This design comes from an exercise in tuning for small area, a short achievable clock period and few clock cycles per item on the open sky130 flow, not from production work.
Where RTL was checked, it was by simulation tests only, not by an equivalence proof against the original.
Some runs may be left out. An edit can pass the tests and still lose a function that they never use.
No functional check of the RTL was part of runs 1 to 4.

--- flow/design.v: outline only ---
// module Final: 2113 lines
// module Final_fa: 4 lines
// module Final_hai: 4 lines
module Final(
    rst_n,
    clk,
    in_valid,
    weight_valid,
    I,
    W,
    out_valid,
    OUT
);
  // ...
==> flow/run.sh <==
#!/bin/bash
# synth_recipe.tcl (not shown) runs the flow's synth.tcl, then flattens the netlist and writes it again
# the make line also repeats each setting of config.mk as NAME=value (left out here)
make -C /OpenROAD-flow-scripts/flow DESIGN_CONFIG=/design/flow/config.mk WORK_HOME=/design/flow/orfs CLKGATE_MAP_FILE= SYNTH_SCRIPT=/design/flow/synth_recipe.tcl finish
==> flow/config.mk <==
export PLATFORM = sky130hd
export DESIGN_NAME = Final
export DESIGN_NICKNAME = Final
export VERILOG_FILES = /design/flow/design.v
export SDC_FILE = /design/flow/constraint.sdc
export NUM_CORES = 4
export LEC_CHECK = 0
export CAP_MARGIN = 20
export CORE_MARGIN = 2
export CORE_UTILIZATION = 40
export SLEW_MARGIN = 20
export SYNTH_HIERARCHICAL = 1
==> flow/constraint.sdc <==
create_clock -name core_clock -period 10.0 [get_ports {clk}]
set_input_delay 2.0000 -clock core_clock [delete_from_list [all_inputs] [get_ports {clk}]]
set_output_delay 2.0000 -clock core_clock [all_outputs]
set_load 0.01 [all_outputs]
Run 1, PDN straps and rails:
Scale bar: 50 um. Pins as bars on the die edge.
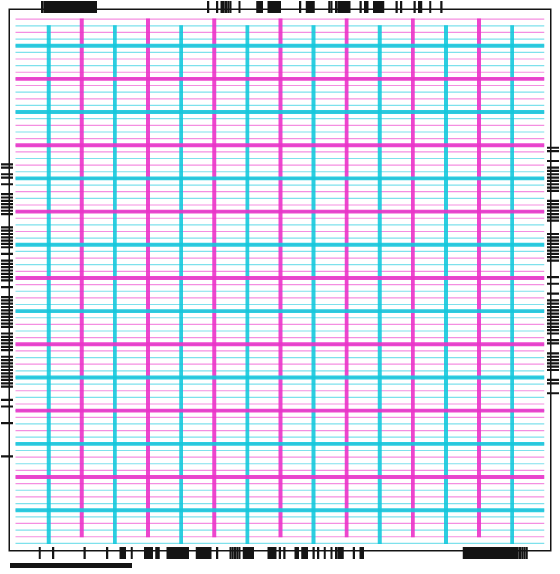
Key: magenta = VDD; cyan = VSS
15 straps on met4. The core has 79 rows. 80 met1 rails follow the rows. 15 straps on met5.

Run 1, placed cells, one color a class:
Fill, decap, tap and diode cells in gray.
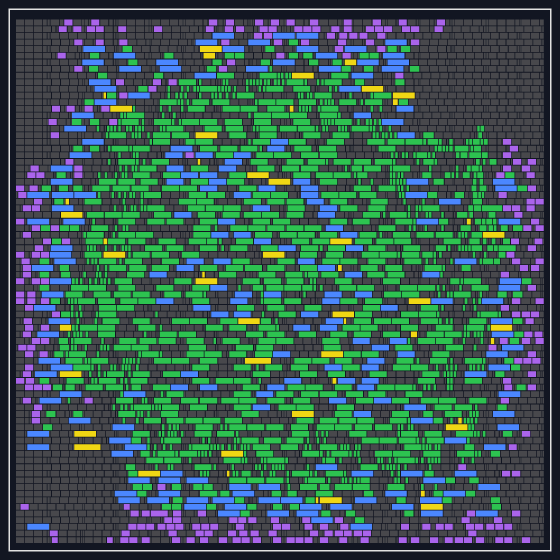
Key: yellow = clock drivers and dummy loads [cells 49, share of their area 3.8%]; purple = other buffers and delay cells [cells 275, share of their area 12%]; green = all other logic [cells 1,267, share of their area 62%]; blue = flip-flops [cells 208, share of their area 21%]

Run 1, clock distribution:
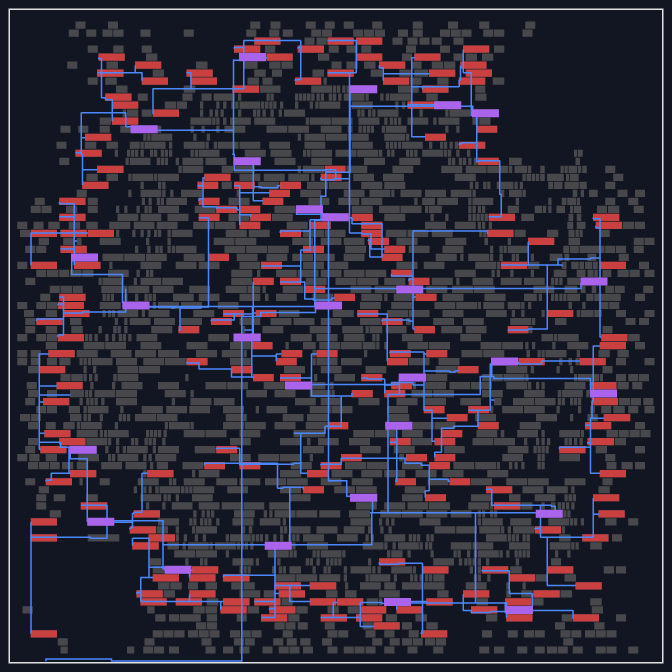
Key: purple = cells driving clock nets [count 27]; red = flip-flops [count 208]; blue = clock wires [length 3,680 um]
There are 28 routed clock nets.

==> flow_summary_export.csv, run 1 <==
group,metric,value,unit
synth,syn_avg_cell_area,12.7,um^2
die,die_area,49000,um^2
global_route,grt_pass1_wl,92.1,mm
timing,setup_viol,0,
cells_and_area,fin_area,23200,um^2
timing,hold_viol,0,
clock_tree,cts-resized-gates,0,
synth,synthMuxAreaShare,7.63,%
global_route,busiest_layer,"met2",
synth,yosys.area.top_type,"fa_1",
cells_and_area,nonClkBufAreaFrac,11.9,%
timing,tightestPinTransition,0.912,ns
timing,finalCritPeriodShare,68.8,%
timing,slew_headroom,39.2,%
cells_and_area,final_nets,2548,
status,status,"timing/DRC/antenna clean",
clock_tree,cts.clk_slew.worst_paths,0.06,ns
cells_and_area,n_all_buffers,275,
job,maxCapViolCount,0,
timing,setup_ws,3.12,ns
timing,fin_hold_ws,0.544,ns
place,numPlacedInstances,2357,
cells_and_area,nClkBuffers,35,
synth,ys_types,34,
worst_setup_path,reg2reg_slack,5.83,ns
synth,synth-simple-area-share,11.0,%
worst_setup_path,cp_max_fo,5,
min_path,whs_path_depth,1,
drt,drc,0,
clock_tree,h-tree-depth,1,
cells_and_area,largest_reg_flops,128,
synth,synth-xor-area-share,0.324,%
synth,yosysSeqAreaShare,25.5,%
clock_tree,hold_buffers,0,
drt,wl_met2,30.3,mm
cells_and_area,layout.cells.non_filler,2407,
place,dpl_cell_area,22300,um^2
cells_and_area,multi_input_area,13800,um^2
synth,synth-edff-count,0,
clock_tree,tritoncts,"done",
clock_tree,root_buffer,"clkbuf_16",
clock_tree,cts_buffers,27,
cells_and_area,final_util,49.8,%
drt,via_per_inst,5.07,
clock_tree,cts.sinks,208,
drt,routed_wl,62.0,mm
drt,wl_met3,3.96,mm
worst_setup_path,cp-end-kind,"output pin",
global_route,track_usage,26.1,%
cells_and_area,area_growth,22.8,%
synth,synthAdderAreaFrac,53.1,%
clock_tree,cts_max_path_buffers,3,
synth,synthTopCellsByArea,"fa_1 52%, dfrtp_1 17%, nand2_1 10%",
synth,ys_seq_elements,208,
place,numPortBuffers,273,
global_route,grt_pass1_vias,14200,
cells_and_area,nFlopsAndLatches,208,
timing,rsz0062_at_grt,"false",
drt,m1WireLength,25.7,mm
die,io_pins,274,
die,rows,79,
synth,synth_compound_area_share,0.986,%
die,start_util,40.6,%
global_route,gr-usage-met2,43.5,%
cells_and_area,fill_cells,4139,
cells_and_area,multi_input_area_share,59.5,%
synth,synth.most_common_cell,"nand2_1",
synth,ys_async_sr_fraction,62.0,%
-- run 1: critical path: stages (launching register included) --
cell and delay [ns]:
dfxtp_1 0.31, fa_1 0.47, fa_1 0.46, fa_1 0.46
fa_1 0.39, fa_1 0.58, inv_1 0.08, ha_1 0.36
nand3_1 0.14, o311ai_2 0.32, xor2_1 0.20, clkdlybuf4s50_1 0.57
-- run 1: layout by cell type, fill, tap and decap left out, types with 2 or more instances in the layout --
master,synthesis,final
clkdlybuf4s50_1,0,271
clkbuf_8,0,3
a21oi_1,7,7
a21o_1,2,2
ha_1,20,20
clkbuf_16,0,27
buf_4,0,3
fa_1,489,489
dfxtp_1,79,79
clkbuf_1,0,5
inv_1,58,58
bufinv_16,0,2
o21ai_1,4,4
nor2_1,11,11
clkinv_2,0,9
o21ai_0,2,2
xor2_1,3,3
xnor2_1,4,4
nand2_1,516,516
mux2_2,128,128
dfrtp_1,129,129
a211oi_1,2,2
nand3_1,3,3
a21oi_2,2,2
Run 1, full-chip view from the flow's report step:
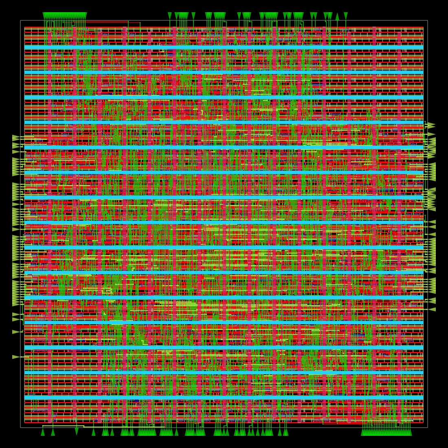

==> run 2: changes to the inputs <==
--- a/flow/design.v
+++ b/flow/design.v
@@ -16,11 +16,14 @@
     input [127:0] W;
     output reg out_valid;
     output [12:0] OUT;
+  reg          wz;
   reg  [127:0] weight;
-  wire [127:0] wn = weight_valid ? W : weight;
+  wire [127:0] wn = ({128{weight_valid}} & W) | ({128{~weight_valid & ~wz}} & weight);
   always @(posedge clk or negedge rst_n)
-    if (~rst_n) weight <= 128'd0;
-    else        weight <= wn;
+    if (~rst_n)            wz <= 1'b1;
+    else if (weight_valid) wz <= 1'b0;
+  always @(posedge clk)
+    weight <= wn;
   always @(posedge clk or negedge rst_n)
     if (~rst_n) out_valid <= 1'b0;
     else        out_valid <= in_valid;
@@ -1634,9 +1637,9 @@
   Final_fa us202 (.a(s168), .b(s170), .c(s172), .s(s202), .co(c203));
   Final_fa us204 (.a(s174), .b(s176), .c(s178), .s(s204), .co(c205));
   Final_fa us206 (.a(s180), .b(s182), .c(s184), .s(s206), .co(c207));
-  Final_fa us208 (.a(s186), .b(s188), .c(c87), .s(s208), .co(c209));
-  Final_fa us210 (.a(c89), .b(s190), .c(c91), .s(s210), .co(c211));
-  Final_fa us212 (.a(s192), .b(s194), .c(s196), .s(s212), .co(c213));
+  Final_fa us208 (.a(s186), .b(s188), .c(s190), .s(s208), .co(c209));
+  Final_fa us210 (.a(c87), .b(c89), .c(s192), .s(s210), .co(c211));
+  Final_fa us212 (.a(c91), .b(s194), .c(s196), .s(s212), .co(c213));
   Final_fa us214 (.a(pp[102]), .b(pp[105]), .c(pp[108]), .s(s214), .co(c215));
   Final_fa us216 (.a(pp[115]), .b(pp[118]), .c(pp[121]), .s(s216), .co(c217));
   Final_fa us218 (.a(pp[124]), .b(pp[12]), .c(pp[131]), .s(s218), .co(c219));
@@ -1706,11 +1709,11 @@
   Final_fa us346 (.a(s290), .b(s292), .c(s294), .s(s346), .co(c347));
   Final_fa us348 (.a(s296), .b(c157), .c(c159), .s(s348), .co(c349));
   Final_fa us350 (.a(c161), .b(c163), .c(c165), .s(s350), .co(c351));
-  Final_fa us352 (.a(c167), .b(c169), .c(c171), .s(s352), .co(c353));
-  Final_fa us354 (.a(c173), .b(c175), .c(c177), .s(s354), .co(c355));
-  Final_fa us356 (.a(c179), .b(c181), .c(c183), .s(s356), .co(c357));
-  Final_fa us358 (.a(c185), .b(c187), .c(c189), .s(s358), .co(c359));
-  Final_fa us360 (.a(s298), .b(s300), .c(s302), .s(s360), .co(c361));
+  Final_fa us352 (.a(c167), .b(c169), .c(s298), .s(s352), .co(c353));
+  Final_fa us354 (.a(c171), .b(c173), .c(c175), .s(s354), .co(c355));
+  Final_fa us356 (.a(c177), .b(c179), .c(c181), .s(s356), .co(c357));
+  Final_fa us358 (.a(c183), .b(c185), .c(c187), .s(s358), .co(c359));
+  Final_fa us360 (.a(c189), .b(s300), .c(s302), .s(s360), .co(c361));
   Final_fa us362 (.a(s304), .b(s306), .c(s308), .s(s362), .co(c363));
   Final_fa us364 (.a(s310), .b(s312), .c(s314), .s(s364), .co(c365));
   Final_fa us366 (.a(s316), .b(s318), .c(s320), .s(s366), .co(c367));
@@ -1721,13 +1724,13 @@
   Final_fa us376 (.a(s346), .b(c191), .c(c193), .s(s376), .co(c377));
   Final_fa us378 (.a(c195), .b(c197), .c(c199), .s(s378), .co(c379));
   Final_fa us380 (.a(c201), .b(s348), .c(s350), .s(s380), .co(c381));
-  Final_fa us382 (.a(c203), .b(c205), .c(c207), .s(s382), .co(c383));
-  Final_fa us384 (.a(s352), .b(s354), .c(s356), .s(s384), .co(c385));
+  Final_fa us382 (.a(s352), .b(c203), .c(c205), .s(s382), .co(c383));
+  Final_fa us384 (.a(c207), .b(s354), .c(s356), .s(s384), .co(c385));
   Final_fa us386 (.a(s358), .b(s360), .c(s362), .s(s386), .co(c387));
   Final_fa us388 (.a(s364), .b(s366), .c(s368), .s(s388), .co(c389));
   Final_fa us390 (.a(s370), .b(s372), .c(s374), .s(s390), .co(c391));
-  Final_fa us392 (.a(c209), .b(c211), .c(c213), .s(s392), .co(c393));
-  Final_hai us394 (.a(s376), .b(s378), .s(s394), .co(c395));
+  Final_fa us392 (.a(c209), .b(s376), .c(c211), .s(s392), .co(c393));
+  Final_fa us394 (.a(c213), .b(s378), .c(1'b1), .s(s394), .co(c395));
   Final_fa us396 (.a(pp[103]), .b(pp[106]), .c(pp[109]), .s(s396), .co(c397));
   Final_fa us398 (.a(pp[10]), .b(pp[119]), .c(pp[122]), .s(s398), .co(c399));
   Final_fa us400 (.a(pp[125]), .b(pp[135]), .c(pp[138]), .s(s400), .co(c401));
@@ -1801,10 +1804,10 @@
   Final_fa us536 (.a(s490), .b(s492), .c(s494), .s(s536), .co(c537));
   Final_fa us538 (.a(s496), .b(s498), .c(s500), .s(s538), .co(c539));
   Final_fa us540 (.a(s502), .b(s504), .c(s506), .s(s540), .co(c541));
-  Final_fa us542 (.a(c349), .b(c351), .c(c353), .s(s542), .co(c543));
-  Final_fa us544 (.a(c355), .b(c357), .c(c359), .s(s544), .co(c545));
-  Final_fa us546 (.a(c361), .b(c363), .c(c365), .s(s546), .co(c547));
-  Final_fa us548 (.a(s508), .b(s510), .c(s512), .s(s548), .co(c549));
+  Final_fa us542 (.a(s508), .b(c349), .c(c351), .s(s542), .co(c543));
+  Final_fa us544 (.a(c353), .b(c355), .c(c357), .s(s544), .co(c545));
+  Final_fa us546 (.a(c359), .b(c361), .c(c363), .s(s546), .co(c547));
+  Final_fa us548 (.a(c365), .b(s510), .c(s512), .s(s548), .co(c549));
   Final_fa us550 (.a(s514), .b(c367), .c(c369), .s(s550), .co(c551));
   Final_fa us552 (.a(c371), .b(c373), .c(c375), .s(s552), .co(c553));
   Final_fa us554 (.a(s516), .b(s518), .c(s520), .s(s554), .co(c555));
@@ -1812,12 +1815,12 @@
   Final_fa us558 (.a(s528), .b(s530), .c(s532), .s(s558), .co(c559));
   Final_fa us560 (.a(s534), .b(s536), .c(s538), .s(s560), .co(c561));
   Final_fa us562 (.a(s540), .b(c377), .c(c379), .s(s562), .co(c563));
-  Final_fa us564 (.a(c381), .b(c383), .c(c385), .s(s564), .co(c565));
-  Final_fa us566 (.a(c387), .b(s542), .c(s544), .s(s566), .co(c567));
+  Final_fa us564 (.a(s542), .b(c381), .c(c383), .s(s564), .co(c565));
+  Final_fa us566 (.a(c385), .b(c387), .c(s544), .s(s566), .co(c567));
   Final_fa us568 (.a(s546), .b(s548), .c(c389), .s(s568), .co(c569));
-  Final_fa us570 (.a(c391), .b(s550), .c(s552), .s(s570), .co(c571));
+  Final_fa us570 (.a(s550), .b(c391), .c(s552), .s(s570), .co(c571));
   Final_fa us572 (.a(s554), .b(s556), .c(s558), .s(s572), .co(c573));
-  Final_hai us574 (.a(s560), .b(c395), .s(s574), .co(c575));
+  Final_fa us574 (.a(s560), .b(c395), .c(1'b1), .s(s574), .co(c575));
   Final_fa us576 (.a(pp[107]), .b(pp[110]), .c(pp[11]), .s(s576), .co(c577));
   Final_fa us578 (.a(pp[123]), .b(pp[126]), .c(pp[139]), .s(s578), .co(c579));
   Final_fa us580 (.a(pp[142]), .b(pp[14]), .c(pp[155]), .s(s580), .co(c581));
@@ -1876,21 +1879,21 @@
   Final_fa us686 (.a(c521), .b(c523), .c(c525), .s(s686), .co(c687));
   Final_fa us688 (.a(c527), .b(c529), .c(c531), .s(s688), .co(c689));
   Final_fa us690 (.a(c533), .b(s654), .c(s656), .s(s690), .co(c691));
-  Final_fa us692 (.a(s658), .b(s660), .c(c535), .s(s692), .co(c693));
-  Final_fa us694 (.a(c537), .b(c539), .c(c541), .s(s694), .co(c695));
-  Final_fa us696 (.a(s662), .b(s664), .c(s666), .s(s696), .co(c697));
+  Final_fa us692 (.a(s658), .b(s660), .c(s662), .s(s692), .co(c693));
+  Final_fa us694 (.a(c535), .b(c537), .c(c539), .s(s694), .co(c695));
+  Final_fa us696 (.a(c541), .b(s664), .c(s666), .s(s696), .co(c697));
   Final_fa us698 (.a(s668), .b(s670), .c(s672), .s(s698), .co(c699));
   Final_fa us700 (.a(s674), .b(s676), .c(s678), .s(s700), .co(c701));
   Final_fa us702 (.a(s680), .b(c543), .c(c545), .s(s702), .co(c703));
-  Final_fa us704 (.a(c547), .b(c549), .c(s682), .s(s704), .co(c705));
+  Final_fa us704 (.a(c547), .b(s682), .c(c549), .s(s704), .co(c705));
   Final_fa us706 (.a(c551), .b(c553), .c(c555), .s(s706), .co(c707));
   Final_fa us708 (.a(c557), .b(c559), .c(s684), .s(s708), .co(c709));
   Final_fa us710 (.a(s686), .b(s688), .c(s690), .s(s710), .co(c711));
-  Final_fa us712 (.a(c561), .b(s692), .c(s694), .s(s712), .co(c713));
+  Final_fa us712 (.a(s692), .b(c561), .c(s694), .s(s712), .co(c713));
   Final_fa us714 (.a(s696), .b(s698), .c(s700), .s(s714), .co(c715));
-  Final_fa us716 (.a(c563), .b(c565), .c(c567), .s(s716), .co(c717));
-  Final_fa us718 (.a(s702), .b(s704), .c(c569), .s(s718), .co(c719));
-  Final_fa us720 (.a(c571), .b(c573), .c(c575), .s(s720), .co(c721));
+  Final_fa us716 (.a(c563), .b(s702), .c(c565), .s(s716), .co(c717));
+  Final_fa us718 (.a(c567), .b(s704), .c(c575), .s(s718), .co(c719));
+  Final_fa us720 (.a(c569), .b(c571), .c(c573), .s(s720), .co(c721));
   Final_fa us722 (.a(pp[111]), .b(pp[127]), .c(pp[143]), .s(s722), .co(c723));
   Final_fa us724 (.a(pp[159]), .b(pp[15]), .c(pp[175]), .s(s724), .co(c725));
   Final_fa us726 (.a(pp[191]), .b(pp[207]), .c(pp[223]), .s(s726), .co(c727));
@@ -1915,10 +1918,10 @@
   Final_fa us764 (.a(c619), .b(c621), .c(c623), .s(s764), .co(c765));
   Final_fa us766 (.a(c625), .b(c627), .c(c629), .s(s766), .co(c767));
   Final_fa us768 (.a(c631), .b(c633), .c(c635), .s(s768), .co(c769));
-  Final_fa us770 (.a(c637), .b(c639), .c(c641), .s(s770), .co(c771));
-  Final_fa us772 (.a(c643), .b(c645), .c(c647), .s(s772), .co(c773));
-  Final_fa us774 (.a(c649), .b(c651), .c(c653), .s(s774), .co(c775));
-  Final_fa us776 (.a(s742), .b(s744), .c(s746), .s(s776), .co(c777));
+  Final_fa us770 (.a(c637), .b(c639), .c(s742), .s(s770), .co(c771));
+  Final_fa us772 (.a(c641), .b(c643), .c(c645), .s(s772), .co(c773));
+  Final_fa us774 (.a(c647), .b(c649), .c(c651), .s(s774), .co(c775));
+  Final_fa us776 (.a(c653), .b(s744), .c(s746), .s(s776), .co(c777));
   Final_fa us778 (.a(s748), .b(s750), .c(s752), .s(s778), .co(c779));
   Final_fa us780 (.a(s754), .b(s756), .c(s758), .s(s780), .co(c781));
   Final_fa us782 (.a(s760), .b(s762), .c(c655), .s(s782), .co(c783));
@@ -1926,20 +1929,20 @@
   Final_fa us786 (.a(c663), .b(c665), .c(c667), .s(s786), .co(c787));
   Final_fa us788 (.a(c669), .b(c671), .c(c673), .s(s788), .co(c789));
   Final_fa us790 (.a(c675), .b(s764), .c(s766), .s(s790), .co(c791));
-  Final_fa us792 (.a(s768), .b(c677), .c(c679), .s(s792), .co(c793));
-  Final_fa us794 (.a(c681), .b(s770), .c(s772), .s(s794), .co(c795));
+  Final_fa us792 (.a(s768), .b(s770), .c(c677), .s(s792), .co(c793));
+  Final_fa us794 (.a(c679), .b(c681), .c(s772), .s(s794), .co(c795));
   Final_fa us796 (.a(s774), .b(s776), .c(s778), .s(s796), .co(c797));
-  Final_fa us798 (.a(s780), .b(c683), .c(c685), .s(s798), .co(c799));
-  Final_fa us800 (.a(c687), .b(c689), .c(c691), .s(s800), .co(c801));
-  Final_fa us802 (.a(s782), .b(s784), .c(c693), .s(s802), .co(c803));
+  Final_fa us798 (.a(s780), .b(c683), .c(s782), .s(s798), .co(c799));
+  Final_fa us800 (.a(c685), .b(c687), .c(c689), .s(s800), .co(c801));
+  Final_fa us802 (.a(s784), .b(c691), .c(c693), .s(s802), .co(c803));
   Final_fa us804 (.a(c695), .b(c697), .c(c699), .s(s804), .co(c805));
   Final_fa us806 (.a(s786), .b(s788), .c(s790), .s(s806), .co(c807));
-  Final_fa us808 (.a(c701), .b(s792), .c(s794), .s(s808), .co(c809));
+  Final_fa us808 (.a(s792), .b(c701), .c(s794), .s(s808), .co(c809));
   Final_fa us810 (.a(s796), .b(c703), .c(c705), .s(s810), .co(c811));
-  Final_fa us812 (.a(c707), .b(c709), .c(c711), .s(s812), .co(c813));
-  Final_fa us814 (.a(s798), .b(s800), .c(c713), .s(s814), .co(c815));
-  Final_fa us816 (.a(s802), .b(s804), .c(s806), .s(s816), .co(c817));
-  Final_hai us818 (.a(s808), .b(c715), .s(s818), .co(c819));
+  Final_fa us812 (.a(s798), .b(c707), .c(c709), .s(s812), .co(c813));
+  Final_fa us814 (.a(c711), .b(s800), .c(s802), .s(s814), .co(c815));
+  Final_fa us816 (.a(c713), .b(c715), .c(s804), .s(s816), .co(c817));
+  Final_fa us818 (.a(s806), .b(s808), .c(1'b1), .s(s818), .co(c819));
   Final_fa us820 (.a(c723), .b(c725), .c(c727), .s(s820), .co(c821));
   Final_fa us822 (.a(c729), .b(c731), .c(c733), .s(s822), .co(c823));
   Final_fa us824 (.a(c735), .b(c737), .c(c739), .s(s824), .co(c825));
@@ -1949,25 +1952,25 @@
   Final_fa us832 (.a(c759), .b(c761), .c(c763), .s(s832), .co(c833));
   Final_fa us834 (.a(s820), .b(s822), .c(s824), .s(s834), .co(c835));
   Final_fa us836 (.a(c765), .b(c767), .c(c769), .s(s836), .co(c837));
-  Final_fa us838 (.a(c771), .b(c773), .c(c775), .s(s838), .co(c839));
-  Final_fa us840 (.a(c777), .b(c779), .c(s826), .s(s840), .co(c841));
-  Final_fa us842 (.a(s828), .b(c781), .c(s830), .s(s842), .co(c843));
+  Final_fa us838 (.a(c771), .b(s826), .c(c773), .s(s838), .co(c839));
+  Final_fa us840 (.a(c775), .b(c777), .c(c779), .s(s840), .co(c841));
+  Final_fa us842 (.a(s828), .b(s830), .c(c781), .s(s842), .co(c843));
   Final_fa us844 (.a(s832), .b(s834), .c(c783), .s(s844), .co(c845));
   Final_fa us846 (.a(c785), .b(c787), .c(c789), .s(s846), .co(c847));
-  Final_fa us848 (.a(c791), .b(s836), .c(c793), .s(s848), .co(c849));
-  Final_fa us850 (.a(c795), .b(c797), .c(s838), .s(s850), .co(c851));
-  Final_fa us852 (.a(s840), .b(s842), .c(c799), .s(s852), .co(c853));
-  Final_fa us854 (.a(c801), .b(s844), .c(c803), .s(s854), .co(c855));
+  Final_fa us848 (.a(s836), .b(c791), .c(c793), .s(s848), .co(c849));
+  Final_fa us850 (.a(s838), .b(c795), .c(c797), .s(s850), .co(c851));
+  Final_fa us852 (.a(s840), .b(s842), .c(s844), .s(s852), .co(c853));
+  Final_fa us854 (.a(c799), .b(c801), .c(c803), .s(s854), .co(c855));
   Final_fa us856 (.a(c805), .b(c807), .c(s846), .s(s856), .co(c857));
-  Final_fa us858 (.a(c809), .b(s848), .c(s850), .s(s858), .co(c859));
-  Final_hai us860 (.a(c811), .b(c819), .s(s860), .co(c861));
+  Final_fa us858 (.a(s848), .b(c809), .c(s850), .s(s858), .co(c859));
+  Final_fa us860 (.a(s852), .b(c811), .c(1'b1), .s(s860), .co(c861));
   Final_fa us862 (.a(c821), .b(c823), .c(c825), .s(s862), .co(c863));
   Final_fa us864 (.a(c827), .b(c829), .c(c831), .s(s864), .co(c865));
   Final_fa us866 (.a(c833), .b(c835), .c(s862), .s(s866), .co(c867));
   Final_fa us868 (.a(c837), .b(c839), .c(c841), .s(s868), .co(c869));
-  Final_fa us870 (.a(c843), .b(s864), .c(s866), .s(s870), .co(c871));
+  Final_fa us870 (.a(s864), .b(c843), .c(s866), .s(s870), .co(c871));
   Final_fa us872 (.a(c845), .b(c847), .c(c849), .s(s872), .co(c873));
-  Final_hai us874 (.a(c851), .b(s868), .s(s874), .co(c875));
+  Final_fa us874 (.a(s868), .b(c851), .c(1'b1), .s(s874), .co(c875));
   Final_fa us876 (.a(cs[0]), .b(cs[1]), .c(cs[2]), .s(s876), .co(c877));
   Final_fa us878 (.a(cs[3]), .b(cs[4]), .c(cs[5]), .s(s878), .co(c879));
   Final_fa us880 (.a(cs[6]), .b(cs[7]), .c(s876), .s(s880), .co(c881));
@@ -1975,55 +1978,55 @@
   Final_fa us884 (.a(cs[13]), .b(cs[14]), .c(cs[15]), .s(s884), .co(c885));
   Final_fa us886 (.a(cs[8]), .b(cs[9]), .c(c877), .s(s886), .co(c887));
   Final_fa us888 (.a(c879), .b(s882), .c(s884), .s(s888), .co(c889));
-  Final_hai us890 (.a(c881), .b(s886), .s(s890), .co(c891));
+  Final_fa us890 (.a(s886), .b(c881), .c(1'b1), .s(s890), .co(c891));
   Final_fa us892 (.a(cs[16]), .b(cs[17]), .c(cs[18]), .s(s892), .co(c893));
   Final_fa us894 (.a(cs[19]), .b(cs[20]), .c(cs[21]), .s(s894), .co(c895));
   Final_fa us896 (.a(cs[22]), .b(cs[23]), .c(c883), .s(s896), .co(c897));
   Final_fa us898 (.a(c885), .b(s892), .c(s894), .s(s898), .co(c899));
-  Final_fa us900 (.a(c887), .b(c889), .c(s896), .s(s900), .co(c901));
-  Final_hai us902 (.a(s898), .b(c891), .s(s902), .co(c903));
+  Final_fa us900 (.a(c887), .b(s896), .c(c889), .s(s900), .co(c901));
+  Final_fa us902 (.a(s898), .b(c891), .c(1'b1), .s(s902), .co(c903));
   Final_fa us904 (.a(cs[24]), .b(cs[25]), .c(cs[26]), .s(s904), .co(c905));
   Final_fa us906 (.a(cs[27]), .b(cs[28]), .c(cs[29]), .s(s906), .co(c907));
   Final_fa us908 (.a(cs[30]), .b(cs[31]), .c(c893), .s(s908), .co(c909));
   Final_fa us910 (.a(c895), .b(s904), .c(s906), .s(s910), .co(c911));
-  Final_fa us912 (.a(c897), .b(c899), .c(s908), .s(s912), .co(c913));
+  Final_fa us912 (.a(c897), .b(s908), .c(c899), .s(s912), .co(c913));
   Final_fa us914 (.a(s910), .b(c901), .c(c903), .s(s914), .co(c915));
   Final_fa us916 (.a(cs[32]), .b(cs[33]), .c(cs[34]), .s(s916), .co(c917));
   Final_fa us918 (.a(cs[35]), .b(cs[36]), .c(cs[37]), .s(s918), .co(c919));
   Final_fa us920 (.a(cs[38]), .b(cs[39]), .c(c905), .s(s920), .co(c921));
   Final_fa us922 (.a(c907), .b(s916), .c(s918), .s(s922), .co(c923));
-  Final_fa us924 (.a(c909), .b(c911), .c(s920), .s(s924), .co(c925));
+  Final_fa us924 (.a(c909), .b(s920), .c(c911), .s(s924), .co(c925));
   Final_fa us926 (.a(s922), .b(c913), .c(s924), .s(s926), .co(c927));
   Final_fa us928 (.a(cs[40]), .b(cs[41]), .c(cs[42]), .s(s928), .co(c929));
   Final_fa us930 (.a(cs[43]), .b(cs[44]), .c(cs[45]), .s(s930), .co(c931));
   Final_fa us932 (.a(cs[46]), .b(cs[47]), .c(c917), .s(s932), .co(c933));
   Final_fa us934 (.a(c919), .b(s928), .c(s930), .s(s934), .co(c935));
-  Final_fa us936 (.a(c921), .b(c923), .c(s932), .s(s936), .co(c937));
+  Final_fa us936 (.a(c921), .b(s932), .c(c923), .s(s936), .co(c937));
   Final_fa us938 (.a(s934), .b(c925), .c(s936), .s(s938), .co(c939));
   Final_fa us940 (.a(cs[48]), .b(cs[49]), .c(cs[50]), .s(s940), .co(c941));
   Final_fa us942 (.a(cs[51]), .b(cs[52]), .c(cs[53]), .s(s942), .co(c943));
   Final_fa us944 (.a(cs[54]), .b(cs[55]), .c(c929), .s(s944), .co(c945));
   Final_fa us946 (.a(c931), .b(s940), .c(s942), .s(s946), .co(c947));
-  Final_fa us948 (.a(c933), .b(c935), .c(s944), .s(s948), .co(c949));
+  Final_fa us948 (.a(c933), .b(s944), .c(c935), .s(s948), .co(c949));
   Final_fa us950 (.a(s946), .b(c937), .c(s948), .s(s950), .co(c951));
   Final_fa us952 (.a(cs[56]), .b(cs[57]), .c(cs[58]), .s(s952), .co(c953));
   Final_fa us954 (.a(cs[59]), .b(cs[60]), .c(cs[61]), .s(s954), .co(c955));
   Final_fa us956 (.a(cs[62]), .b(cs[63]), .c(c941), .s(s956), .co(c957));
   Final_fa us958 (.a(c943), .b(s952), .c(s954), .s(s958), .co(c959));
-  Final_fa us960 (.a(c945), .b(c947), .c(s956), .s(s960), .co(c961));
+  Final_fa us960 (.a(c945), .b(s956), .c(c947), .s(s960), .co(c961));
   Final_fa us962 (.a(s958), .b(c949), .c(s960), .s(s962), .co(c963));
   Final_fa us964 (.a(cs[64]), .b(cs[65]), .c(cs[66]), .s(s964), .co(c965));
   Final_fa us966 (.a(cs[67]), .b(cs[68]), .c(cs[69]), .s(s966), .co(c967));
   Final_fa us968 (.a(cs[70]), .b(cs[71]), .c(c953), .s(s968), .co(c969));
   Final_fa us970 (.a(c955), .b(s964), .c(s966), .s(s970), .co(c971));
-  Final_fa us972 (.a(c957), .b(c959), .c(s968), .s(s972), .co(c973));
+  Final_fa us972 (.a(c957), .b(s968), .c(c959), .s(s972), .co(c973));
   Final_fa us974 (.a(s970), .b(c961), .c(s972), .s(s974), .co(c975));
   Final_fa us976 (.a(cs[72]), .b(cs[73]), .c(cs[74]), .s(s976), .co(c977));
   Final_fa us978 (.a(cs[75]), .b(cs[76]), .c(cs[77]), .s(s978), .co(c979));
   Final_fa us980 (.a(cs[78]), .b(c965), .c(c967), .s(s980), .co(c981));
   Final_fa us982 (.a(s976), .b(s978), .c(c969), .s(s982), .co(c983));
-  Final_fa us984 (.a(c971), .b(s980), .c(c973), .s(s984), .co(c985));
-  Final_hai us986 (.a(s982), .b(c975), .s(s986), .co(c987));
+  Final_fa us984 (.a(c971), .b(s980), .c(s982), .s(s984), .co(c985));
+  Final_fa us986 (.a(c973), .b(s984), .c(1'b1), .s(s986), .co(c987));
   Final_fa us988 (.a(c977), .b(c979), .c(c981), .s(s988), .co(c989));
   Final_fa us990 (.a(c983), .b(s988), .c(c985), .s(s990), .co(c991));
   always @(posedge clk) begin
@@ -2062,8 +2065,8 @@
     cs[32] <= c393;
     cs[33] <= s562;
     cs[34] <= s564;
-    cs[35] <= s566;
-    cs[36] <= s574;
+    cs[35] <= s574;
+    cs[36] <= s566;
     cs[37] <= s568;
     cs[38] <= s570;
     cs[39] <= s572;
@@ -2077,27 +2080,27 @@
     cs[47] <= s720;
     cs[48] <= c717;
     cs[49] <= s810;
-    cs[50] <= s818;
-    cs[51] <= c719;
+    cs[50] <= c719;
+    cs[51] <= s818;
     cs[52] <= c721;
     cs[53] <= s812;
     cs[54] <= s814;
     cs[55] <= s816;
-    cs[56] <= s852;
+    cs[56] <= c819;
     cs[57] <= c813;
     cs[58] <= c815;
-    cs[59] <= c817;
-    cs[60] <= s854;
+    cs[59] <= s854;
+    cs[60] <= c817;
     cs[61] <= s856;
-    cs[62] <= s858;
-    cs[63] <= s860;
+    cs[62] <= s860;
+    cs[63] <= s858;
     cs[64] <= s870;
-    cs[65] <= s874;
-    cs[66] <= c853;
+    cs[65] <= c853;
+    cs[66] <= s874;
     cs[67] <= c855;
     cs[68] <= c857;
-    cs[69] <= c859;
-    cs[70] <= s872;
+    cs[69] <= s872;
+    cs[70] <= c859;
     cs[71] <= c861;
     cs[72] <= c863;
     cs[73] <= c865;
@@ -2107,7 +2110,7 @@
     cs[77] <= c875;
     cs[78] <= c873;
   end
-  wire [12:0] ra = {1'b0, ~c989, ~c987, ~s984, ~c963, ~c951, ~c939, ~c927, ~c915, ~s912, ~s900, ~s888, ~s878};
+  wire [12:0] ra = {1'b0, ~c989, ~c987, ~c975, ~c963, ~c951, ~c939, ~c927, ~c915, ~s912, ~s900, ~s888, ~s878};
   wire [12:0] rb = {1'b0, ~c991, ~s990, ~s986, ~s974, ~s962, ~s950, ~s938, ~s926, ~s914, ~s902, ~s890, ~s880};
   assign OUT = ra + rb;
 endmodule
@@ -2115,7 +2118,3 @@
   assign s = a ^ b ^ c;
   assign co = (a & b) | (a & c) | (b & c);
 endmodule
-module Final_hai(input a, input b, output s, output co);
-  assign s = ~(a ^ b);
-  assign co = a | b;
-endmodule
==> flow/flow/run.sh (new file) <==
#!/bin/bash
# Own layout flow: the standard flow (standard.sh, unchanged synthesis and
# steps) with the port buffers made from the small sky130_fd_sc_hd__buf_1
# instead of the default delay buffer. Each tool's output goes to a log here.
set -euo pipefail
export BUFFER_PORTS_ARGS="-buffer_cell sky130_fd_sc_hd__buf_1"
bash standard.sh > standard_flow.log 2>&1
==> flow/standard.sh (new file) <==
#!/bin/bash
# synth_recipe.tcl (not shown) runs the flow's synth.tcl, then flattens the netlist and writes it again
# the make line also repeats each setting of config.mk as NAME=value (left out here)
make -C /OpenROAD-flow-scripts/flow DESIGN_CONFIG=/design/flow/config.mk WORK_HOME=/design/flow/orfs CLKGATE_MAP_FILE= SYNTH_SCRIPT=/design/flow/synth_recipe.tcl "${@:-finish}"
--- a/flow/config.mk
+++ b/flow/config.mk
@@ -8,5 +8,6 @@
 export CAP_MARGIN = 20
 export CORE_MARGIN = 2
 export CORE_UTILIZATION = 40
+export SETUP_SLACK_MARGIN = 3.5
 export SLEW_MARGIN = 20
 export SYNTH_HIERARCHICAL = 1
removed: flow/run.sh
Run 2, full-chip view from the flow's report step:
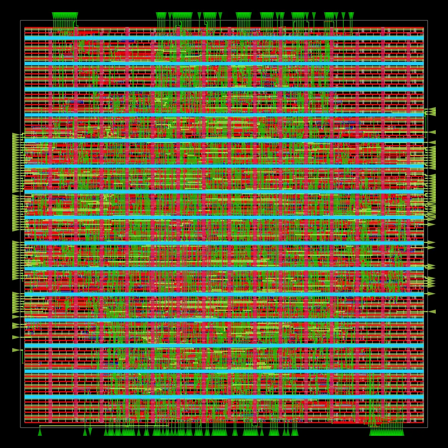
Finished Layout Cells: 2,371
num rows: 77
Core Util, Final: 46.7%
final instance area: 20,700 um^2
die width: 216 um

Run 2, PDN straps and rails:
Scale bar: 50 um. Pins as bars on the die edge.
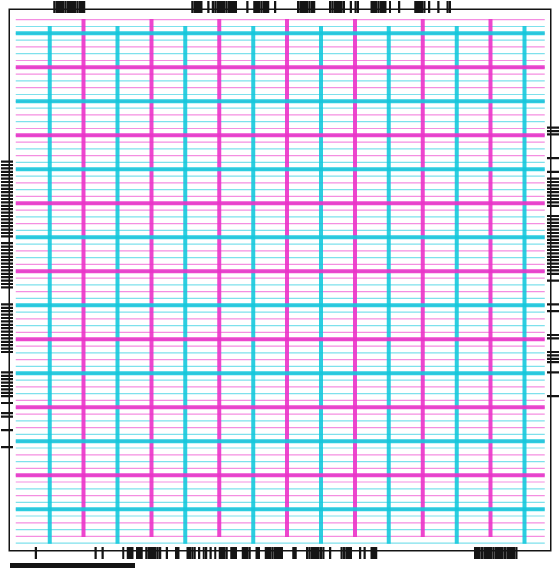
Key: cyan = VSS; magenta = VDD
78 met1 rails follow the rows. 15 straps on met5. 15 straps on met4. The core has 77 rows. 274 signal pins sit on the boundary.
core footprint: 44,300 um^2
Die Y: 216 um

Run 2, placed cells, one color a class:
Fill, decap, tap and diode cells in gray.
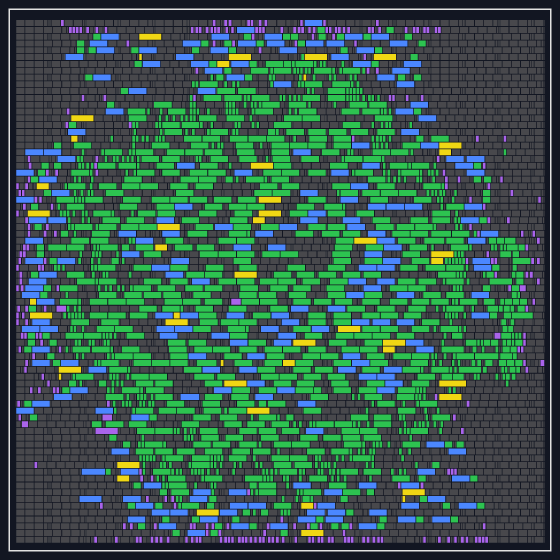
Key: yellow = clock drivers and dummy loads [cells 46, share of their area 4.4%]; blue = flip-flops [cells 209, share of their area 21%]; green = all other logic [cells 1,245, share of their area 69%]; purple = other buffers and delay cells [cells 279, share of their area 5.5%]
sequential share of cell area: 20.3%

Run 2, routed metal, one color a layer:
Only two layers are drawn.
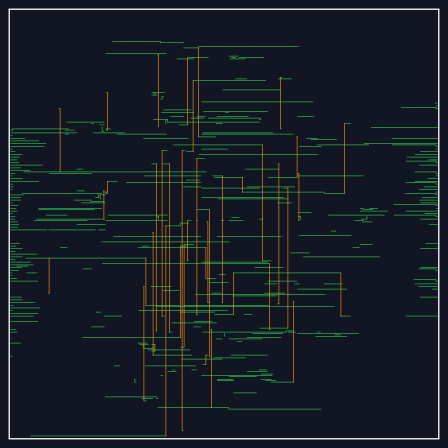
Key: green = met3 [wire length 4,410 um]; orange = met4 [wire length 1,750 um]

==> run 2 against run 1 <==
Against the previous run:
- still clean
- maximum frequency is 6.9% higher
- final cell count is 1.5% lower
- count of clock-buffer cells in the layout is 7 higher
- area after synthesis is 4.8% lower
- critical path type unchanged
==> flow_summary_export.csv, run 2 <==
group,metric,value,unit
status,status,"timing/DRC/antenna clean",
place,dpl_cell_area,19700,um^2
drt,routed_wl,61.9,mm
synth,ys_async_sr_fraction,0.957,%
worst_setup_path,cpMaxStageDelayCell,"fa_1",
worst_setup_path,cp-end-kind,"output pin",
place,numPlacedInstances,2322,
timing,finalCritPeriodShare,64.4,%
timing,setup_viol,0,
die,die_area,46700,um^2
global_route,grt_pass1_vias,14000,
worst_setup_path,reg2reg_slack,4.96,ns
place,numPortBuffers,273,
synth,ys_types,37,
worst_setup_path,cpMostUsedCell,"fa_1",
synth,yosys.area.top_type,"fa_1",
timing,slew_headroom,55.7,%
worst_setup_path,cp_max_fo,6,
worst_setup_path,critical_path_depth,12,
cells_and_area,largest_reg_flops,128,
worst_setup_path,slowest_delay,0.53,ns
clock_tree,tritoncts,"done",
drt,drc,0,
clock_tree,cts.sinks,209,
timing,tightestPinTransition,0.664,ns
clock_tree,cts_max_path_buffers,3,
clock_tree,root_buffer,"clkbuf_16",
drt,via_per_inst,5.25,
die,start_util,40.6,%
global_route,track_usage,26.9,%
clock_tree,cts_buffers,26,
die,io_pins,274,
clock_tree,cts.clk_slew.worst_paths,0.06,ns
timing,hold_viol,0,
worst_setup_path,critical-path-top-delay-family,"adder cells",
worst_setup_path,crit_buf_inv,2,
timing,fin_hold_ws,0.508,ns
## run 2: metal layers
metal  GRT usage [%]  share of wire (%)  vias to the layer above
met5               0                  0                        -
met4            7.15                2.8                        0
met3            3.57                7.1                       82
met2            45.3                 49                      545
met1            36.8                 41                     6542
li1                -                  -                     5277
## run 2: area by class of cell
class                           instances  area, um^2  area share [%]
Inverter                               26        97.6           0.472
Sequential cell                       209        4200            20.3
Timing Repair Buffer                  279        1100            5.34
Multi-Input combinational cell       1219       13700            66.0
Tap cell                              592         741            3.58
Clock buffer                           42         832            4.02
Clock inverter                          4        52.6           0.254
## run 2: timing repair
item,CTS,global route
setup buffers,0,2
gates resized for setup,9,11
cloned,0,1
pin swaps,5,11
setup endpoints to repair,7,2
Run 2, clock distribution:
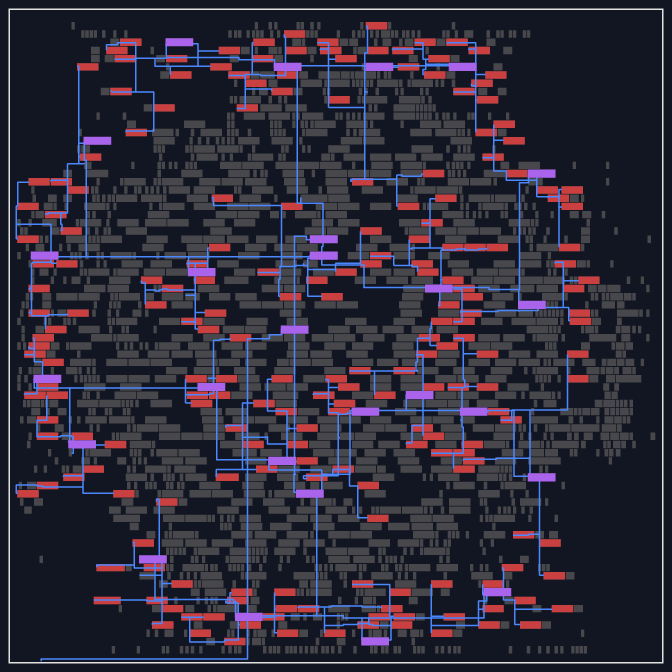

--- run 3: outline of the changes from run 2 ---
flow/design.v: 2120 -> 2104 lines; modules unchanged: 1
  Final: edited, 2116 -> 2096 lines
  Final_hai: new, 4 lines
==> module Final_hai as of run 3 <==
module Final_hai(input a, input b, output s, output co);
  assign s = ~(a ^ b);
  assign co = a | b;
endmodule
==> flow/run.sh (new file) <==
#!/bin/bash
# synth_recipe.tcl (not shown) runs the flow's synth.tcl, then flattens the netlist and writes it again
# the make line also repeats each setting of config.mk as NAME=value (left out here)
make -C /OpenROAD-flow-scripts/flow DESIGN_CONFIG=/design/flow/config.mk WORK_HOME=/design/flow/orfs CLKGATE_MAP_FILE= SYNTH_SCRIPT=/design/flow/synth_recipe.tcl finish
--- a/flow/config.mk
+++ b/flow/config.mk
@@ -9,5 +9,4 @@
 export CORE_MARGIN = 2
 export CORE_UTILIZATION = 40
-export SETUP_SLACK_MARGIN = 3.5
 export SLEW_MARGIN = 20
 export SYNTH_HIERARCHICAL = 1
removed: flow/flow/run.sh
removed: flow/standard.sh
Run 3, clock distribution:
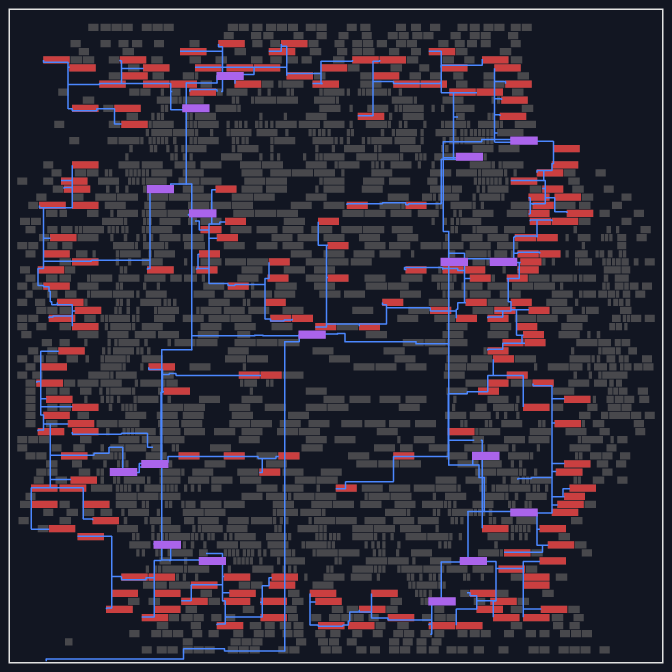
Key: purple = cells driving clock nets [count 17]; red = flip-flops [count 191]; blue = clock wires [length 2,820 um]
Position of the flops: spread over the die. There are 18 routed clock nets.
Post-Route Skew: 0.0145 ns
later-pin clock latency in the skew report: 0.48 ns

Run 3, placed cells, one color a class:
Fill, decap, tap and diode cells in gray.
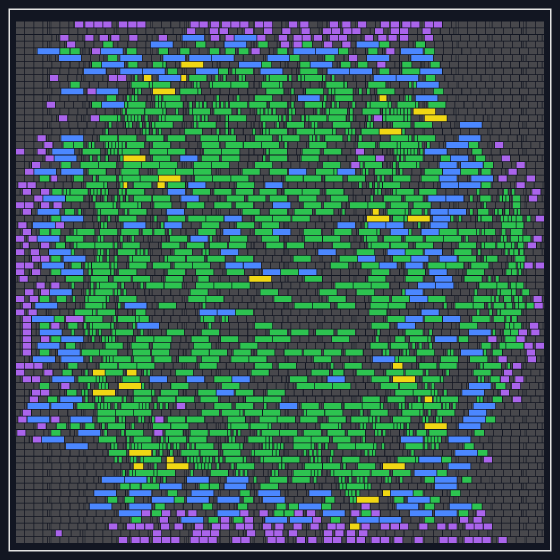
Key: blue = flip-flops [cells 191, share of their area 20%]; green = all other logic [cells 1,267, share of their area 64%]; purple = other buffers and delay cells [cells 275, share of their area 13%]; yellow = clock drivers and dummy loads [cells 32, share of their area 2.7%]

==> run 3 against run 2 <==
Against the previous run:
- still clean
- global-route usage increased by 0.81 points
- maximum frequency fell by 4.3%
- design area is 9.2% higher
- sequential share of layout area shrank 0.50 points
- worst hold slack improved by 0.036 ns
- non-clock buffer count fell by 4
- critical path depth shrank 1
- flip-flop and latch count shrank 18
- area after synthesis is 3.2% higher
- highest routed layer unchanged
==> flow_summary_export.csv, run 3 <==
group,metric,value,unit
place,dpl_cell_area,22000,um^2
clock_tree,hold_buffers,0,
place,numPortBuffers,273,
synth,synth-edff-count,0,
die,die_area,48100,um^2
timing,setup_viol,0,
cells_and_area,largest_reg_flops,128,
die,io_pins,274,
place,numPlacedInstances,2333,
worst_setup_path,critical_path.cell_chain,"buf_4, buf_12, mux2_2, nand2_1, fa_1, fa_1, fa_1, fa_1, fa_1, fa_1, fa_1",
clock_tree,cts.clk_slew.worst_paths,0.08,ns
synth,yosysSeqAreaShare,24.1,%
timing,fin_hold_ws,0.545,ns
worst_setup_path,cpMostUsedCell,"fa_1",
status,status,"timing/DRC/antenna clean",
worst_setup_path,critical_path_depth,11,
synth,synth-simple-area-share,11.2,%
clock_tree,tritoncts,"done",
cells_and_area,final_util,49.5,%
die,core,45600,um^2
synth,synth_compound_area_share,1.00,%
cells_and_area,final_nets,2521,
synth,synthAdderAreaFrac,54.1,%
drt,drc,0,
synth,synthTopCellsByArea,"fa_1 53%, dfrtp_1 17%, nand2_1 10%",
cells_and_area,mostFrequentLayoutCell,"nand2_1",
die,start_util,40.7,%
global_route,track_usage,27.7,%
worst_setup_path,slowest_delay,0.63,ns
synth,synth.most_common_cell,"nand2_1",
cells_and_area,area_growth,21.7,%
timing,slew_headroom,38.7,%
synth,syn_avg_cell_area,12.6,um^2
global_route,grt_pass1_wl,92.8,mm
cells_and_area,layout.cells.non_filler,2366,
global_route,grt_pass1_vias,13900,
clock_tree,post-cts-setup-buffers,0,
clock_tree,cts_max_path_buffers,2,
synth,yosys.area.top_type,"fa_1",
min_path,whs_path_depth,1,
clock_tree,h-tree-depth,4,
die,chipHeight,219,um
die,die_w,219,um
timing,hold_viol,0,
timing,finalCritPeriodShare,67.3,%
worst_setup_path,reg2reg_slack,5.55,ns
job,maxCapViolCount,0,
synth,ys_types,34,
worst_setup_path,cpMaxStageDelayCell,"buf_4",
Run 3, full-chip view from the flow's report step:
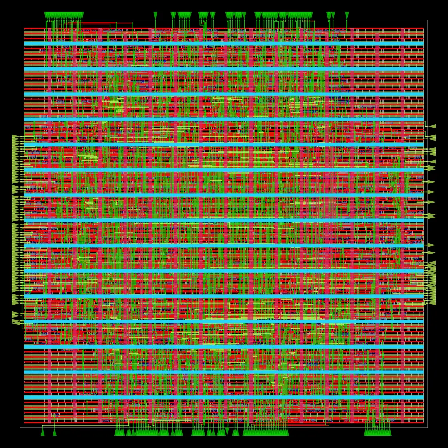
routed wire length: 62.1 mm
final instance area: 22,600 um^2

Run 3, routed metal, one color a layer:
Only two layers are drawn.
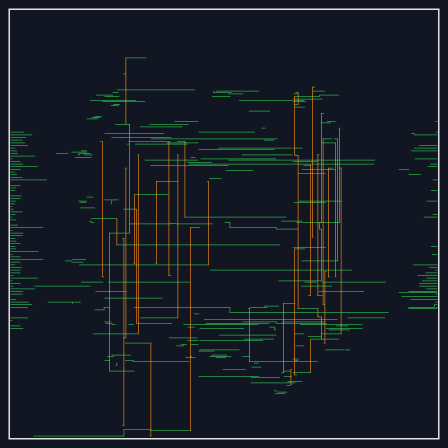
Key: orange = met4 [wire length 2,070 um]; green = met3 [wire length 3,680 um]

==> run 3: cell types whose count changed in the layout (fill, tap and decap cells not counted), moves of 5 or more <==
| cell | change |
|---|---|
| inv_1 | +32 |
| ha_1 | +11 |
| buf_1 | -271 |
| a22o_1 | -128 |
| dfrtp_1 | +128 |
| clkbuf_8 | -9 |
| conb_1 | -8 |
| fa_2 | -6 |
| mux2_2 | +128 |
| clkbuf_1 | -5 |
| dfxtp_1 | -144 |
| clkdlybuf4s50_1 | +271 |
| clkbuf_16 | -10 |
==> run 3: layer usage <==
layer | part of all wire, % | vias up | track usage (%) | routed length [um]
met5 | 0 | - | 0 | 0
met4 | 3.3 | 0 | 9.82 | 2070
met3 | 5.9 | 80 | 4.48 | 3680
met2 | 48 | 482 | 44.6 | 30000
met1 | 42 | 6485 | 38.1 | 26400
li1 | - | 5138 | - | -
==> run 3: layout make-up <==
cell class / instances / area (um^2)
well taps: 600 / 751
repair buffers: 275 / 2760
clock inverters: 13 / 116
clock buffers: 19 / 464
flip-flops and latches: 191 / 4470
fillers: 4024 / 23000
diodes: 1 / 2.50
multi-input cells: 1209 / 13800
inverters: 58 / 218
Run 3, PDN straps and rails:
Scale bar: 50 um. Pins as bars on the die edge.
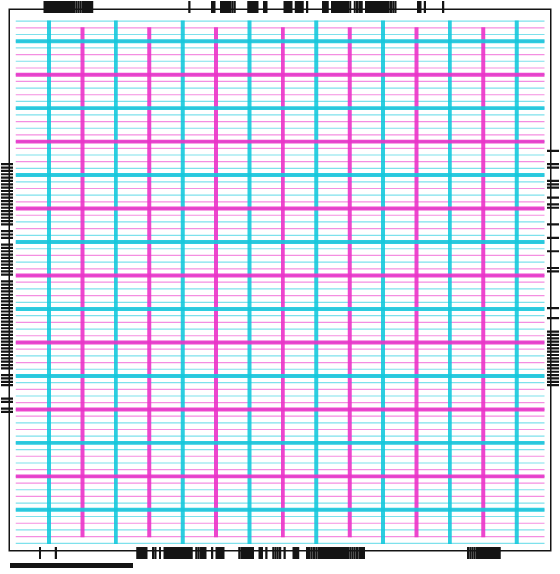

==> run 4: changes to the inputs <==
--- a/flow/config.mk
+++ b/flow/config.mk
@@ -8,5 +8,6 @@
 export CAP_MARGIN = 20
 export CORE_MARGIN = 2
 export CORE_UTILIZATION = 40
+export SETUP_SLACK_MARGIN = 4
 export SLEW_MARGIN = 20
 export SYNTH_HIERARCHICAL = 1
Run 4, PDN straps and rails:
Scale bar: 50 um. Pins as bars on the die edge.
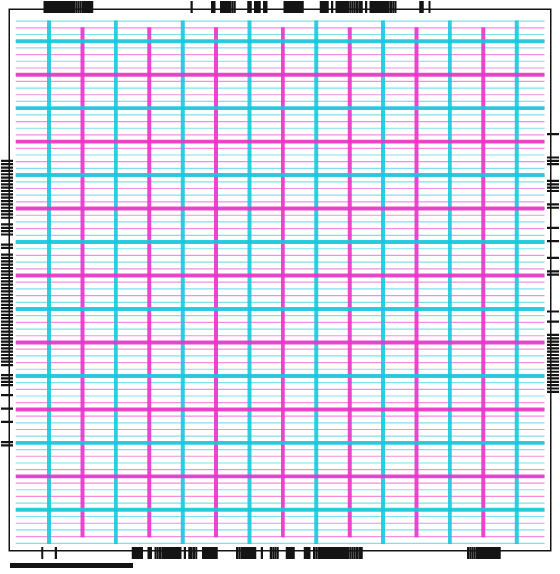
Key: magenta = VDD; cyan = VSS
79 met1 rails follow the rows. 274 signal pins sit on the boundary. 15 straps on met4. The core has 78 rows. 15 straps on met5.
core footprint: 45,600 um^2
Die Y: 219 um
die width: 219 um

Run 4, full-chip view from the flow's report step:
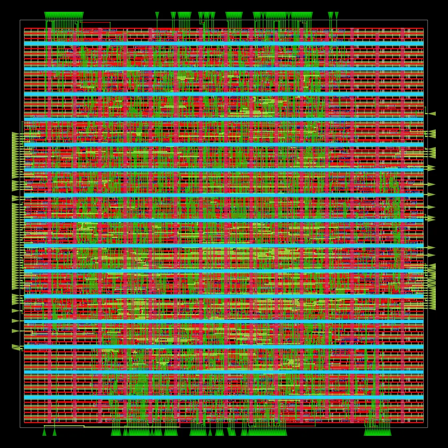
Finished Layout Cells: 2,377
io pins: 274
final instance area: 23,000 um^2
Die ar.: 48,100 um^2
routed wire length: 62.7 mm

Run 4, placed cells, one color a class:
Fill, decap, tap and diode cells in gray.
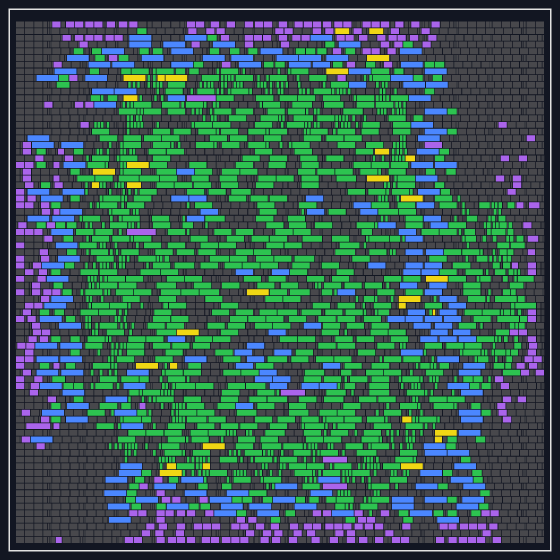
Key: yellow = clock drivers and dummy loads [cells 32, share of their area 2.7%]; green = all other logic [cells 1,267, share of their area 64%]; blue = flip-flops [cells 191, share of their area 20%]; purple = other buffers and delay cells [cells 287, share of their area 13%]
sequential share of cell area: 19.4%
Core Util, Final: 50.5%
num rows: 78

Run 4, routed metal, one color a layer:
Only two layers are drawn.
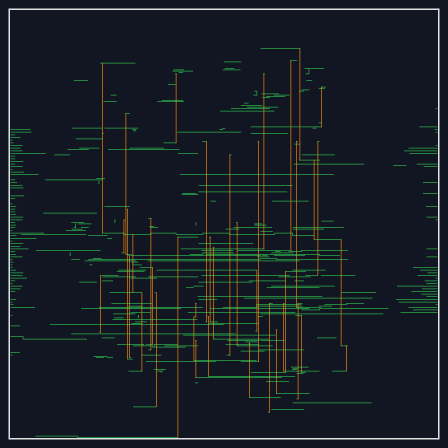
Key: orange = met4 [wire length 2,090 um]; green = met3 [wire length 4,500 um]

==> run 4 against run 3 <==
Against the previous run:
- still clean
- maximum frequency increased by 14%
- wire length increased by 0.88%
- setup slack better by 0.81 ns
- global-route usage up 0.071 points
- flip-flop and latch count unchanged
- sequential share of layout area decreased by 0.36 points
- worst hold slack gained 0.0051 ns
- critical endpoint is now cs[47]$_DFF_P_
==> flow_summary_export.csv, run 4 <==
group,metric,value,unit
global_route,track_usage,27.7,%
cells_and_area,mostFrequentLayoutCell,"nand2_1",
clock_tree,h-tree-depth,4,
timing,hold_viol,0,
cells_and_area,nonClkBufAreaFrac,12.9,%
cells_and_area,largest_reg_flops,128,
clock_tree,cts.clk_slew.worst_paths,0.07,ns
cells_and_area,fill_cells,3949,
cells_and_area,diodes,0,
cells_and_area,n_all_buffers,287,
synth,ys_types,34,
worst_setup_path,cp-end-kind,"register",
cells_and_area,nClkBuffers,18,
job,maxCapViolCount,0,
cells_and_area,drive_gt1_share,13.2,%
cells_and_area,area_growth,23.9,%
synth,ys_seq_elements,191,
synth,synth-edff-count,0,
synth,syn_avg_cell_area,12.6,um^2
min_path,whs_path_depth,1,
timing,setup_ws,4.08,ns
clock_tree,cts_max_path_buffers,2,
cells_and_area,most-common-layout-cells,"514 x nand2_1, 445 x fa_1, 267 x clkdlybuf4s50_1, 129 x dfrtp_1, 125 x mux2_2",
synth,synth_top_area_share,52.8,%
drt,drc,0,
place,dpl_cell_area,22100,um^2
worst_setup_path,reg2reg_slack,5.67,ns
cells_and_area,final_nets,2533,
cells_and_area,largest_class,"multi-input combinational cells",
die,num_tap_cells,600,
clock_tree,clkLatencyLatePin,0.49,ns
clock_tree,root_buffer,"clkbuf_16",
global_route,grt_pass1_wl,92.5,mm
clock_tree,cts-resized-gates,17,
cells_and_area,multi_input_area,14000,um^2
synth,yosys.area.top_type,"fa_1",
cells_and_area,multi_input_area_share,60.8,%
cells_and_area,nFlopsAndLatches,191,
cells_and_area,seq_area,4470,um^2
die,start_util,40.7,%
cells_and_area,nMultiInputCombCells,1209,
cells_and_area,inv_count,58,
drt,via_per_inst,5.17,
clock_tree,post-cts-setup-buffers,0,
synth,synthTopCellsByArea,"fa_1 53%, dfrtp_1 17%, nand2_1 10%",
worst_setup_path,cp_max_fo,5,
global_route,grt_pass1_vias,14000,
cells_and_area,clkCellAreaFrac,2.60,%
global_route,grt_max_degree,66,
timing,fin_skew,0.0124,ns
timing,setup_viol,0,
timing,tightestPinTransition,0.929,ns
synth,yosysSeqAreaShare,24.1,%
clock_tree,cts.sinks,191,
synth,syn_inst,1472,
clock_tree,cts_buffers,17,
timing,rsz0062_at_grt,"true",
place,numPlacedInstances,2335,
timing,slew_headroom,38.1,%
drt,drtPass1Iterations,8,
clock_tree,tritoncts,"done",
clock_tree,hold_buffers,0,
status,status,"timing/DRC/antenna clean",
timing,finalCritPeriodShare,59.2,%
place,numPortBuffers,273,
synth,ys_async_sr_fraction,67.5,%
synth,synth.most_common_cell,"nand2_1",
run 4: layer usage:
layer | wire, um | global-route usage (%) | share of wire (%) | up-vias
met5 | 0 | 0 | 0 | -
met4 | 2090 | 10.0 | 3.3 | 0
met3 | 4500 | 6.17 | 7.2 | 84
met2 | 29900 | 44.1 | 48 | 551
met1 | 26300 | 37.5 | 42 | 6511
li1 | - | - | - | 5153
run 4: kinds of logic after synthesis:
family,synth area share (%)
buffers and inverters,1.55
xor gates and xnor gates,0.330
muxes,7.77
DFF,24.1
adders and majority gates,54.1
and+or+nand+nor,11.2
AOI/OAI and AO/OA,1.00
run 4: stage by stage:
step / hold WS (ns)
after floorplan: 0.512
after global placement: 0.529
after detailed placement: 0.535
after CTS: 0.554
after global routing: 0.576
final: 0.550
run 4: critical path, stage by stage:
cell,delay (ns)
clkdlybuf4s50_1,0.47
mux2_2,0.22
nand2_1,0.09
fa_1,0.48
fa_1,0.56
fa_1,0.55
fa_1,0.46
fa_1,0.46
fa_1,0.58
fa_1,0.42
Run 4, clock distribution:
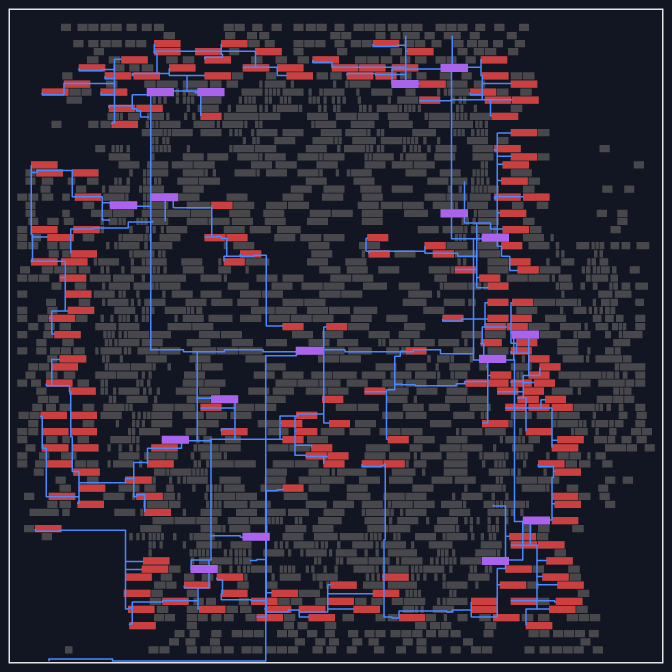

==> run 5: changes to the inputs <==
--- a/flow/design.v
+++ b/flow/design.v
@@ -1578,7 +1578,7 @@
   Final_fa us90 (.a(c23), .b(c25), .c(s68), .s(s90), .co(c91));
   Final_fa us92 (.a(s70), .b(s72), .c(s74), .s(s92), .co(c93));
   Final_fa us94 (.a(s76), .b(s78), .c(s80), .s(s94), .co(c95));
-  Final_hai us96 (.a(s82), .b(s84), .s(s96), .co(c97));
+  Final_fa us96 (.a(s82), .b(s84), .c(1'b1), .s(s96), .co(c97));
   Final_fa us98 (.a(pp[101]), .b(pp[104]), .c(pp[114]), .s(s98), .co(c99));
   Final_fa us100 (.a(pp[117]), .b(pp[120]), .c(pp[130]), .s(s100), .co(c101));
   Final_fa us102 (.a(pp[133]), .b(pp[136]), .c(pp[146]), .s(s102), .co(c103));
@@ -1734,7 +1734,7 @@
   Final_fa us402 (.a(c215), .b(c217), .c(c219), .s(s402), .co(c403));
   Final_fa us404 (.a(c221), .b(s386), .c(s388), .s(s404), .co(c405));
   Final_fa us406 (.a(s390), .b(c223), .c(s392), .s(s406), .co(c407));
-  Final_hai us408 (.a(s394), .b(s396), .s(s408), .co(c409));
+  Final_fa us408 (.a(s394), .b(s396), .c(1'b1), .s(s408), .co(c409));
   Final_fa us410 (.a(pp[103]), .b(pp[106]), .c(pp[109]), .s(s410), .co(c411));
   Final_fa us412 (.a(pp[10]), .b(pp[119]), .c(pp[122]), .s(s412), .co(c413));
   Final_fa us414 (.a(pp[125]), .b(pp[135]), .c(pp[138]), .s(s414), .co(c415));
@@ -1826,7 +1826,7 @@
   Final_fa us586 (.a(s568), .b(s570), .c(s572), .s(s586), .co(c587));
   Final_fa us588 (.a(s574), .b(c409), .c(c403), .s(s588), .co(c589));
   Final_fa us590 (.a(c405), .b(s576), .c(c407), .s(s590), .co(c591));
-  Final_hai us592 (.a(s578), .b(s580), .s(s592), .co(c593));
+  Final_fa us592 (.a(s578), .b(s580), .c(1'b1), .s(s592), .co(c593));
   Final_fa us594 (.a(pp[107]), .b(pp[110]), .c(pp[11]), .s(s594), .co(c595));
   Final_fa us596 (.a(pp[123]), .b(pp[126]), .c(pp[139]), .s(s596), .co(c597));
   Final_fa us598 (.a(pp[142]), .b(pp[14]), .c(pp[155]), .s(s598), .co(c599));
@@ -1952,7 +1952,7 @@
   Final_fa us838 (.a(s824), .b(s826), .c(s828), .s(s838), .co(c839));
   Final_fa us840 (.a(s830), .b(c733), .c(c735), .s(s840), .co(c841));
   Final_fa us842 (.a(s832), .b(c737), .c(c739), .s(s842), .co(c843));
-  Final_hai us844 (.a(s834), .b(c741), .s(s844), .co(c845));
+  Final_fa us844 (.a(s834), .b(c741), .c(1'b1), .s(s844), .co(c845));
   Final_fa us846 (.a(c745), .b(c747), .c(c749), .s(s846), .co(c847));
   Final_fa us848 (.a(c751), .b(c753), .c(c755), .s(s848), .co(c849));
   Final_fa us850 (.a(c757), .b(c759), .c(c761), .s(s850), .co(c851));
@@ -1975,7 +1975,7 @@
   Final_fa us884 (.a(c831), .b(s874), .c(s876), .s(s884), .co(c885));
   Final_fa us886 (.a(c833), .b(s878), .c(c835), .s(s886), .co(c887));
   Final_fa us888 (.a(c837), .b(c839), .c(s880), .s(s888), .co(c889));
-  Final_hai us890 (.a(s882), .b(s884), .s(s890), .co(c891));
+  Final_fa us890 (.a(s882), .b(s884), .c(1'b1), .s(s890), .co(c891));
   Final_fa us892 (.a(c847), .b(c849), .c(c851), .s(s892), .co(c893));
   Final_fa us894 (.a(c853), .b(c855), .c(c857), .s(s894), .co(c895));
   Final_fa us896 (.a(c859), .b(c861), .c(s892), .s(s896), .co(c897));
@@ -1984,9 +1984,9 @@
   Final_fa us902 (.a(c871), .b(c873), .c(c875), .s(s902), .co(c903));
   Final_fa us904 (.a(c877), .b(s898), .c(s900), .s(s904), .co(c905));
   Final_fa us906 (.a(c879), .b(c881), .c(c883), .s(s906), .co(c907));
-  Final_hai us908 (.a(c885), .b(s902), .s(s908), .co(c909));
+  Final_fa us908 (.a(c885), .b(s902), .c(1'b1), .s(s908), .co(c909));
   Final_fa us910 (.a(c893), .b(c895), .c(c897), .s(s910), .co(c911));
-  Final_hai us912 (.a(c899), .b(c901), .s(s912), .co(c913));
+  Final_fa us912 (.a(c899), .b(c901), .c(1'b1), .s(s912), .co(c913));
   Final_fa us914 (.a(cs[0]), .b(cs[1]), .c(cs[2]), .s(s914), .co(c915));
   Final_fa us916 (.a(cs[3]), .b(cs[4]), .c(cs[5]), .s(s916), .co(c917));
   Final_fa us918 (.a(cs[10]), .b(cs[11]), .c(cs[6]), .s(s918), .co(c919));
@@ -1995,7 +1995,7 @@
   Final_fa us924 (.a(cs[12]), .b(cs[13]), .c(cs[14]), .s(s924), .co(c925));
   Final_fa us926 (.a(cs[15]), .b(cs[16]), .c(cs[17]), .s(s926), .co(c927));
   Final_fa us928 (.a(c919), .b(c921), .c(s924), .s(s928), .co(c929));
-  Final_hai us930 (.a(s926), .b(c923), .s(s930), .co(c931));
+  Final_fa us930 (.a(s926), .b(c923), .c(1'b1), .s(s930), .co(c931));
   Final_fa us932 (.a(cs[18]), .b(cs[19]), .c(cs[20]), .s(s932), .co(c933));
   Final_fa us934 (.a(cs[21]), .b(cs[22]), .c(cs[23]), .s(s934), .co(c935));
   Final_fa us936 (.a(c925), .b(c927), .c(s932), .s(s936), .co(c937));
@@ -2098,7 +2098,3 @@
   assign s = a ^ b ^ c;
   assign co = (a & b) | (a & c) | (b & c);
 endmodule
-module Final_hai(input a, input b, output s, output co);
-  assign s = ~(a ^ b);
-  assign co = a | b;
-endmodule
--- a/flow/config.mk
+++ b/flow/config.mk
@@ -8,6 +8,6 @@
 export CAP_MARGIN = 20
 export CORE_MARGIN = 2
 export CORE_UTILIZATION = 40
-export SETUP_SLACK_MARGIN = 4
+export SETUP_SLACK_MARGIN = 5
 export SLEW_MARGIN = 20
 export SYNTH_HIERARCHICAL = 1
Run 5, clock distribution:
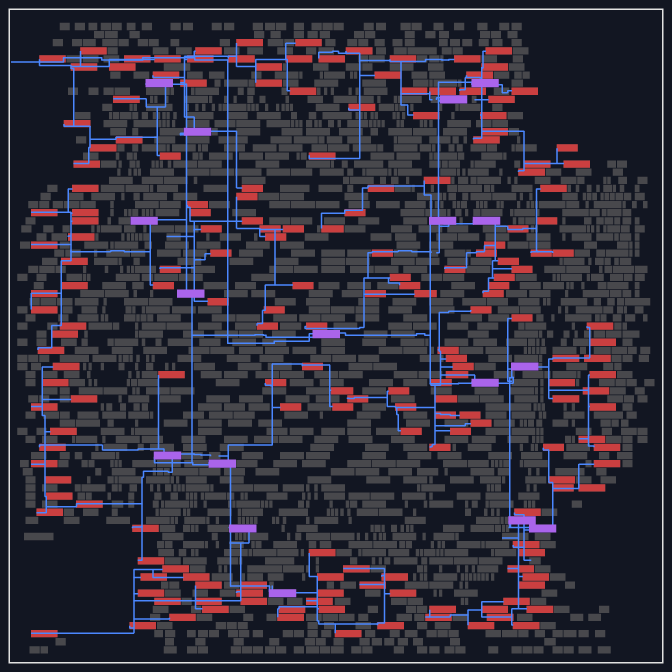
Key: blue = clock wires [length 3,080 um]; red = flip-flops [count 191]; purple = cells driving clock nets [count 17]
There are 18 routed clock nets.

Run 5, placed cells, one color a class:
Fill, decap, tap and diode cells in gray.
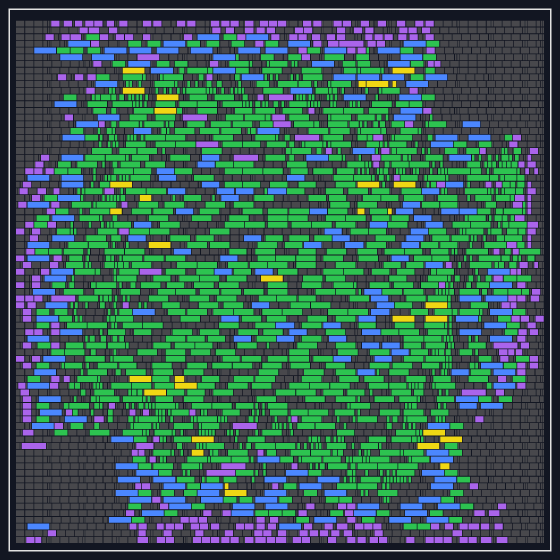
Key: blue = flip-flops [cells 191, share of their area 18%]; purple = other buffers and delay cells [cells 339, share of their area 15%]; yellow = clock drivers and dummy loads [cells 32, share of their area 2.6%]; green = all other logic [cells 1,243, share of their area 65%]

Run 5, full-chip view from the flow's report step:
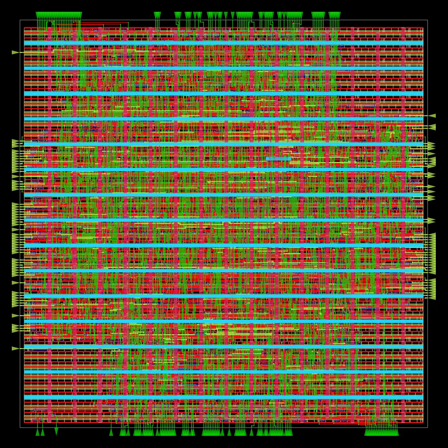
Finished Layout Cells: 2,405
die width: 219 um
final instance area: 25,300 um^2
Die Y: 219 um
Core Util, Final: 55.6%

Run 5, routed metal, one color a layer:
Only two layers are drawn.
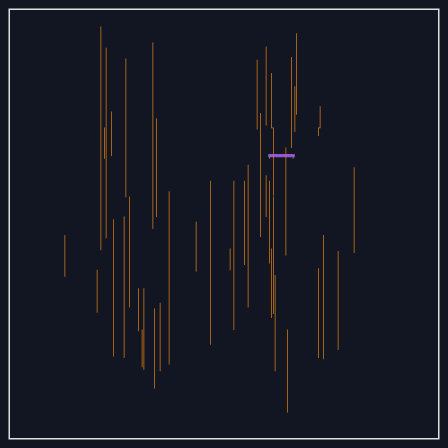
Key: purple = met5 [wire length 12.0 um]; orange = met4 [wire length 2,100 um]

==> run 5 against run 4 <==
Against the previous run:
- wire length increased by 4.8%
- clock skew up 0.0039 ns
- maximum frequency up 2.3%
- setup slack better by 0.13 ns
- count of clock-buffer cells in the layout grew 7
- flip-flop and latch count unchanged
- via count up 0.85%
- design area is 10% higher
==> flow_summary_export.csv, run 5 <==
group,metric,value,unit
status,status,"timing/DRC/antenna clean",
timing,hold_viol,0,
worst_setup_path,cpMaxStageDelayCell,"fa_2",
die,num_tap_cells,600,
die,start_util,40.7,%
clock_tree,cts_buffers,17,
worst_setup_path,cp_max_fo,7,
timing,setup_viol,0,
die,io_pins,274,
synth,yosysSeqAreaShare,24.2,%
die,rows,78,
die,core,45500,um^2
synth,syn_avg_cell_area,12.8,um^2
global_route,use_met3,4.67,%
place,numPortBuffers,273,
drt,m1WireLength,27.6,mm
timing,finalCritPeriodShare,57.9,%
clock_tree,h-tree-depth,4,
synth,ys_types,35,
synth,synthTopCellsByArea,"fa_1 54%, dfrtp_1 17%, nand2_1 10%",
cells_and_area,seq_area,4480,um^2
cells_and_area,nonClkBufAreaFrac,14.1,%
worst_setup_path,slowest_delay,0.58,ns
synth,ys_seq_elements,191,
cells_and_area,nMultiInputCombCells,1217,
cells_and_area,largest_reg_flops,128,
cells_and_area,largest_class,"multi-input combinational cells",
drt,wl_met3,3.68,mm
min_path,whs_path_depth,1,
job,maxCapViolCount,0,
place,dpl_cell_area,23200,um^2
cells_and_area,seq_share,17.7,%
clock_tree,root_buffer,"clkbuf_16",
synth,synth-edff-count,0,
clock_tree,tritoncts,"done",
global_route,busiest_layer,"met2",
drt,wl_met2,32.3,mm
cells_and_area,clkCellAreaFrac,2.56,%
clock_tree,cts.sinks,191,
drt,top_layer_used,"met5",
cells_and_area,n_all_buffers,339,
worst_setup_path,cp-end-kind,"register",
place,numPlacedInstances,2311,
cells_and_area,final_nets,2561,
global_route,grt_pass1_vias,14200,
cells_and_area,area_growth,36.7,%
cells_and_area,nFlopsAndLatches,191,
global_route,gr-usage-met2,47.6,%
clock_tree,clkLatencyLatePin,0.48,ns
drt,drc,0,
timing,slew_headroom,44.0,%
drt,drtPass1Iterations,7,
cells_and_area,mostFrequentLayoutCell,"nand2_1",
timing,setup_ws,4.21,ns
clock_tree,cts.clk_slew.worst_paths,0.08,ns
cells_and_area,drive_gt1_share,40.9,%
synth,ys_async_sr_fraction,67.5,%
Testbench counts for the RTL of run 5, summed over its fixed seeds: cycles 3,200, items 3,200.
## run 5: changes by cell type in the layout (fill, tap and decap cells not counted), sizes merged, moves of 6 or more
cell,previous run,this run
ha,20,12
clkdlybuf4s50,267,238
inv,66,28
dlygate4sd2,2,8
dlymetal6s2s,2,14
fa,489,497
clkbuf,18,29
buf,14,74
conb,0,8
## run 5: worst max-delay path, delay by kind of cell
| kind | cells | cell delay (ns) |
|---|---|---|
| AND/OR/NAND/NOR | 1 | 0.08 |
| buffers and inverters | 3 | 0.42 |
| adder cells (fa/ha/maj) | 7 | 3.29 |
| multiplexers | 1 | 0.36 |
## run 5: what timing repair did
item                       CTS  global route
setup endpoints to repair   60            50
setup buffers               29            21
pin swaps                   41           152
gates cloned                 9             3
hold buffers                 0             0
resized for setup          160           159
## run 5: cells by family (layout without fill, tap and decap cells)
group,Yosys count,count (layout),synth area share [%]
muxes,128,128,7.79
and+or+nand+nor,538,538,11.2
adders and majority gates,509,509,54.6
buffers and inverters,40,397,0.906
other,1,8,0.0203
DFF,191,191,24.2
xor gates and xnor gates,7,7,0.331
AOI/OAI and AO/OA,27,27,1.01
Run 5, PDN straps and rails:
Scale bar: 50 um. Pins as bars on the die edge.
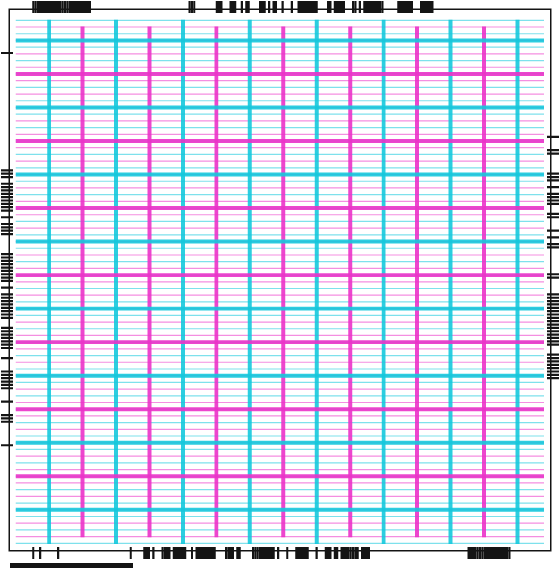

==> run 6: changes to the inputs <==
==> flow/flow/run.sh (new file) <==
#!/bin/bash
# Own layout flow: the standard flow (standard.sh, unchanged synthesis and
# steps) with the port buffers made from the small sky130_fd_sc_hd__buf_1
# instead of the default delay buffer. Each tool's output goes to a log here.
set -euo pipefail
export BUFFER_PORTS_ARGS="-buffer_cell sky130_fd_sc_hd__buf_1"
bash standard.sh > standard_flow.log 2>&1
==> flow/standard.sh (new file) <==
#!/bin/bash
# synth_recipe.tcl (not shown) runs the flow's synth.tcl, then flattens the netlist and writes it again
# the make line also repeats each setting of config.mk as NAME=value (left out here)
make -C /OpenROAD-flow-scripts/flow DESIGN_CONFIG=/design/flow/config.mk WORK_HOME=/design/flow/orfs CLKGATE_MAP_FILE= SYNTH_SCRIPT=/design/flow/synth_recipe.tcl "${@:-finish}"
--- a/flow/config.mk
+++ b/flow/config.mk
@@ -8,6 +8,6 @@
 export CAP_MARGIN = 20
 export CORE_MARGIN = 2
 export CORE_UTILIZATION = 40
-export SETUP_SLACK_MARGIN = 5
+export SETUP_SLACK_MARGIN = 3.5
 export SLEW_MARGIN = 20
 export SYNTH_HIERARCHICAL = 1
removed: flow/run.sh
Run 6, PDN straps and rails:
Scale bar: 50 um. Pins as bars on the die edge.
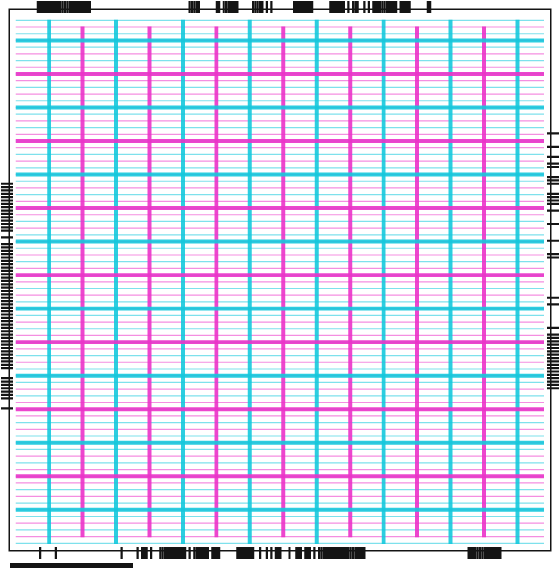
Key: magenta = VDD; cyan = VSS
15 straps on met5. The core has 78 rows. 79 met1 rails follow the rows.
core footprint: 45,500 um^2

Run 6, placed cells, one color a class:
Fill, decap, tap and diode cells in gray.
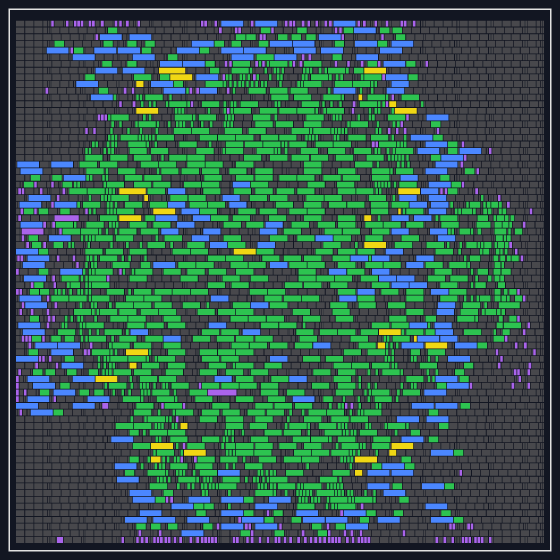
Key: purple = other buffers and delay cells [cells 276, share of their area 5.5%]; green = all other logic [cells 1,243, share of their area 69%]; yellow = clock drivers and dummy loads [cells 32, share of their area 2.9%]; blue = flip-flops [cells 191, share of their area 22%]

Run 6, routed metal, one color a layer:
Only two layers are drawn.
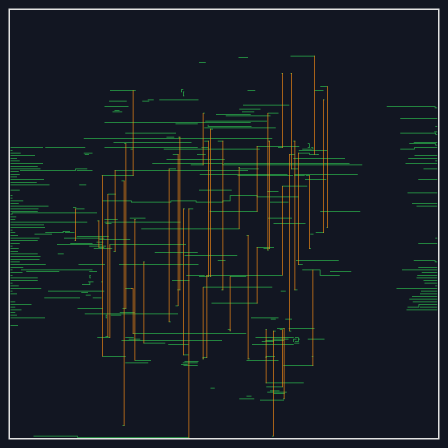
Key: orange = met4 [wire length 2,520 um]; green = met3 [wire length 3,760 um]
routed wire length: 60.4 mm
Routed WL per cell: 25.8 um
Total GRT Usage: 26.7%
via count: 12,000

Run 6, full-chip view from the flow's report step:
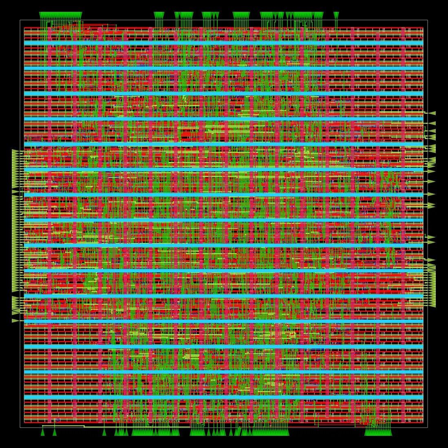
Core Util, Final: 46.0%
Finished Layout Cells: 2,343
Die ar.: 48,000 um^2
final instance area: 20,900 um^2

==> run 6 against run 5 <==
Against the previous run:
- sequential share of layout area up 3.7 points
- wire length down 8.1%
- core utilization down 9.6 points
- global-route usage down 1.9 points
- still clean
- area after synthesis unchanged
- design area down 17%
- critical path depth down 1
- highest routed layer is now met4
- final cell count down 2.6%
- largest cell class unchanged
- critical endpoint is now cs[35]$_DFF_P_
- via count down 2.9%
==> flow_summary_export.csv, run 6 <==
group,metric,value,unit
status,status,"timing/DRC/antenna clean",
timing,slew_headroom,34.0,%
synth,synth.most_common_cell,"nand2_1",
clock_tree,h-tree-depth,4,
die,start_util,40.7,%
global_route,grt_max_degree,68,
cells_and_area,seq_share,21.4,%
worst_setup_path,cpMaxStageDelayCell,"fa_1",
clock_tree,cts.sinks,191,
clock_tree,cts_max_path_buffers,2,
cells_and_area,nClkBuffers,18,
worst_setup_path,cp-end-kind,"register",
worst_setup_path,reg2reg_slack,5.55,ns
drt,antenna_left,0,
synth,synth_top_area_share,53.8,%
synth,ys_seq_elements,191,
drt,drtPass1Iterations,5,
cells_and_area,nMultiInputCombCells,1217,
die,io_pins,274,
cells_and_area,drive_gt1_share,9.87,%
drt,via_per_inst,5.14,
worst_setup_path,slowest_delay,0.54,ns
cells_and_area,nFlopsAndLatches,191,
global_route,grt_util_met1,35.0,%
synth,synthTopCellsByArea,"fa_1 54%, dfrtp_1 17%, nand2_1 10%",
timing,setup_viol,0,
cells_and_area,mostFrequentLayoutCell,"nand2_1",
global_route,grt_pass1_vias,13600,
cells_and_area,fill_cells,4296,
cells_and_area,final_nets,2498,
global_route,gr-usage-met2,43.7,%
clock_tree,cts.clk_slew.worst_paths,0.07,ns
cells_and_area,area_growth,13.0,%
clock_tree,clkLatencyLatePin,0.48,ns
cells_and_area,largest_reg_flops,128,
cells_and_area,inv_count,26,
die,rows,78,
clock_tree,root_buffer,"clkbuf_16",
synth,ys_async_sr_fraction,67.5,%
synth,yosys.area.top_type,"fa_1",
cells_and_area,multi_input_area,13900,um^2
die,num_tap_cells,600,
clock_tree,hold_buffers,0,
timing,hold_viol,0,
cells_and_area,n_all_buffers,276,
die,chipHeight,219,um
cells_and_area,diodes,1,
global_route,busiest_layer,"met2",
clock_tree,post-cts-setup-buffers,0,
worst_setup_path,crit_buf_inv,2,
worst_setup_path,cp_max_fo,57,
timing,tightestPinTransition,0.990,ns
cells_and_area,multi_input_area_share,66.4,%
place,numPortBuffers,273,
worst_setup_path,cpMostUsedCell,"fa_1",
min_path,whs_path_depth,1,
cells_and_area,clkCellAreaFrac,2.79,%
die,die_w,219,um
timing,rsz0062_at_grt,"false",
cells_and_area,nonClkBufAreaFrac,5.34,%
clock_tree,cts_buffers,17,
worst_setup_path,critical-path-top-delay-family,"adder cells",
worst_setup_path,critical_path_depth,11,
global_route,use_met3,4.95,%
clock_tree,tritoncts,"done",
drt,drc,0,
-- run 6: cells by family after synthesis --
family	count (synthesis)	share of synthesized area [%]
buffers and inverters	40	0.906
other	1	0.0203
muxes	128	7.79
xor gates and xnor gates	7	0.331
AOI/OAI and AO/OA	27	1.01
adders and majority gates	509	54.6
and+or+nand+nor	538	11.2
DFF	191	24.2
-- run 6: metrics by stage --
stage | setup WS [ns] | hold slack [ns] | instance area [um^2] | util (%)
floorplan | 3.75 | 0.512 | 18500 | -
global placement | 2.71 | 0.525 | 20300 | 44.6
detailed placement | 2.65 | 0.533 | 20300 | 44.6
CTS | 3.65 | 0.550 | 20900 | 46.0
global route | 3.53 | 0.572 | 20900 | 46.0
finish | 3.64 | 0.545 | 20900 | 46.0
-- run 6: layer usage --
| metal | vias up | part of all wire [%] |
|---|---|---|
| met5 | - | 0 |
| met4 | 0 | 4.2 |
| met3 | 96 | 6.2 |
| met2 | 464 | 49 |
| met1 | 6411 | 41 |
| li1 | 5076 | - |
Run 6, clock distribution:
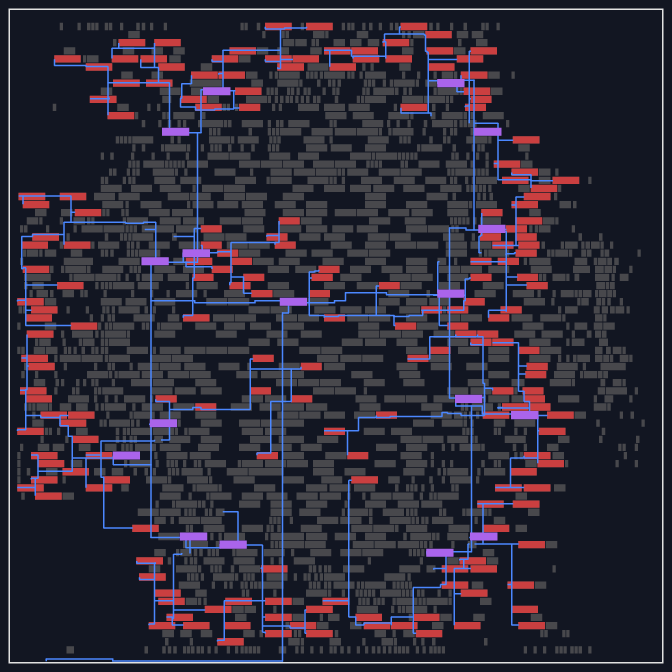

==> run 7: changes to the inputs <==
--- a/flow/config.mk
+++ b/flow/config.mk
@@ -8,6 +8,6 @@
 export CAP_MARGIN = 20
 export CORE_MARGIN = 2
 export CORE_UTILIZATION = 40
-export SETUP_SLACK_MARGIN = 3.5
+export SETUP_SLACK_MARGIN = 3.0
 export SLEW_MARGIN = 20
 export SYNTH_HIERARCHICAL = 1
Run 7, clock distribution:
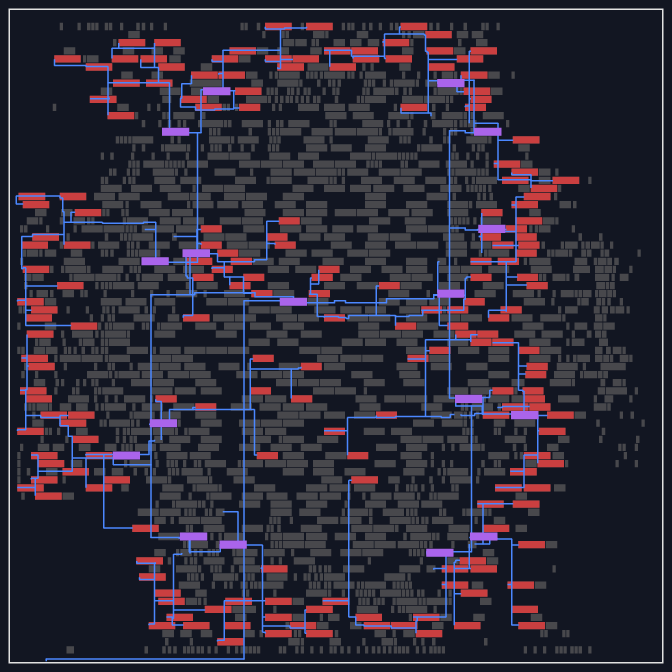
Key: blue = clock wires [length 2,770 um]; purple = cells driving clock nets [count 17]; red = flip-flops [count 191]
Position of the flops: spread over the die.
Post-Route Skew: 0.0139 ns

Run 7, full-chip view from the flow's report step:
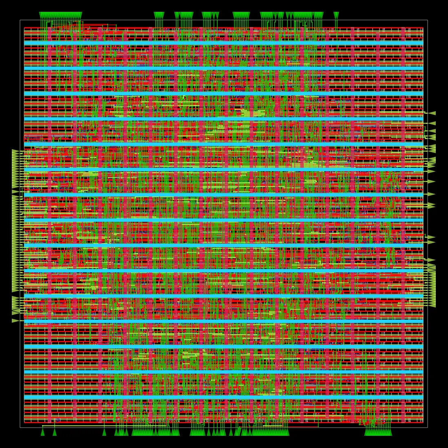
Finished Layout Cells: 2,342
routed wire length: 59.8 mm

Run 7, placed cells, one color a class:
Fill, decap, tap and diode cells in gray.
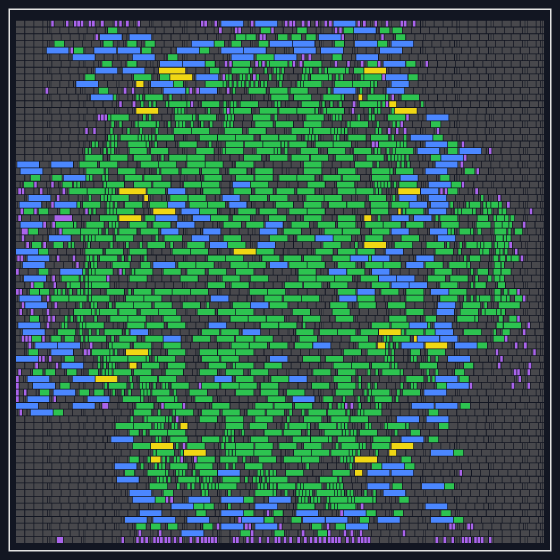
Key: green = all other logic [cells 1,243, share of their area 70%]; blue = flip-flops [cells 191, share of their area 22%]; purple = other buffers and delay cells [cells 275, share of their area 5.3%]; yellow = clock drivers and dummy loads [cells 32, share of their area 2.9%]
Core Util, Final: 45.9%
final instance area: 20,900 um^2

Run 7, routed metal, one color a layer:
Only two layers are drawn.
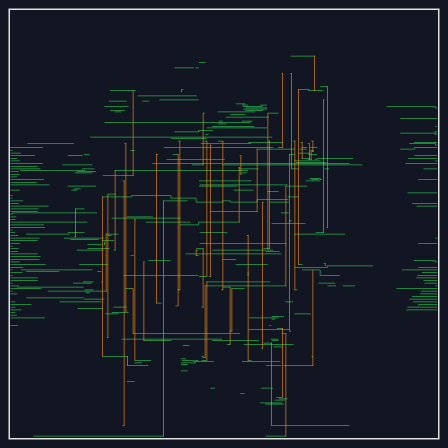
Key: orange = met4 [wire length 2,480 um]; green = met3 [wire length 3,880 um]

==> run 7 against run 6 <==
Against the previous run:
- core utilization decreased by 0.13 points
- count of clock-buffer cells in the layout unchanged
- register-to-register slack worse by 0.02 ns
- critical endpoint unchanged
- worst hold slack improved by 0.0038 ns
- setup slack got worse by 0.40 ns
- non-clock buffer count shrank 1
- global-route usage is 0.19 points lower
==> flow_summary_export.csv, run 7 <==
group,metric,value,unit
die,chipHeight,219,um
global_route,grt_pass1_vias,13600,
synth,synth_common_cells,"516 x nand2_1, 497 x fa_1, 129 x dfrtp_1",
clock_tree,hold_buffers,0,
job,maxCapViolCount,0,
worst_setup_path,critical_path_depth,11,
synth,yosys.area.top_type,"fa_1",
timing,rsz0062_at_grt,"false",
synth,synth_top_area_share,53.8,%
min_path,whs_path_depth,1,
synth,syn_avg_cell_area,12.8,um^2
cells_and_area,nonClkBufAreaFrac,5.08,%
cells_and_area,area_growth,12.7,%
synth,synthTopCellsByArea,"fa_1 54%, dfrtp_1 17%, nand2_1 10%",
worst_setup_path,reg2reg_slack,5.53,ns
synth,synth.most_common_cell,"nand2_1",
cells_and_area,seq_share,21.4,%
timing,fin_hold_ws,0.548,ns
synth,ys_async_sr_fraction,67.5,%
cells_and_area,largest_reg_flops,128,
die,start_util,40.7,%
cells_and_area,clkCellAreaFrac,2.80,%
drt,antenna_left,0,
die,core,45500,um^2
cells_and_area,diodes,1,
cells_and_area,fill_cells,4298,
synth,syn_inst,1441,
timing,tightestPinTransition,0.990,ns
worst_setup_path,cp_max_fo,73,
clock_tree,cts-resized-gates,0,
drt,wire_per_inst,25.5,um
timing,finalCritPeriodShare,67.6,%
drt,via_per_inst,5.16,
cells_and_area,drive_gt1_share,9.82,%
clock_tree,clkLatencyLatePin,0.48,ns
cells_and_area,final_nets,2497,
die,die_w,219,um
synth,netlist_area,18500,um^2
synth,ys_seq_elements,191,
worst_setup_path,critical-path-top-delay-family,"adder cells",
worst_setup_path,cp-end-kind,"register",
die,io_pins,274,
clock_tree,root_buffer,"clkbuf_16",
global_route,grt_max_degree,74,
synth,yosysSeqAreaShare,24.2,%
worst_setup_path,cpMaxStageDelayCell,"clkbuf_4",
worst_setup_path,crit_buf_inv,2,
cells_and_area,nClkBuffers,18,
synth,ys_types,35,
die,num_tap_cells,600,
place,numPlacedInstances,2309,
clock_tree,cts_max_path_buffers,2,
clock_tree,cts.clk_slew.worst_paths,0.07,ns
cells_and_area,seq_area,4470,um^2
clock_tree,post-cts-setup-buffers,0,
global_route,overflow,0,
timing,setup_viol,0,
clock_tree,h-tree-depth,4,
drt,drc,0,
drt,drtPass1Iterations,5,
cells_and_area,multi_input_area_share,66.6,%
timing,slew_viol_final,0,
global_route,track_usage,26.5,%
worst_setup_path,slowest_delay,0.60,ns
die,rows,78,
cells_and_area,nFlopsAndLatches,191,
timing,slew_headroom,34.0,%
place,dp_slack,2.65,ns
cells_and_area,inv_count,26,
worst_setup_path,cp.arrival,7.12,ns
die,die_area,48000,um^2
worst_setup_path,required,10.35,ns
drt,num_vias,12100,
clock_tree,cts_buffers,17,
timing,setup_ws,3.24,ns
global_route,grt_pass1_wl,89.0,mm
timing,hold_viol,0,
cells_and_area,largest_class,"multi-input combinational cells",
global_route,antenna_found_initial,1,
place,numPortBuffers,273,
worst_setup_path,cpMostUsedCell,"fa_1",
cells_and_area,most-common-layout-cells,"516 x nand2_1, 497 x fa_1, 271 x buf_1, 129 x dfrtp_1, 128 x mux2_2",
synth,synth-edff-count,0,
clock_tree,tritoncts,"done",
timing,finalSetupTns,0,ns
worst_setup_path,critical_path.cell_chain,"clkbuf_4, buf_12, mux2_2, nand2_1, fa_1, fa_1, fa_1, fa_1, fa_1, fa_1, fa_1",
cells_and_area,multi_input_area,13900,um^2
cells_and_area,mostFrequentLayoutCell,"nand2_1",
place,dpl_cell_area,20300,um^2
status,status,"timing/DRC/antenna clean",
cells_and_area,n_all_buffers,275,
clock_tree,cts.sinks,191,
cells_and_area,nMultiInputCombCells,1217,
[run 7: logic make-up after synthesis]
| family | count (synthesis) | synth area share, % |
|---|---|---|
| and+or+nand+nor | 538 | 11.2 |
| adders and majority gates | 509 | 54.6 |
| DFF | 191 | 24.2 |
| muxes | 128 | 7.79 |
| buffers and inverters | 40 | 0.906 |
| AOI/OAI and AO/OA | 27 | 1.01 |
| xor gates and xnor gates | 7 | 0.331 |
| other | 1 | 0.0203 |
[run 7: routing by layer]
metal  wire [um]  vias up  GRT usage [%]
li1            -     5076              -
met5           0        -              0
met4        2480        0           11.3
met1       24200     6382           34.8
met2       29300      513           43.4
met3        3880      106           4.91
[run 7: worst reg2reg max path, cell delays in order (launching register included)]
cell     delay (ns)
dfrtp_1        0.37
mux2_2         0.31
nand2_1        0.11
fa_1           0.49
fa_1           0.49
fa_1           0.68
fa_1           0.47
fa_1           0.42
fa_1           0.59
fa_1           0.43
==> run 8: changes to the inputs <==
--- a/flow/config.mk
+++ b/flow/config.mk
@@ -8,6 +8,6 @@
 export CAP_MARGIN = 20
 export CORE_MARGIN = 2
 export CORE_UTILIZATION = 40
-export SETUP_SLACK_MARGIN = 3.0
+export SETUP_SLACK_MARGIN = 4.5
 export SLEW_MARGIN = 20
 export SYNTH_HIERARCHICAL = 1
Run 8, clock distribution:
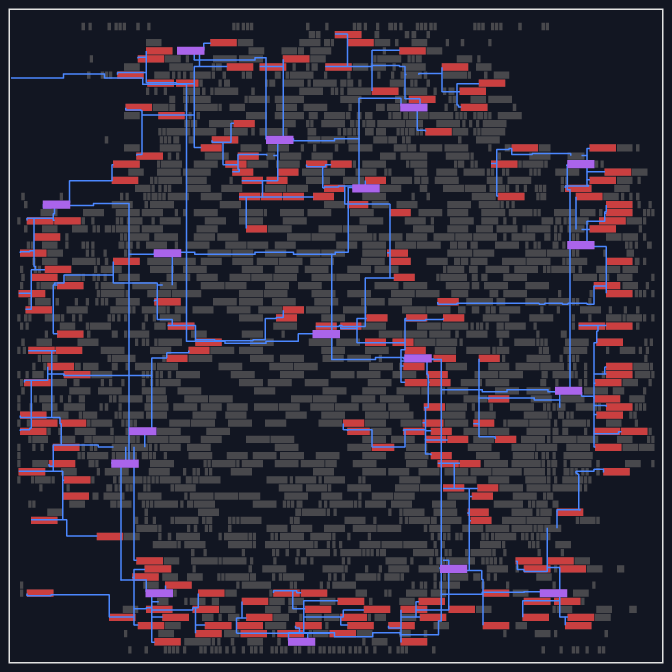
Key: purple = cells driving clock nets [count 17]; red = flip-flops [count 191]; blue = clock wires [length 3,130 um]
There are 18 routed clock nets. Position of the flops: spread over the die.

Run 8, routed metal, one color a layer:
Only two layers are drawn.
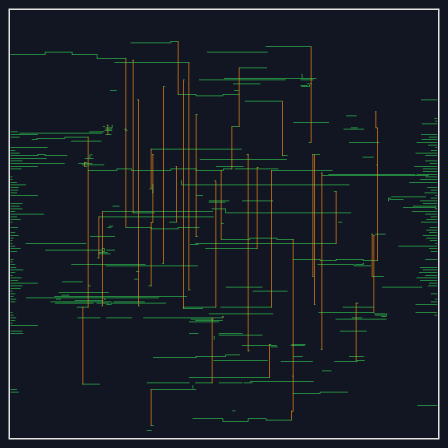
Key: green = met3 [wire length 3,580 um]; orange = met4 [wire length 2,030 um]
routed wire length: 65.0 mm
via count: 12,300
Total GRT Usage: 29.2%

Run 8, placed cells, one color a class:
Fill, decap, tap and diode cells in gray.
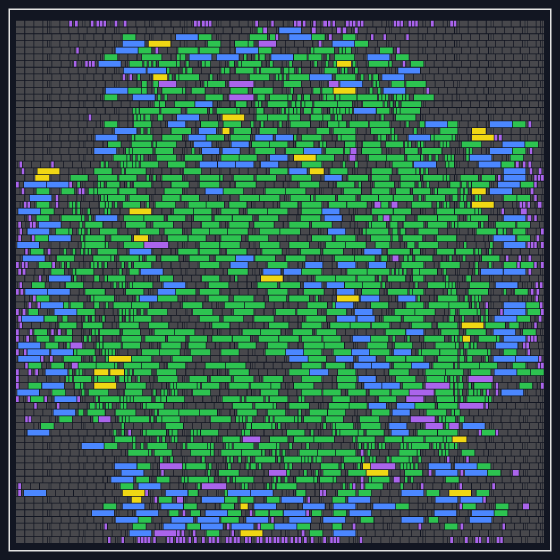
Key: purple = other buffers and delay cells [cells 305, share of their area 7.2%]; green = all other logic [cells 1,243, share of their area 70%]; yellow = clock drivers and dummy loads [cells 32, share of their area 2.8%]; blue = flip-flops [cells 191, share of their area 20%]

Run 8, full-chip view from the flow's report step:
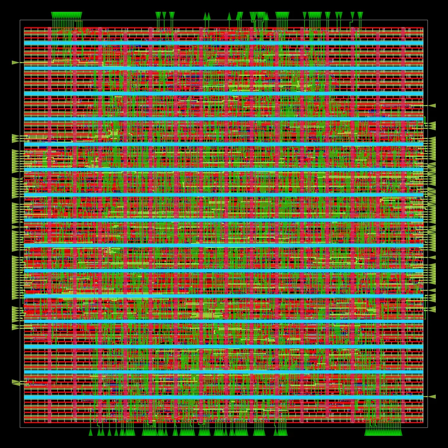
Core Util, Final: 50.6%
final instance area: 23,000 um^2

==> run 8 against run 7 <==
Against the previous run:
- still clean
- synthesized cell count is the same
- final cell count grew 1.2%
- flip-flop and latch count is the same
- wire length grew 8.6%
- register-to-register slack gained 0.19 ns
- sequential share of layout area shrank 2.0 points
- count of clock-buffer cells in the layout shrank 1
- setup slack gained 0.93 ns
- critical path type unchanged
- critical endpoint is now cs[44]$_DFF_P_
==> flow_summary_export.csv, run 8 <==
group,metric,value,unit
synth,synthAdderAreaFrac,54.6,%
cells_and_area,inv_count,26,
cells_and_area,mostFrequentLayoutCell,"nand2_1",
synth,syn_inst,1441,
clock_tree,root_buffer,"clkbuf_16",
status,status,"timing/DRC/antenna clean",
drt,drtPass1Iterations,5,
cells_and_area,nClkBuffers,17,
min_path,whs_path_depth,1,
die,rows,78,
worst_setup_path,crit_buf_inv,3,
worst_setup_path,cp_max_fo,7,
cells_and_area,clkCellAreaFrac,2.76,%
cells_and_area,multi_input_area,15400,um^2
cells_and_area,area_growth,24.4,%
cells_and_area,drive_gt1_share,33.7,%
timing,finalCritPeriodShare,58.3,%
synth,synth-xor-area-share,0.331,%
timing,hold_viol,0,
cells_and_area,nFlopsAndLatches,191,
cells_and_area,largest_class,"multi-input combinational cells",
worst_setup_path,critical_path.cell_chain,"clkbuf_16, buf_12, buf_16, mux2_4, nand2_2, fa_2, fa_2, fa_2, fa_2, fa_2, fa_2, fa_2",
synth,synthMuxAreaShare,7.79,%
global_route,grt_max_degree,64,
clock_tree,cts_buffers,17,
synth,synth-edff-count,0,
synth,netlist_area,18500,um^2
timing,slew_headroom,42.8,%
cells_and_area,nonClkBufAreaFrac,7.01,%
synth,synthTopCellsByArea,"fa_1 54%, dfrtp_1 17%, nand2_1 10%",
die,die_area,48000,um^2
drt,antenna_left,0,
drt,drc,0,
global_route,overflow,0,
timing,tightestPinTransition,0.857,ns
cells_and_area,multi_input_area_share,67.1,%
timing,setup_viol,0,
synth,ys_seq_elements,191,
global_route,antenna_found_initial,1,
cells_and_area,diodes,0,
cells_and_area,seq_share,19.4,%
place,dpl_cell_area,21300,um^2
timing,finalSetupTns,0,ns
timing,rsz0062_at_grt,"true",
cells_and_area,n_all_buffers,305,
cells_and_area,largest_reg_flops,128,
job,maxCapViolCount,0,
place,numPortBuffers,273,
clock_tree,hold_buffers,0,
clock_tree,tritoncts,"done",
die,die_w,219,um
cells_and_area,fill_cells,4039,
global_route,grt_pass1_wl,96.6,mm
worst_setup_path,required,10.40,ns
synth,yosysSeqAreaShare,24.2,%
global_route,grt_pass1_vias,14400,
worst_setup_path,slowest_delay,0.61,ns
clock_tree,clkLatencyLatePin,0.51,ns
-- run 8: cell count changes in the layout (fill, tap and decap cells not counted), sizes merged --
cell and change:
inv +2, bufinv -2, buf +26, clkbuf +3
clkinv +1, diode -1
-- run 8: logic make-up after synthesis --
family	after synthesis
muxes	128
adders and majority gates	509
other	1
and+or+nand+nor	538
AOI/OAI and AO/OA	27
buffers and inverters	40
DFF	191
xor gates and xnor gates	7
-- run 8: timing repair --
item	CTS	global route
cloned	11	0
setup endpoints to repair	53	26
buffers inserted	17	0
pin swaps	102	67
resized for setup	150	53
-- run 8: through the flow --
stage	cells	hold slack, ns
2_1_floorplan	1448	0.492
3_3_place_gp	2311	0.506
3_5_place_dp	2311	0.510
4_1_cts	2371	0.530
5_1_grt	2371	0.546
6_report	2371	0.532
-- run 8: routing by layer --
metal	track usage, %	share of wire [%]	wire [um]
met2	48.6	50	32200
met5	0	0	0
met4	9.73	3.1	2030
met3	4.77	5.5	3580
met1	39.3	42	27100
Run 8, PDN straps and rails:
Scale bar: 50 um. Pins as bars on the die edge.
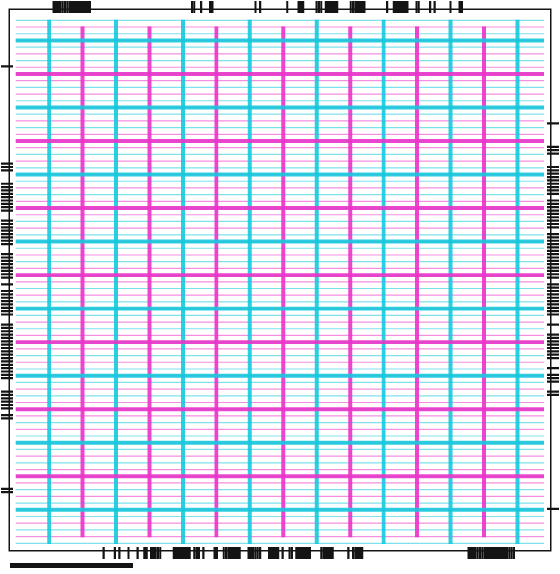

==> run 9: changes to the inputs <==
--- a/flow/config.mk
+++ b/flow/config.mk
@@ -8,6 +8,6 @@
 export CAP_MARGIN = 20
 export CORE_MARGIN = 2
 export CORE_UTILIZATION = 40
-export SETUP_SLACK_MARGIN = 4.5
+export SETUP_SLACK_MARGIN = 4
 export SLEW_MARGIN = 20
 export SYNTH_HIERARCHICAL = 1
Run 9, PDN straps and rails:
Scale bar: 50 um. Pins as bars on the die edge.
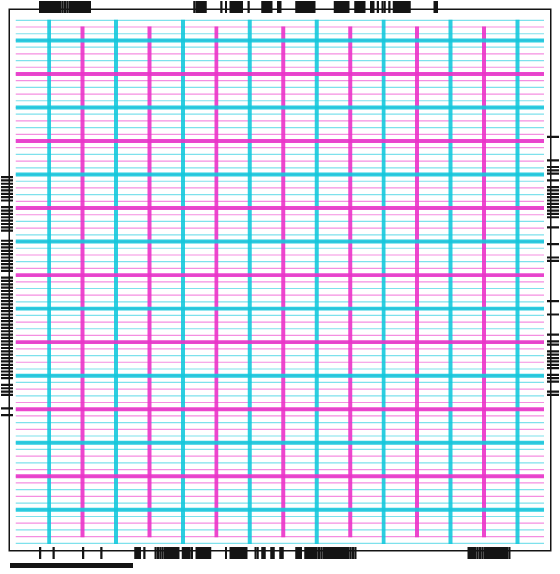
Key: cyan = VSS; magenta = VDD
274 signal pins sit on the boundary. 15 straps on met4. 79 met1 rails follow the rows. The core has 78 rows.

Run 9, clock distribution:
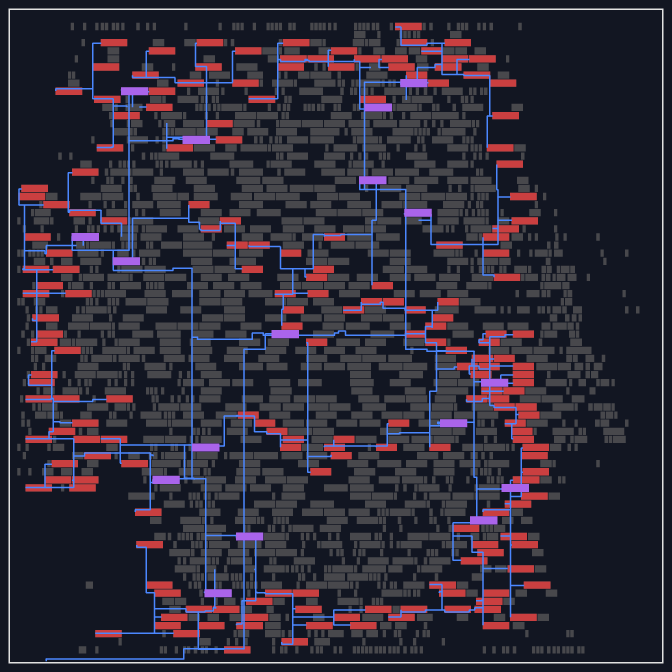
Key: red = flip-flops [count 191]; blue = clock wires [length 2,750 um]; purple = cells driving clock nets [count 17]
Position of the flops: spread over the die. There are 18 routed clock nets.

==> run 9 against run 8 <==
Against the previous run:
- still clean on timing, DRC and antenna
- final cell count decreased by 0.67%
- non-clock buffer count decreased by 19
- die area unchanged
- critical path type unchanged
==> flow_summary_export.csv, run 9 <==
group,metric,value,unit
cells_and_area,diodes,3,
clock_tree,cts_max_path_buffers,2,
global_route,overflow,0,
job,maxCapViolCount,0,
global_route,use_met3,5.16,%
die,die_w,219,um
synth,synthTopCellsByArea,"fa_1 54%, dfrtp_1 17%, nand2_1 10%",
clock_tree,cts.clk_slew.worst_paths,0.08,ns
cells_and_area,clkCellAreaFrac,2.88,%
die,num_tap_cells,600,
worst_setup_path,critical_path_depth,11,
synth,synth-edff-count,0,
timing,hold_viol,0,
clock_tree,cts.sinks,191,
drt,drtPass1Iterations,5,
synth,ys_seq_elements,191,
clock_tree,cts_buffers,17,
die,die_area,48000,um^2
drt,top_layer_used,"met4",
die,chipHeight,219,um
cells_and_area,final_nets,2508,
drt,drtIter0Drc,947,
cells_and_area,seq_area,4470,um^2
cells_and_area,largest_class,"multi-input combinational cells",
die,io_pins,274,
cells_and_area,multi_input_area_share,66.1,%
global_route,grt_max_degree,62,
place,numPlacedInstances,2312,
cells_and_area,inv_count,26,
timing,finalCritPeriodShare,59.4,%
synth,synth.most_common_cell,"nand2_1",
place,dp_slack,2.89,ns
cells_and_area,most-common-layout-cells,"515 x nand2_1, 435 x fa_1, 271 x buf_1, 129 x dfrtp_1, 114 x mux2_2",
synth,yosys_warnings,7,
synth,yosysSeqAreaShare,24.2,%
synth,ys_types,35,
drt,m1WireLength,24.9,mm
cells_and_area,multi_input_area,14100,um^2
timing,finalSetupTns,0,ns
drt,wl_met2,30.1,mm
worst_setup_path,crit_buf_inv,2,
cells_and_area,nClkBuffers,17,
global_route,grt_util_met1,35.7,%
synth,synth_common_cells,"516 x nand2_1, 497 x fa_1, 129 x dfrtp_1",
synth,syn_inst,1441,
synth,synth_top_area_share,53.8,%
drt,antenna_left,0,
timing,fin_skew,0.0172,ns
timing,slew_viol_final,0,
synth,ys_async_sr_fraction,67.5,%
global_route,gr-usage-met2,43.8,%
timing,setup_viol,0,
timing,slew_headroom,44.5,%
global_route,antenna_found_initial,3,
clock_tree,root_buffer,"clkbuf_16",
cells_and_area,drive_gt1_share,14.1,%
status,status,"timing/DRC/antenna clean",
worst_setup_path,required,10.36,ns
die,rows,78,
synth,syn_avg_cell_area,12.8,um^2
synth,yosys.area.top_type,"fa_1",
drt,via_per_inst,5.25,
worst_setup_path,critical-path-top-delay-family,"adder cells",
timing,tightestPinTransition,0.833,ns
cells_and_area,nFlopsAndLatches,191,
drt,drc,0,
timing,rsz0062_at_grt,"false",
drt,wl_met3,4.61,mm
cells_and_area,seq_share,20.9,%
die,core,45500,um^2
place,dpl_cell_area,20500,um^2
worst_setup_path,cpMaxStageDelayCell,"fa_2",
cells_and_area,n_all_buffers,286,
place,numPortBuffers,273,
clock_tree,h-tree-depth,4,
worst_setup_path,slowest_delay,0.62,ns
worst_setup_path,cp_max_fo,11,
global_route,grt_pass1_wl,90.5,mm
global_route,busiest_layer,"met2",
cells_and_area,nonClkBufAreaFrac,6.06,%
cells_and_area,nMultiInputCombCells,1217,
min_path,whs_path_depth,1,
cells_and_area,fill_cells,4258,
clock_tree,tritoncts,"done",
timing,fin_hold_ws,0.539,ns
synth,netlist_area,18500,um^2
worst_setup_path,reg2reg_slack,5.72,ns
global_route,grt_pass1_vias,14000,
Run 9, full-chip view from the flow's report step:
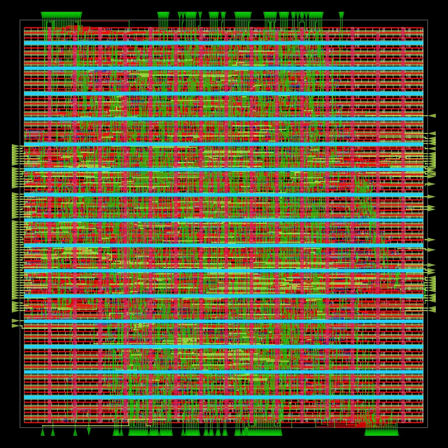
Finished Layout Cells: 2,355
routed wire length: 61.7 mm
Core Util, Final: 46.9%
final instance area: 21,300 um^2

Run 9, routed metal, one color a layer:
Only two layers are drawn.
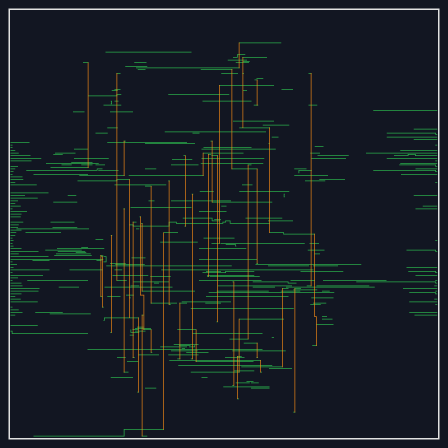
Key: orange = met4 [wire length 2,050 um]; green = met3 [wire length 4,610 um]
via count: 12,400
Routed WL per cell: 26.2 um
Total GRT Usage: 26.8%

run 9: cell types whose count changed in the layout (fill, tap and decap cells not counted), moves of 7 or more:
cell / change
mux2_2: +102
fa_1: +225
buf_4: -8
buf_2: -7
nand2_1: +67
nand2_2: -64
mux2_4: -102
fa_2: -225
buf_1: +8
run 9: timing repair:
item	4_1_cts	5_1_grt
setup endpoints to repair	30	8
hold buffers	0	0
gates cloned	4	4
pin swaps	1	1
resized for setup	10	14
endpoints found under the hold margin	0	0
buffers inserted	0	0
run 9: logic make-up after synthesis:
kind of cell	share of synthesized area, %
adder cells (fa/ha/maj)	54.6
other	0.0203
XOR/XNOR	0.331
multiplexers	7.79
flip-flops	24.2
AO/OA/AOI/OAI	1.01
AND/OR/NAND/NOR	11.2
buffers and inverters	0.906
run 9: worst register-to-register path, stage by stage, from the launching register on:
cell and delay (ns):
dfrtp_1 0.36, mux2_2 0.34, nand2_1 0.17, fa_1 0.44
fa_1 0.53, fa_2 0.43, fa_2 0.41, fa_1 0.59
fa_1 0.45, fa_1 0.46
Run 9, placed cells, one color a class:
Fill, decap, tap and diode cells in gray.
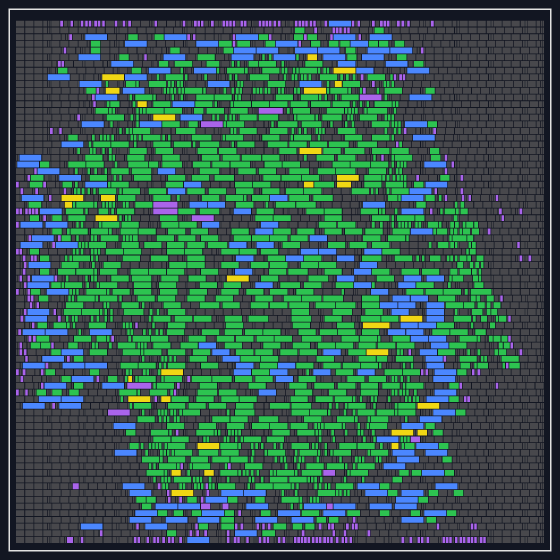

==> run 10: changes to the inputs <==
==> flow/flow/run.sh (replaced) <==
#!/bin/bash
# Own layout flow: the standard flow (standard.sh, unchanged synthesis and
# steps) with
#  - port buffers made from the small sky130_fd_sc_hd__buf_1 instead of the
#    default delay buffer;
#  - clock tree synthesis without dummy loads and with smaller clock buffers.
# The make output goes to standard_flow.log here; ORFS keeps each step's log
# under orfs/logs.
set -euo pipefail
export BUFFER_PORTS_ARGS="-buffer_cell sky130_fd_sc_hd__buf_1"
export CTS_ARGS="-sink_clustering_enable -sink_clustering_size 14 -repair_clock_nets -dont_use_dummy_load -buf_list {sky130_fd_sc_hd__clkbuf_4 sky130_fd_sc_hd__clkbuf_8} -root_buf sky130_fd_sc_hd__clkbuf_8"
bash standard.sh > standard_flow.log 2>&1
Run 10, placed cells, one color a class:
Fill, decap, tap and diode cells in gray.
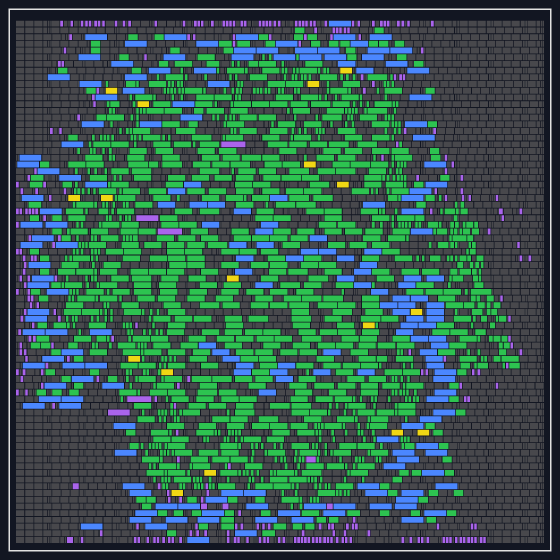
Key: blue = flip-flops [cells 191, share of their area 22%]; yellow = cells driving clock nets [cells 17, share of their area 1.2%]; green = all other logic [cells 1,243, share of their area 71%]; purple = other buffers and delay cells [cells 282, share of their area 6.0%]

Run 10, full-chip view from the flow's report step:
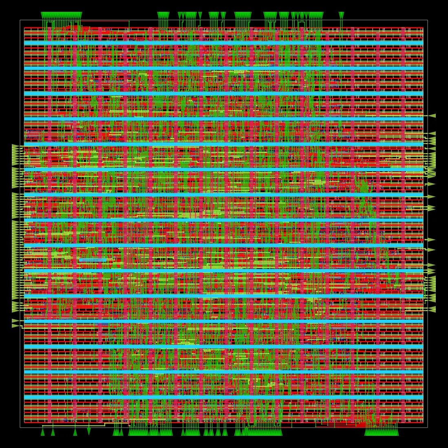
Finished Layout Cells: 2,335
final instance area: 20,800 um^2
Core Util, Final: 45.8%
routed wire length: 60.7 mm

Run 10, routed metal, one color a layer:
Only two layers are drawn.
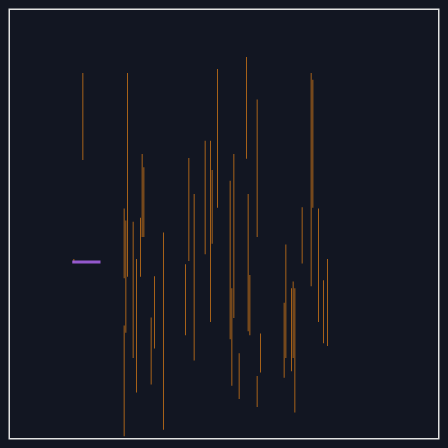
Key: orange = met4 [wire length 2,220 um]; purple = met5 [wire length 12.9 um]

Run 10, clock distribution:
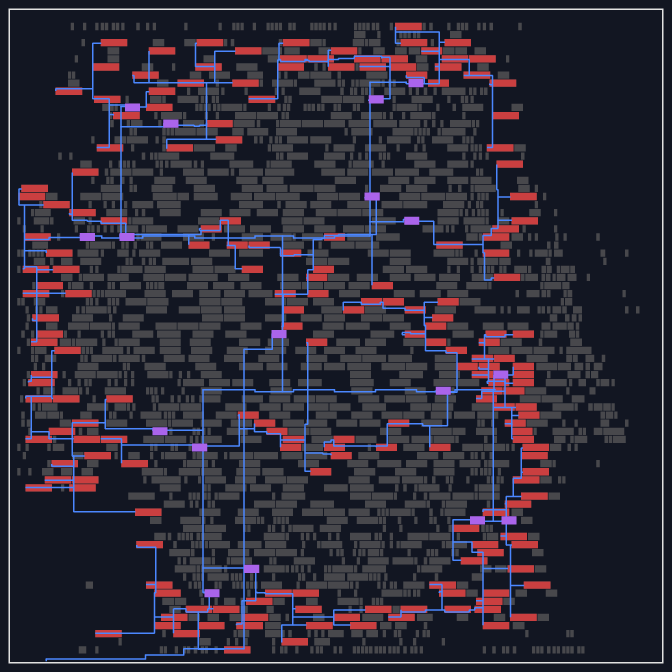
Key: red = flip-flops [count 191]; purple = cells driving clock nets [count 17]; blue = clock wires [length 2,670 um]
There are 18 routed clock nets.
Post-Route Skew: 0.0399 ns
later-pin clock latency in the skew report: 0.54 ns

==> run 10 against run 9 <==
Against the previous run:
- core utilization decreased by 1.1 points
- clock skew increased by 0.023 ns
- critical endpoint unchanged
- die area unchanged
==> flow_summary_export.csv, run 10 <==
group,metric,value,unit
cells_and_area,mostFrequentLayoutCell,"nand2_1",
die,rows,78,
die,chipHeight,219,um
cells_and_area,clkCellAreaFrac,1.12,%
drt,drc,0,
timing,slew_headroom,44.6,%
synth,yosysSeqAreaShare,24.2,%
cells_and_area,nMultiInputCombCells,1217,
status,status,"timing/DRC/antenna clean",
worst_setup_path,required,10.43,ns
timing,slew_viol_final,0,
synth,yosys_warnings,7,
worst_setup_path,critical-path-top-delay-family,"adder cells",
cells_and_area,nFlopsAndLatches,191,
global_route,track_usage,26.5,%
clock_tree,hold_buffers,0,
worst_setup_path,cp_max_fo,21,
cells_and_area,multi_input_area_share,67.6,%
cells_and_area,most-common-layout-cells,"515 x nand2_1, 446 x fa_1, 270 x buf_1, 129 x dfrtp_1, 115 x mux2_2",
worst_setup_path,cp-end-kind,"register",
worst_setup_path,cp.arrival,6.38,ns
synth,synth-edff-count,0,
synth,ys_seq_elements,191,
synth,yosys.area.top_type,"fa_1",
die,num_tap_cells,600,
global_route,use_met3,5.05,%
place,dp_slack,2.89,ns
synth,netlist_area,18500,um^2
drt,wl_met2,29.2,mm
drt,m1WireLength,24.8,mm
cells_and_area,final_nets,2504,
timing,hold_viol,0,
timing,finalCritPeriodShare,59.6,%
timing,finalSetupTns,0,ns
==> run 10: cell counts after synthesis <==
No cell type changed its count.
==> run 10: logic make-up after synthesis <==
| family | Yosys count | share of synthesized area, % |
|---|---|---|
| compound gates | 27 | 1.01 |
| mux | 128 | 7.79 |
| simple gates | 538 | 11.2 |
| xor+xnor | 7 | 0.331 |
| buf+inv | 40 | 0.906 |
| flops | 191 | 24.2 |
| other cells | 1 | 0.0203 |
| fa+ha+maj | 509 | 54.6 |
==> run 10: through the flow <==
| stage | instances | instance area, um^2 |
|---|---|---|
| finish | 2335 | 20800 |
| global route | 2335 | 20800 |
| CTS | 2331 | 20800 |
| detailed placement | 2312 | 20500 |
| global placement | 2312 | 20500 |
| floorplan | 1448 | 18800 |

afterwards: timing with drivers on the ports:
In the flow no input, the clock included, has a driving cell. The finished layouts below were timed again as built, in two steps. Step 1 assumes that a clkbuf_16 drives the clock port and a buf_2 every other input. Step 2 also shifts input and output timing later by t, the mid clock arrival at the registers, as if the neighbouring blocks saw the same clock. Three values: ideal, step 1, step 2; two values: the first two.
run	t, ns	setup slack, ns	worst data-port slew with drivers (ns)
run 1	0.613	3.118 / 3.062 / 3.078	0.16
run 2	0.601	3.565 / 3.512 / 3.038	0.07
run 3	0.528	3.274 / 3.302 / 2.774	0.07
run 4	0.534	4.079 / 3.898 / 3.364	0.26
run 5	0.534	4.214 / 3.931 / 3.396	0.40
run 6	0.530	3.637 / 3.637 / 3.108	0.08
run 7	0.532	3.235 / 3.267 / 2.735	0.08
run 8	0.565	4.170 / 4.040 / 3.475	0.21
run 9	0.532	4.063 / 3.870 / 3.339	0.24
run 10	0.574	4.044 / 3.918 / 3.344	0.17
After both steps setup and hold are still met in every run listed. The setup slack of run 5, which loses most, moves by -0.283 ns with the drivers and by -0.818 ns with both steps.
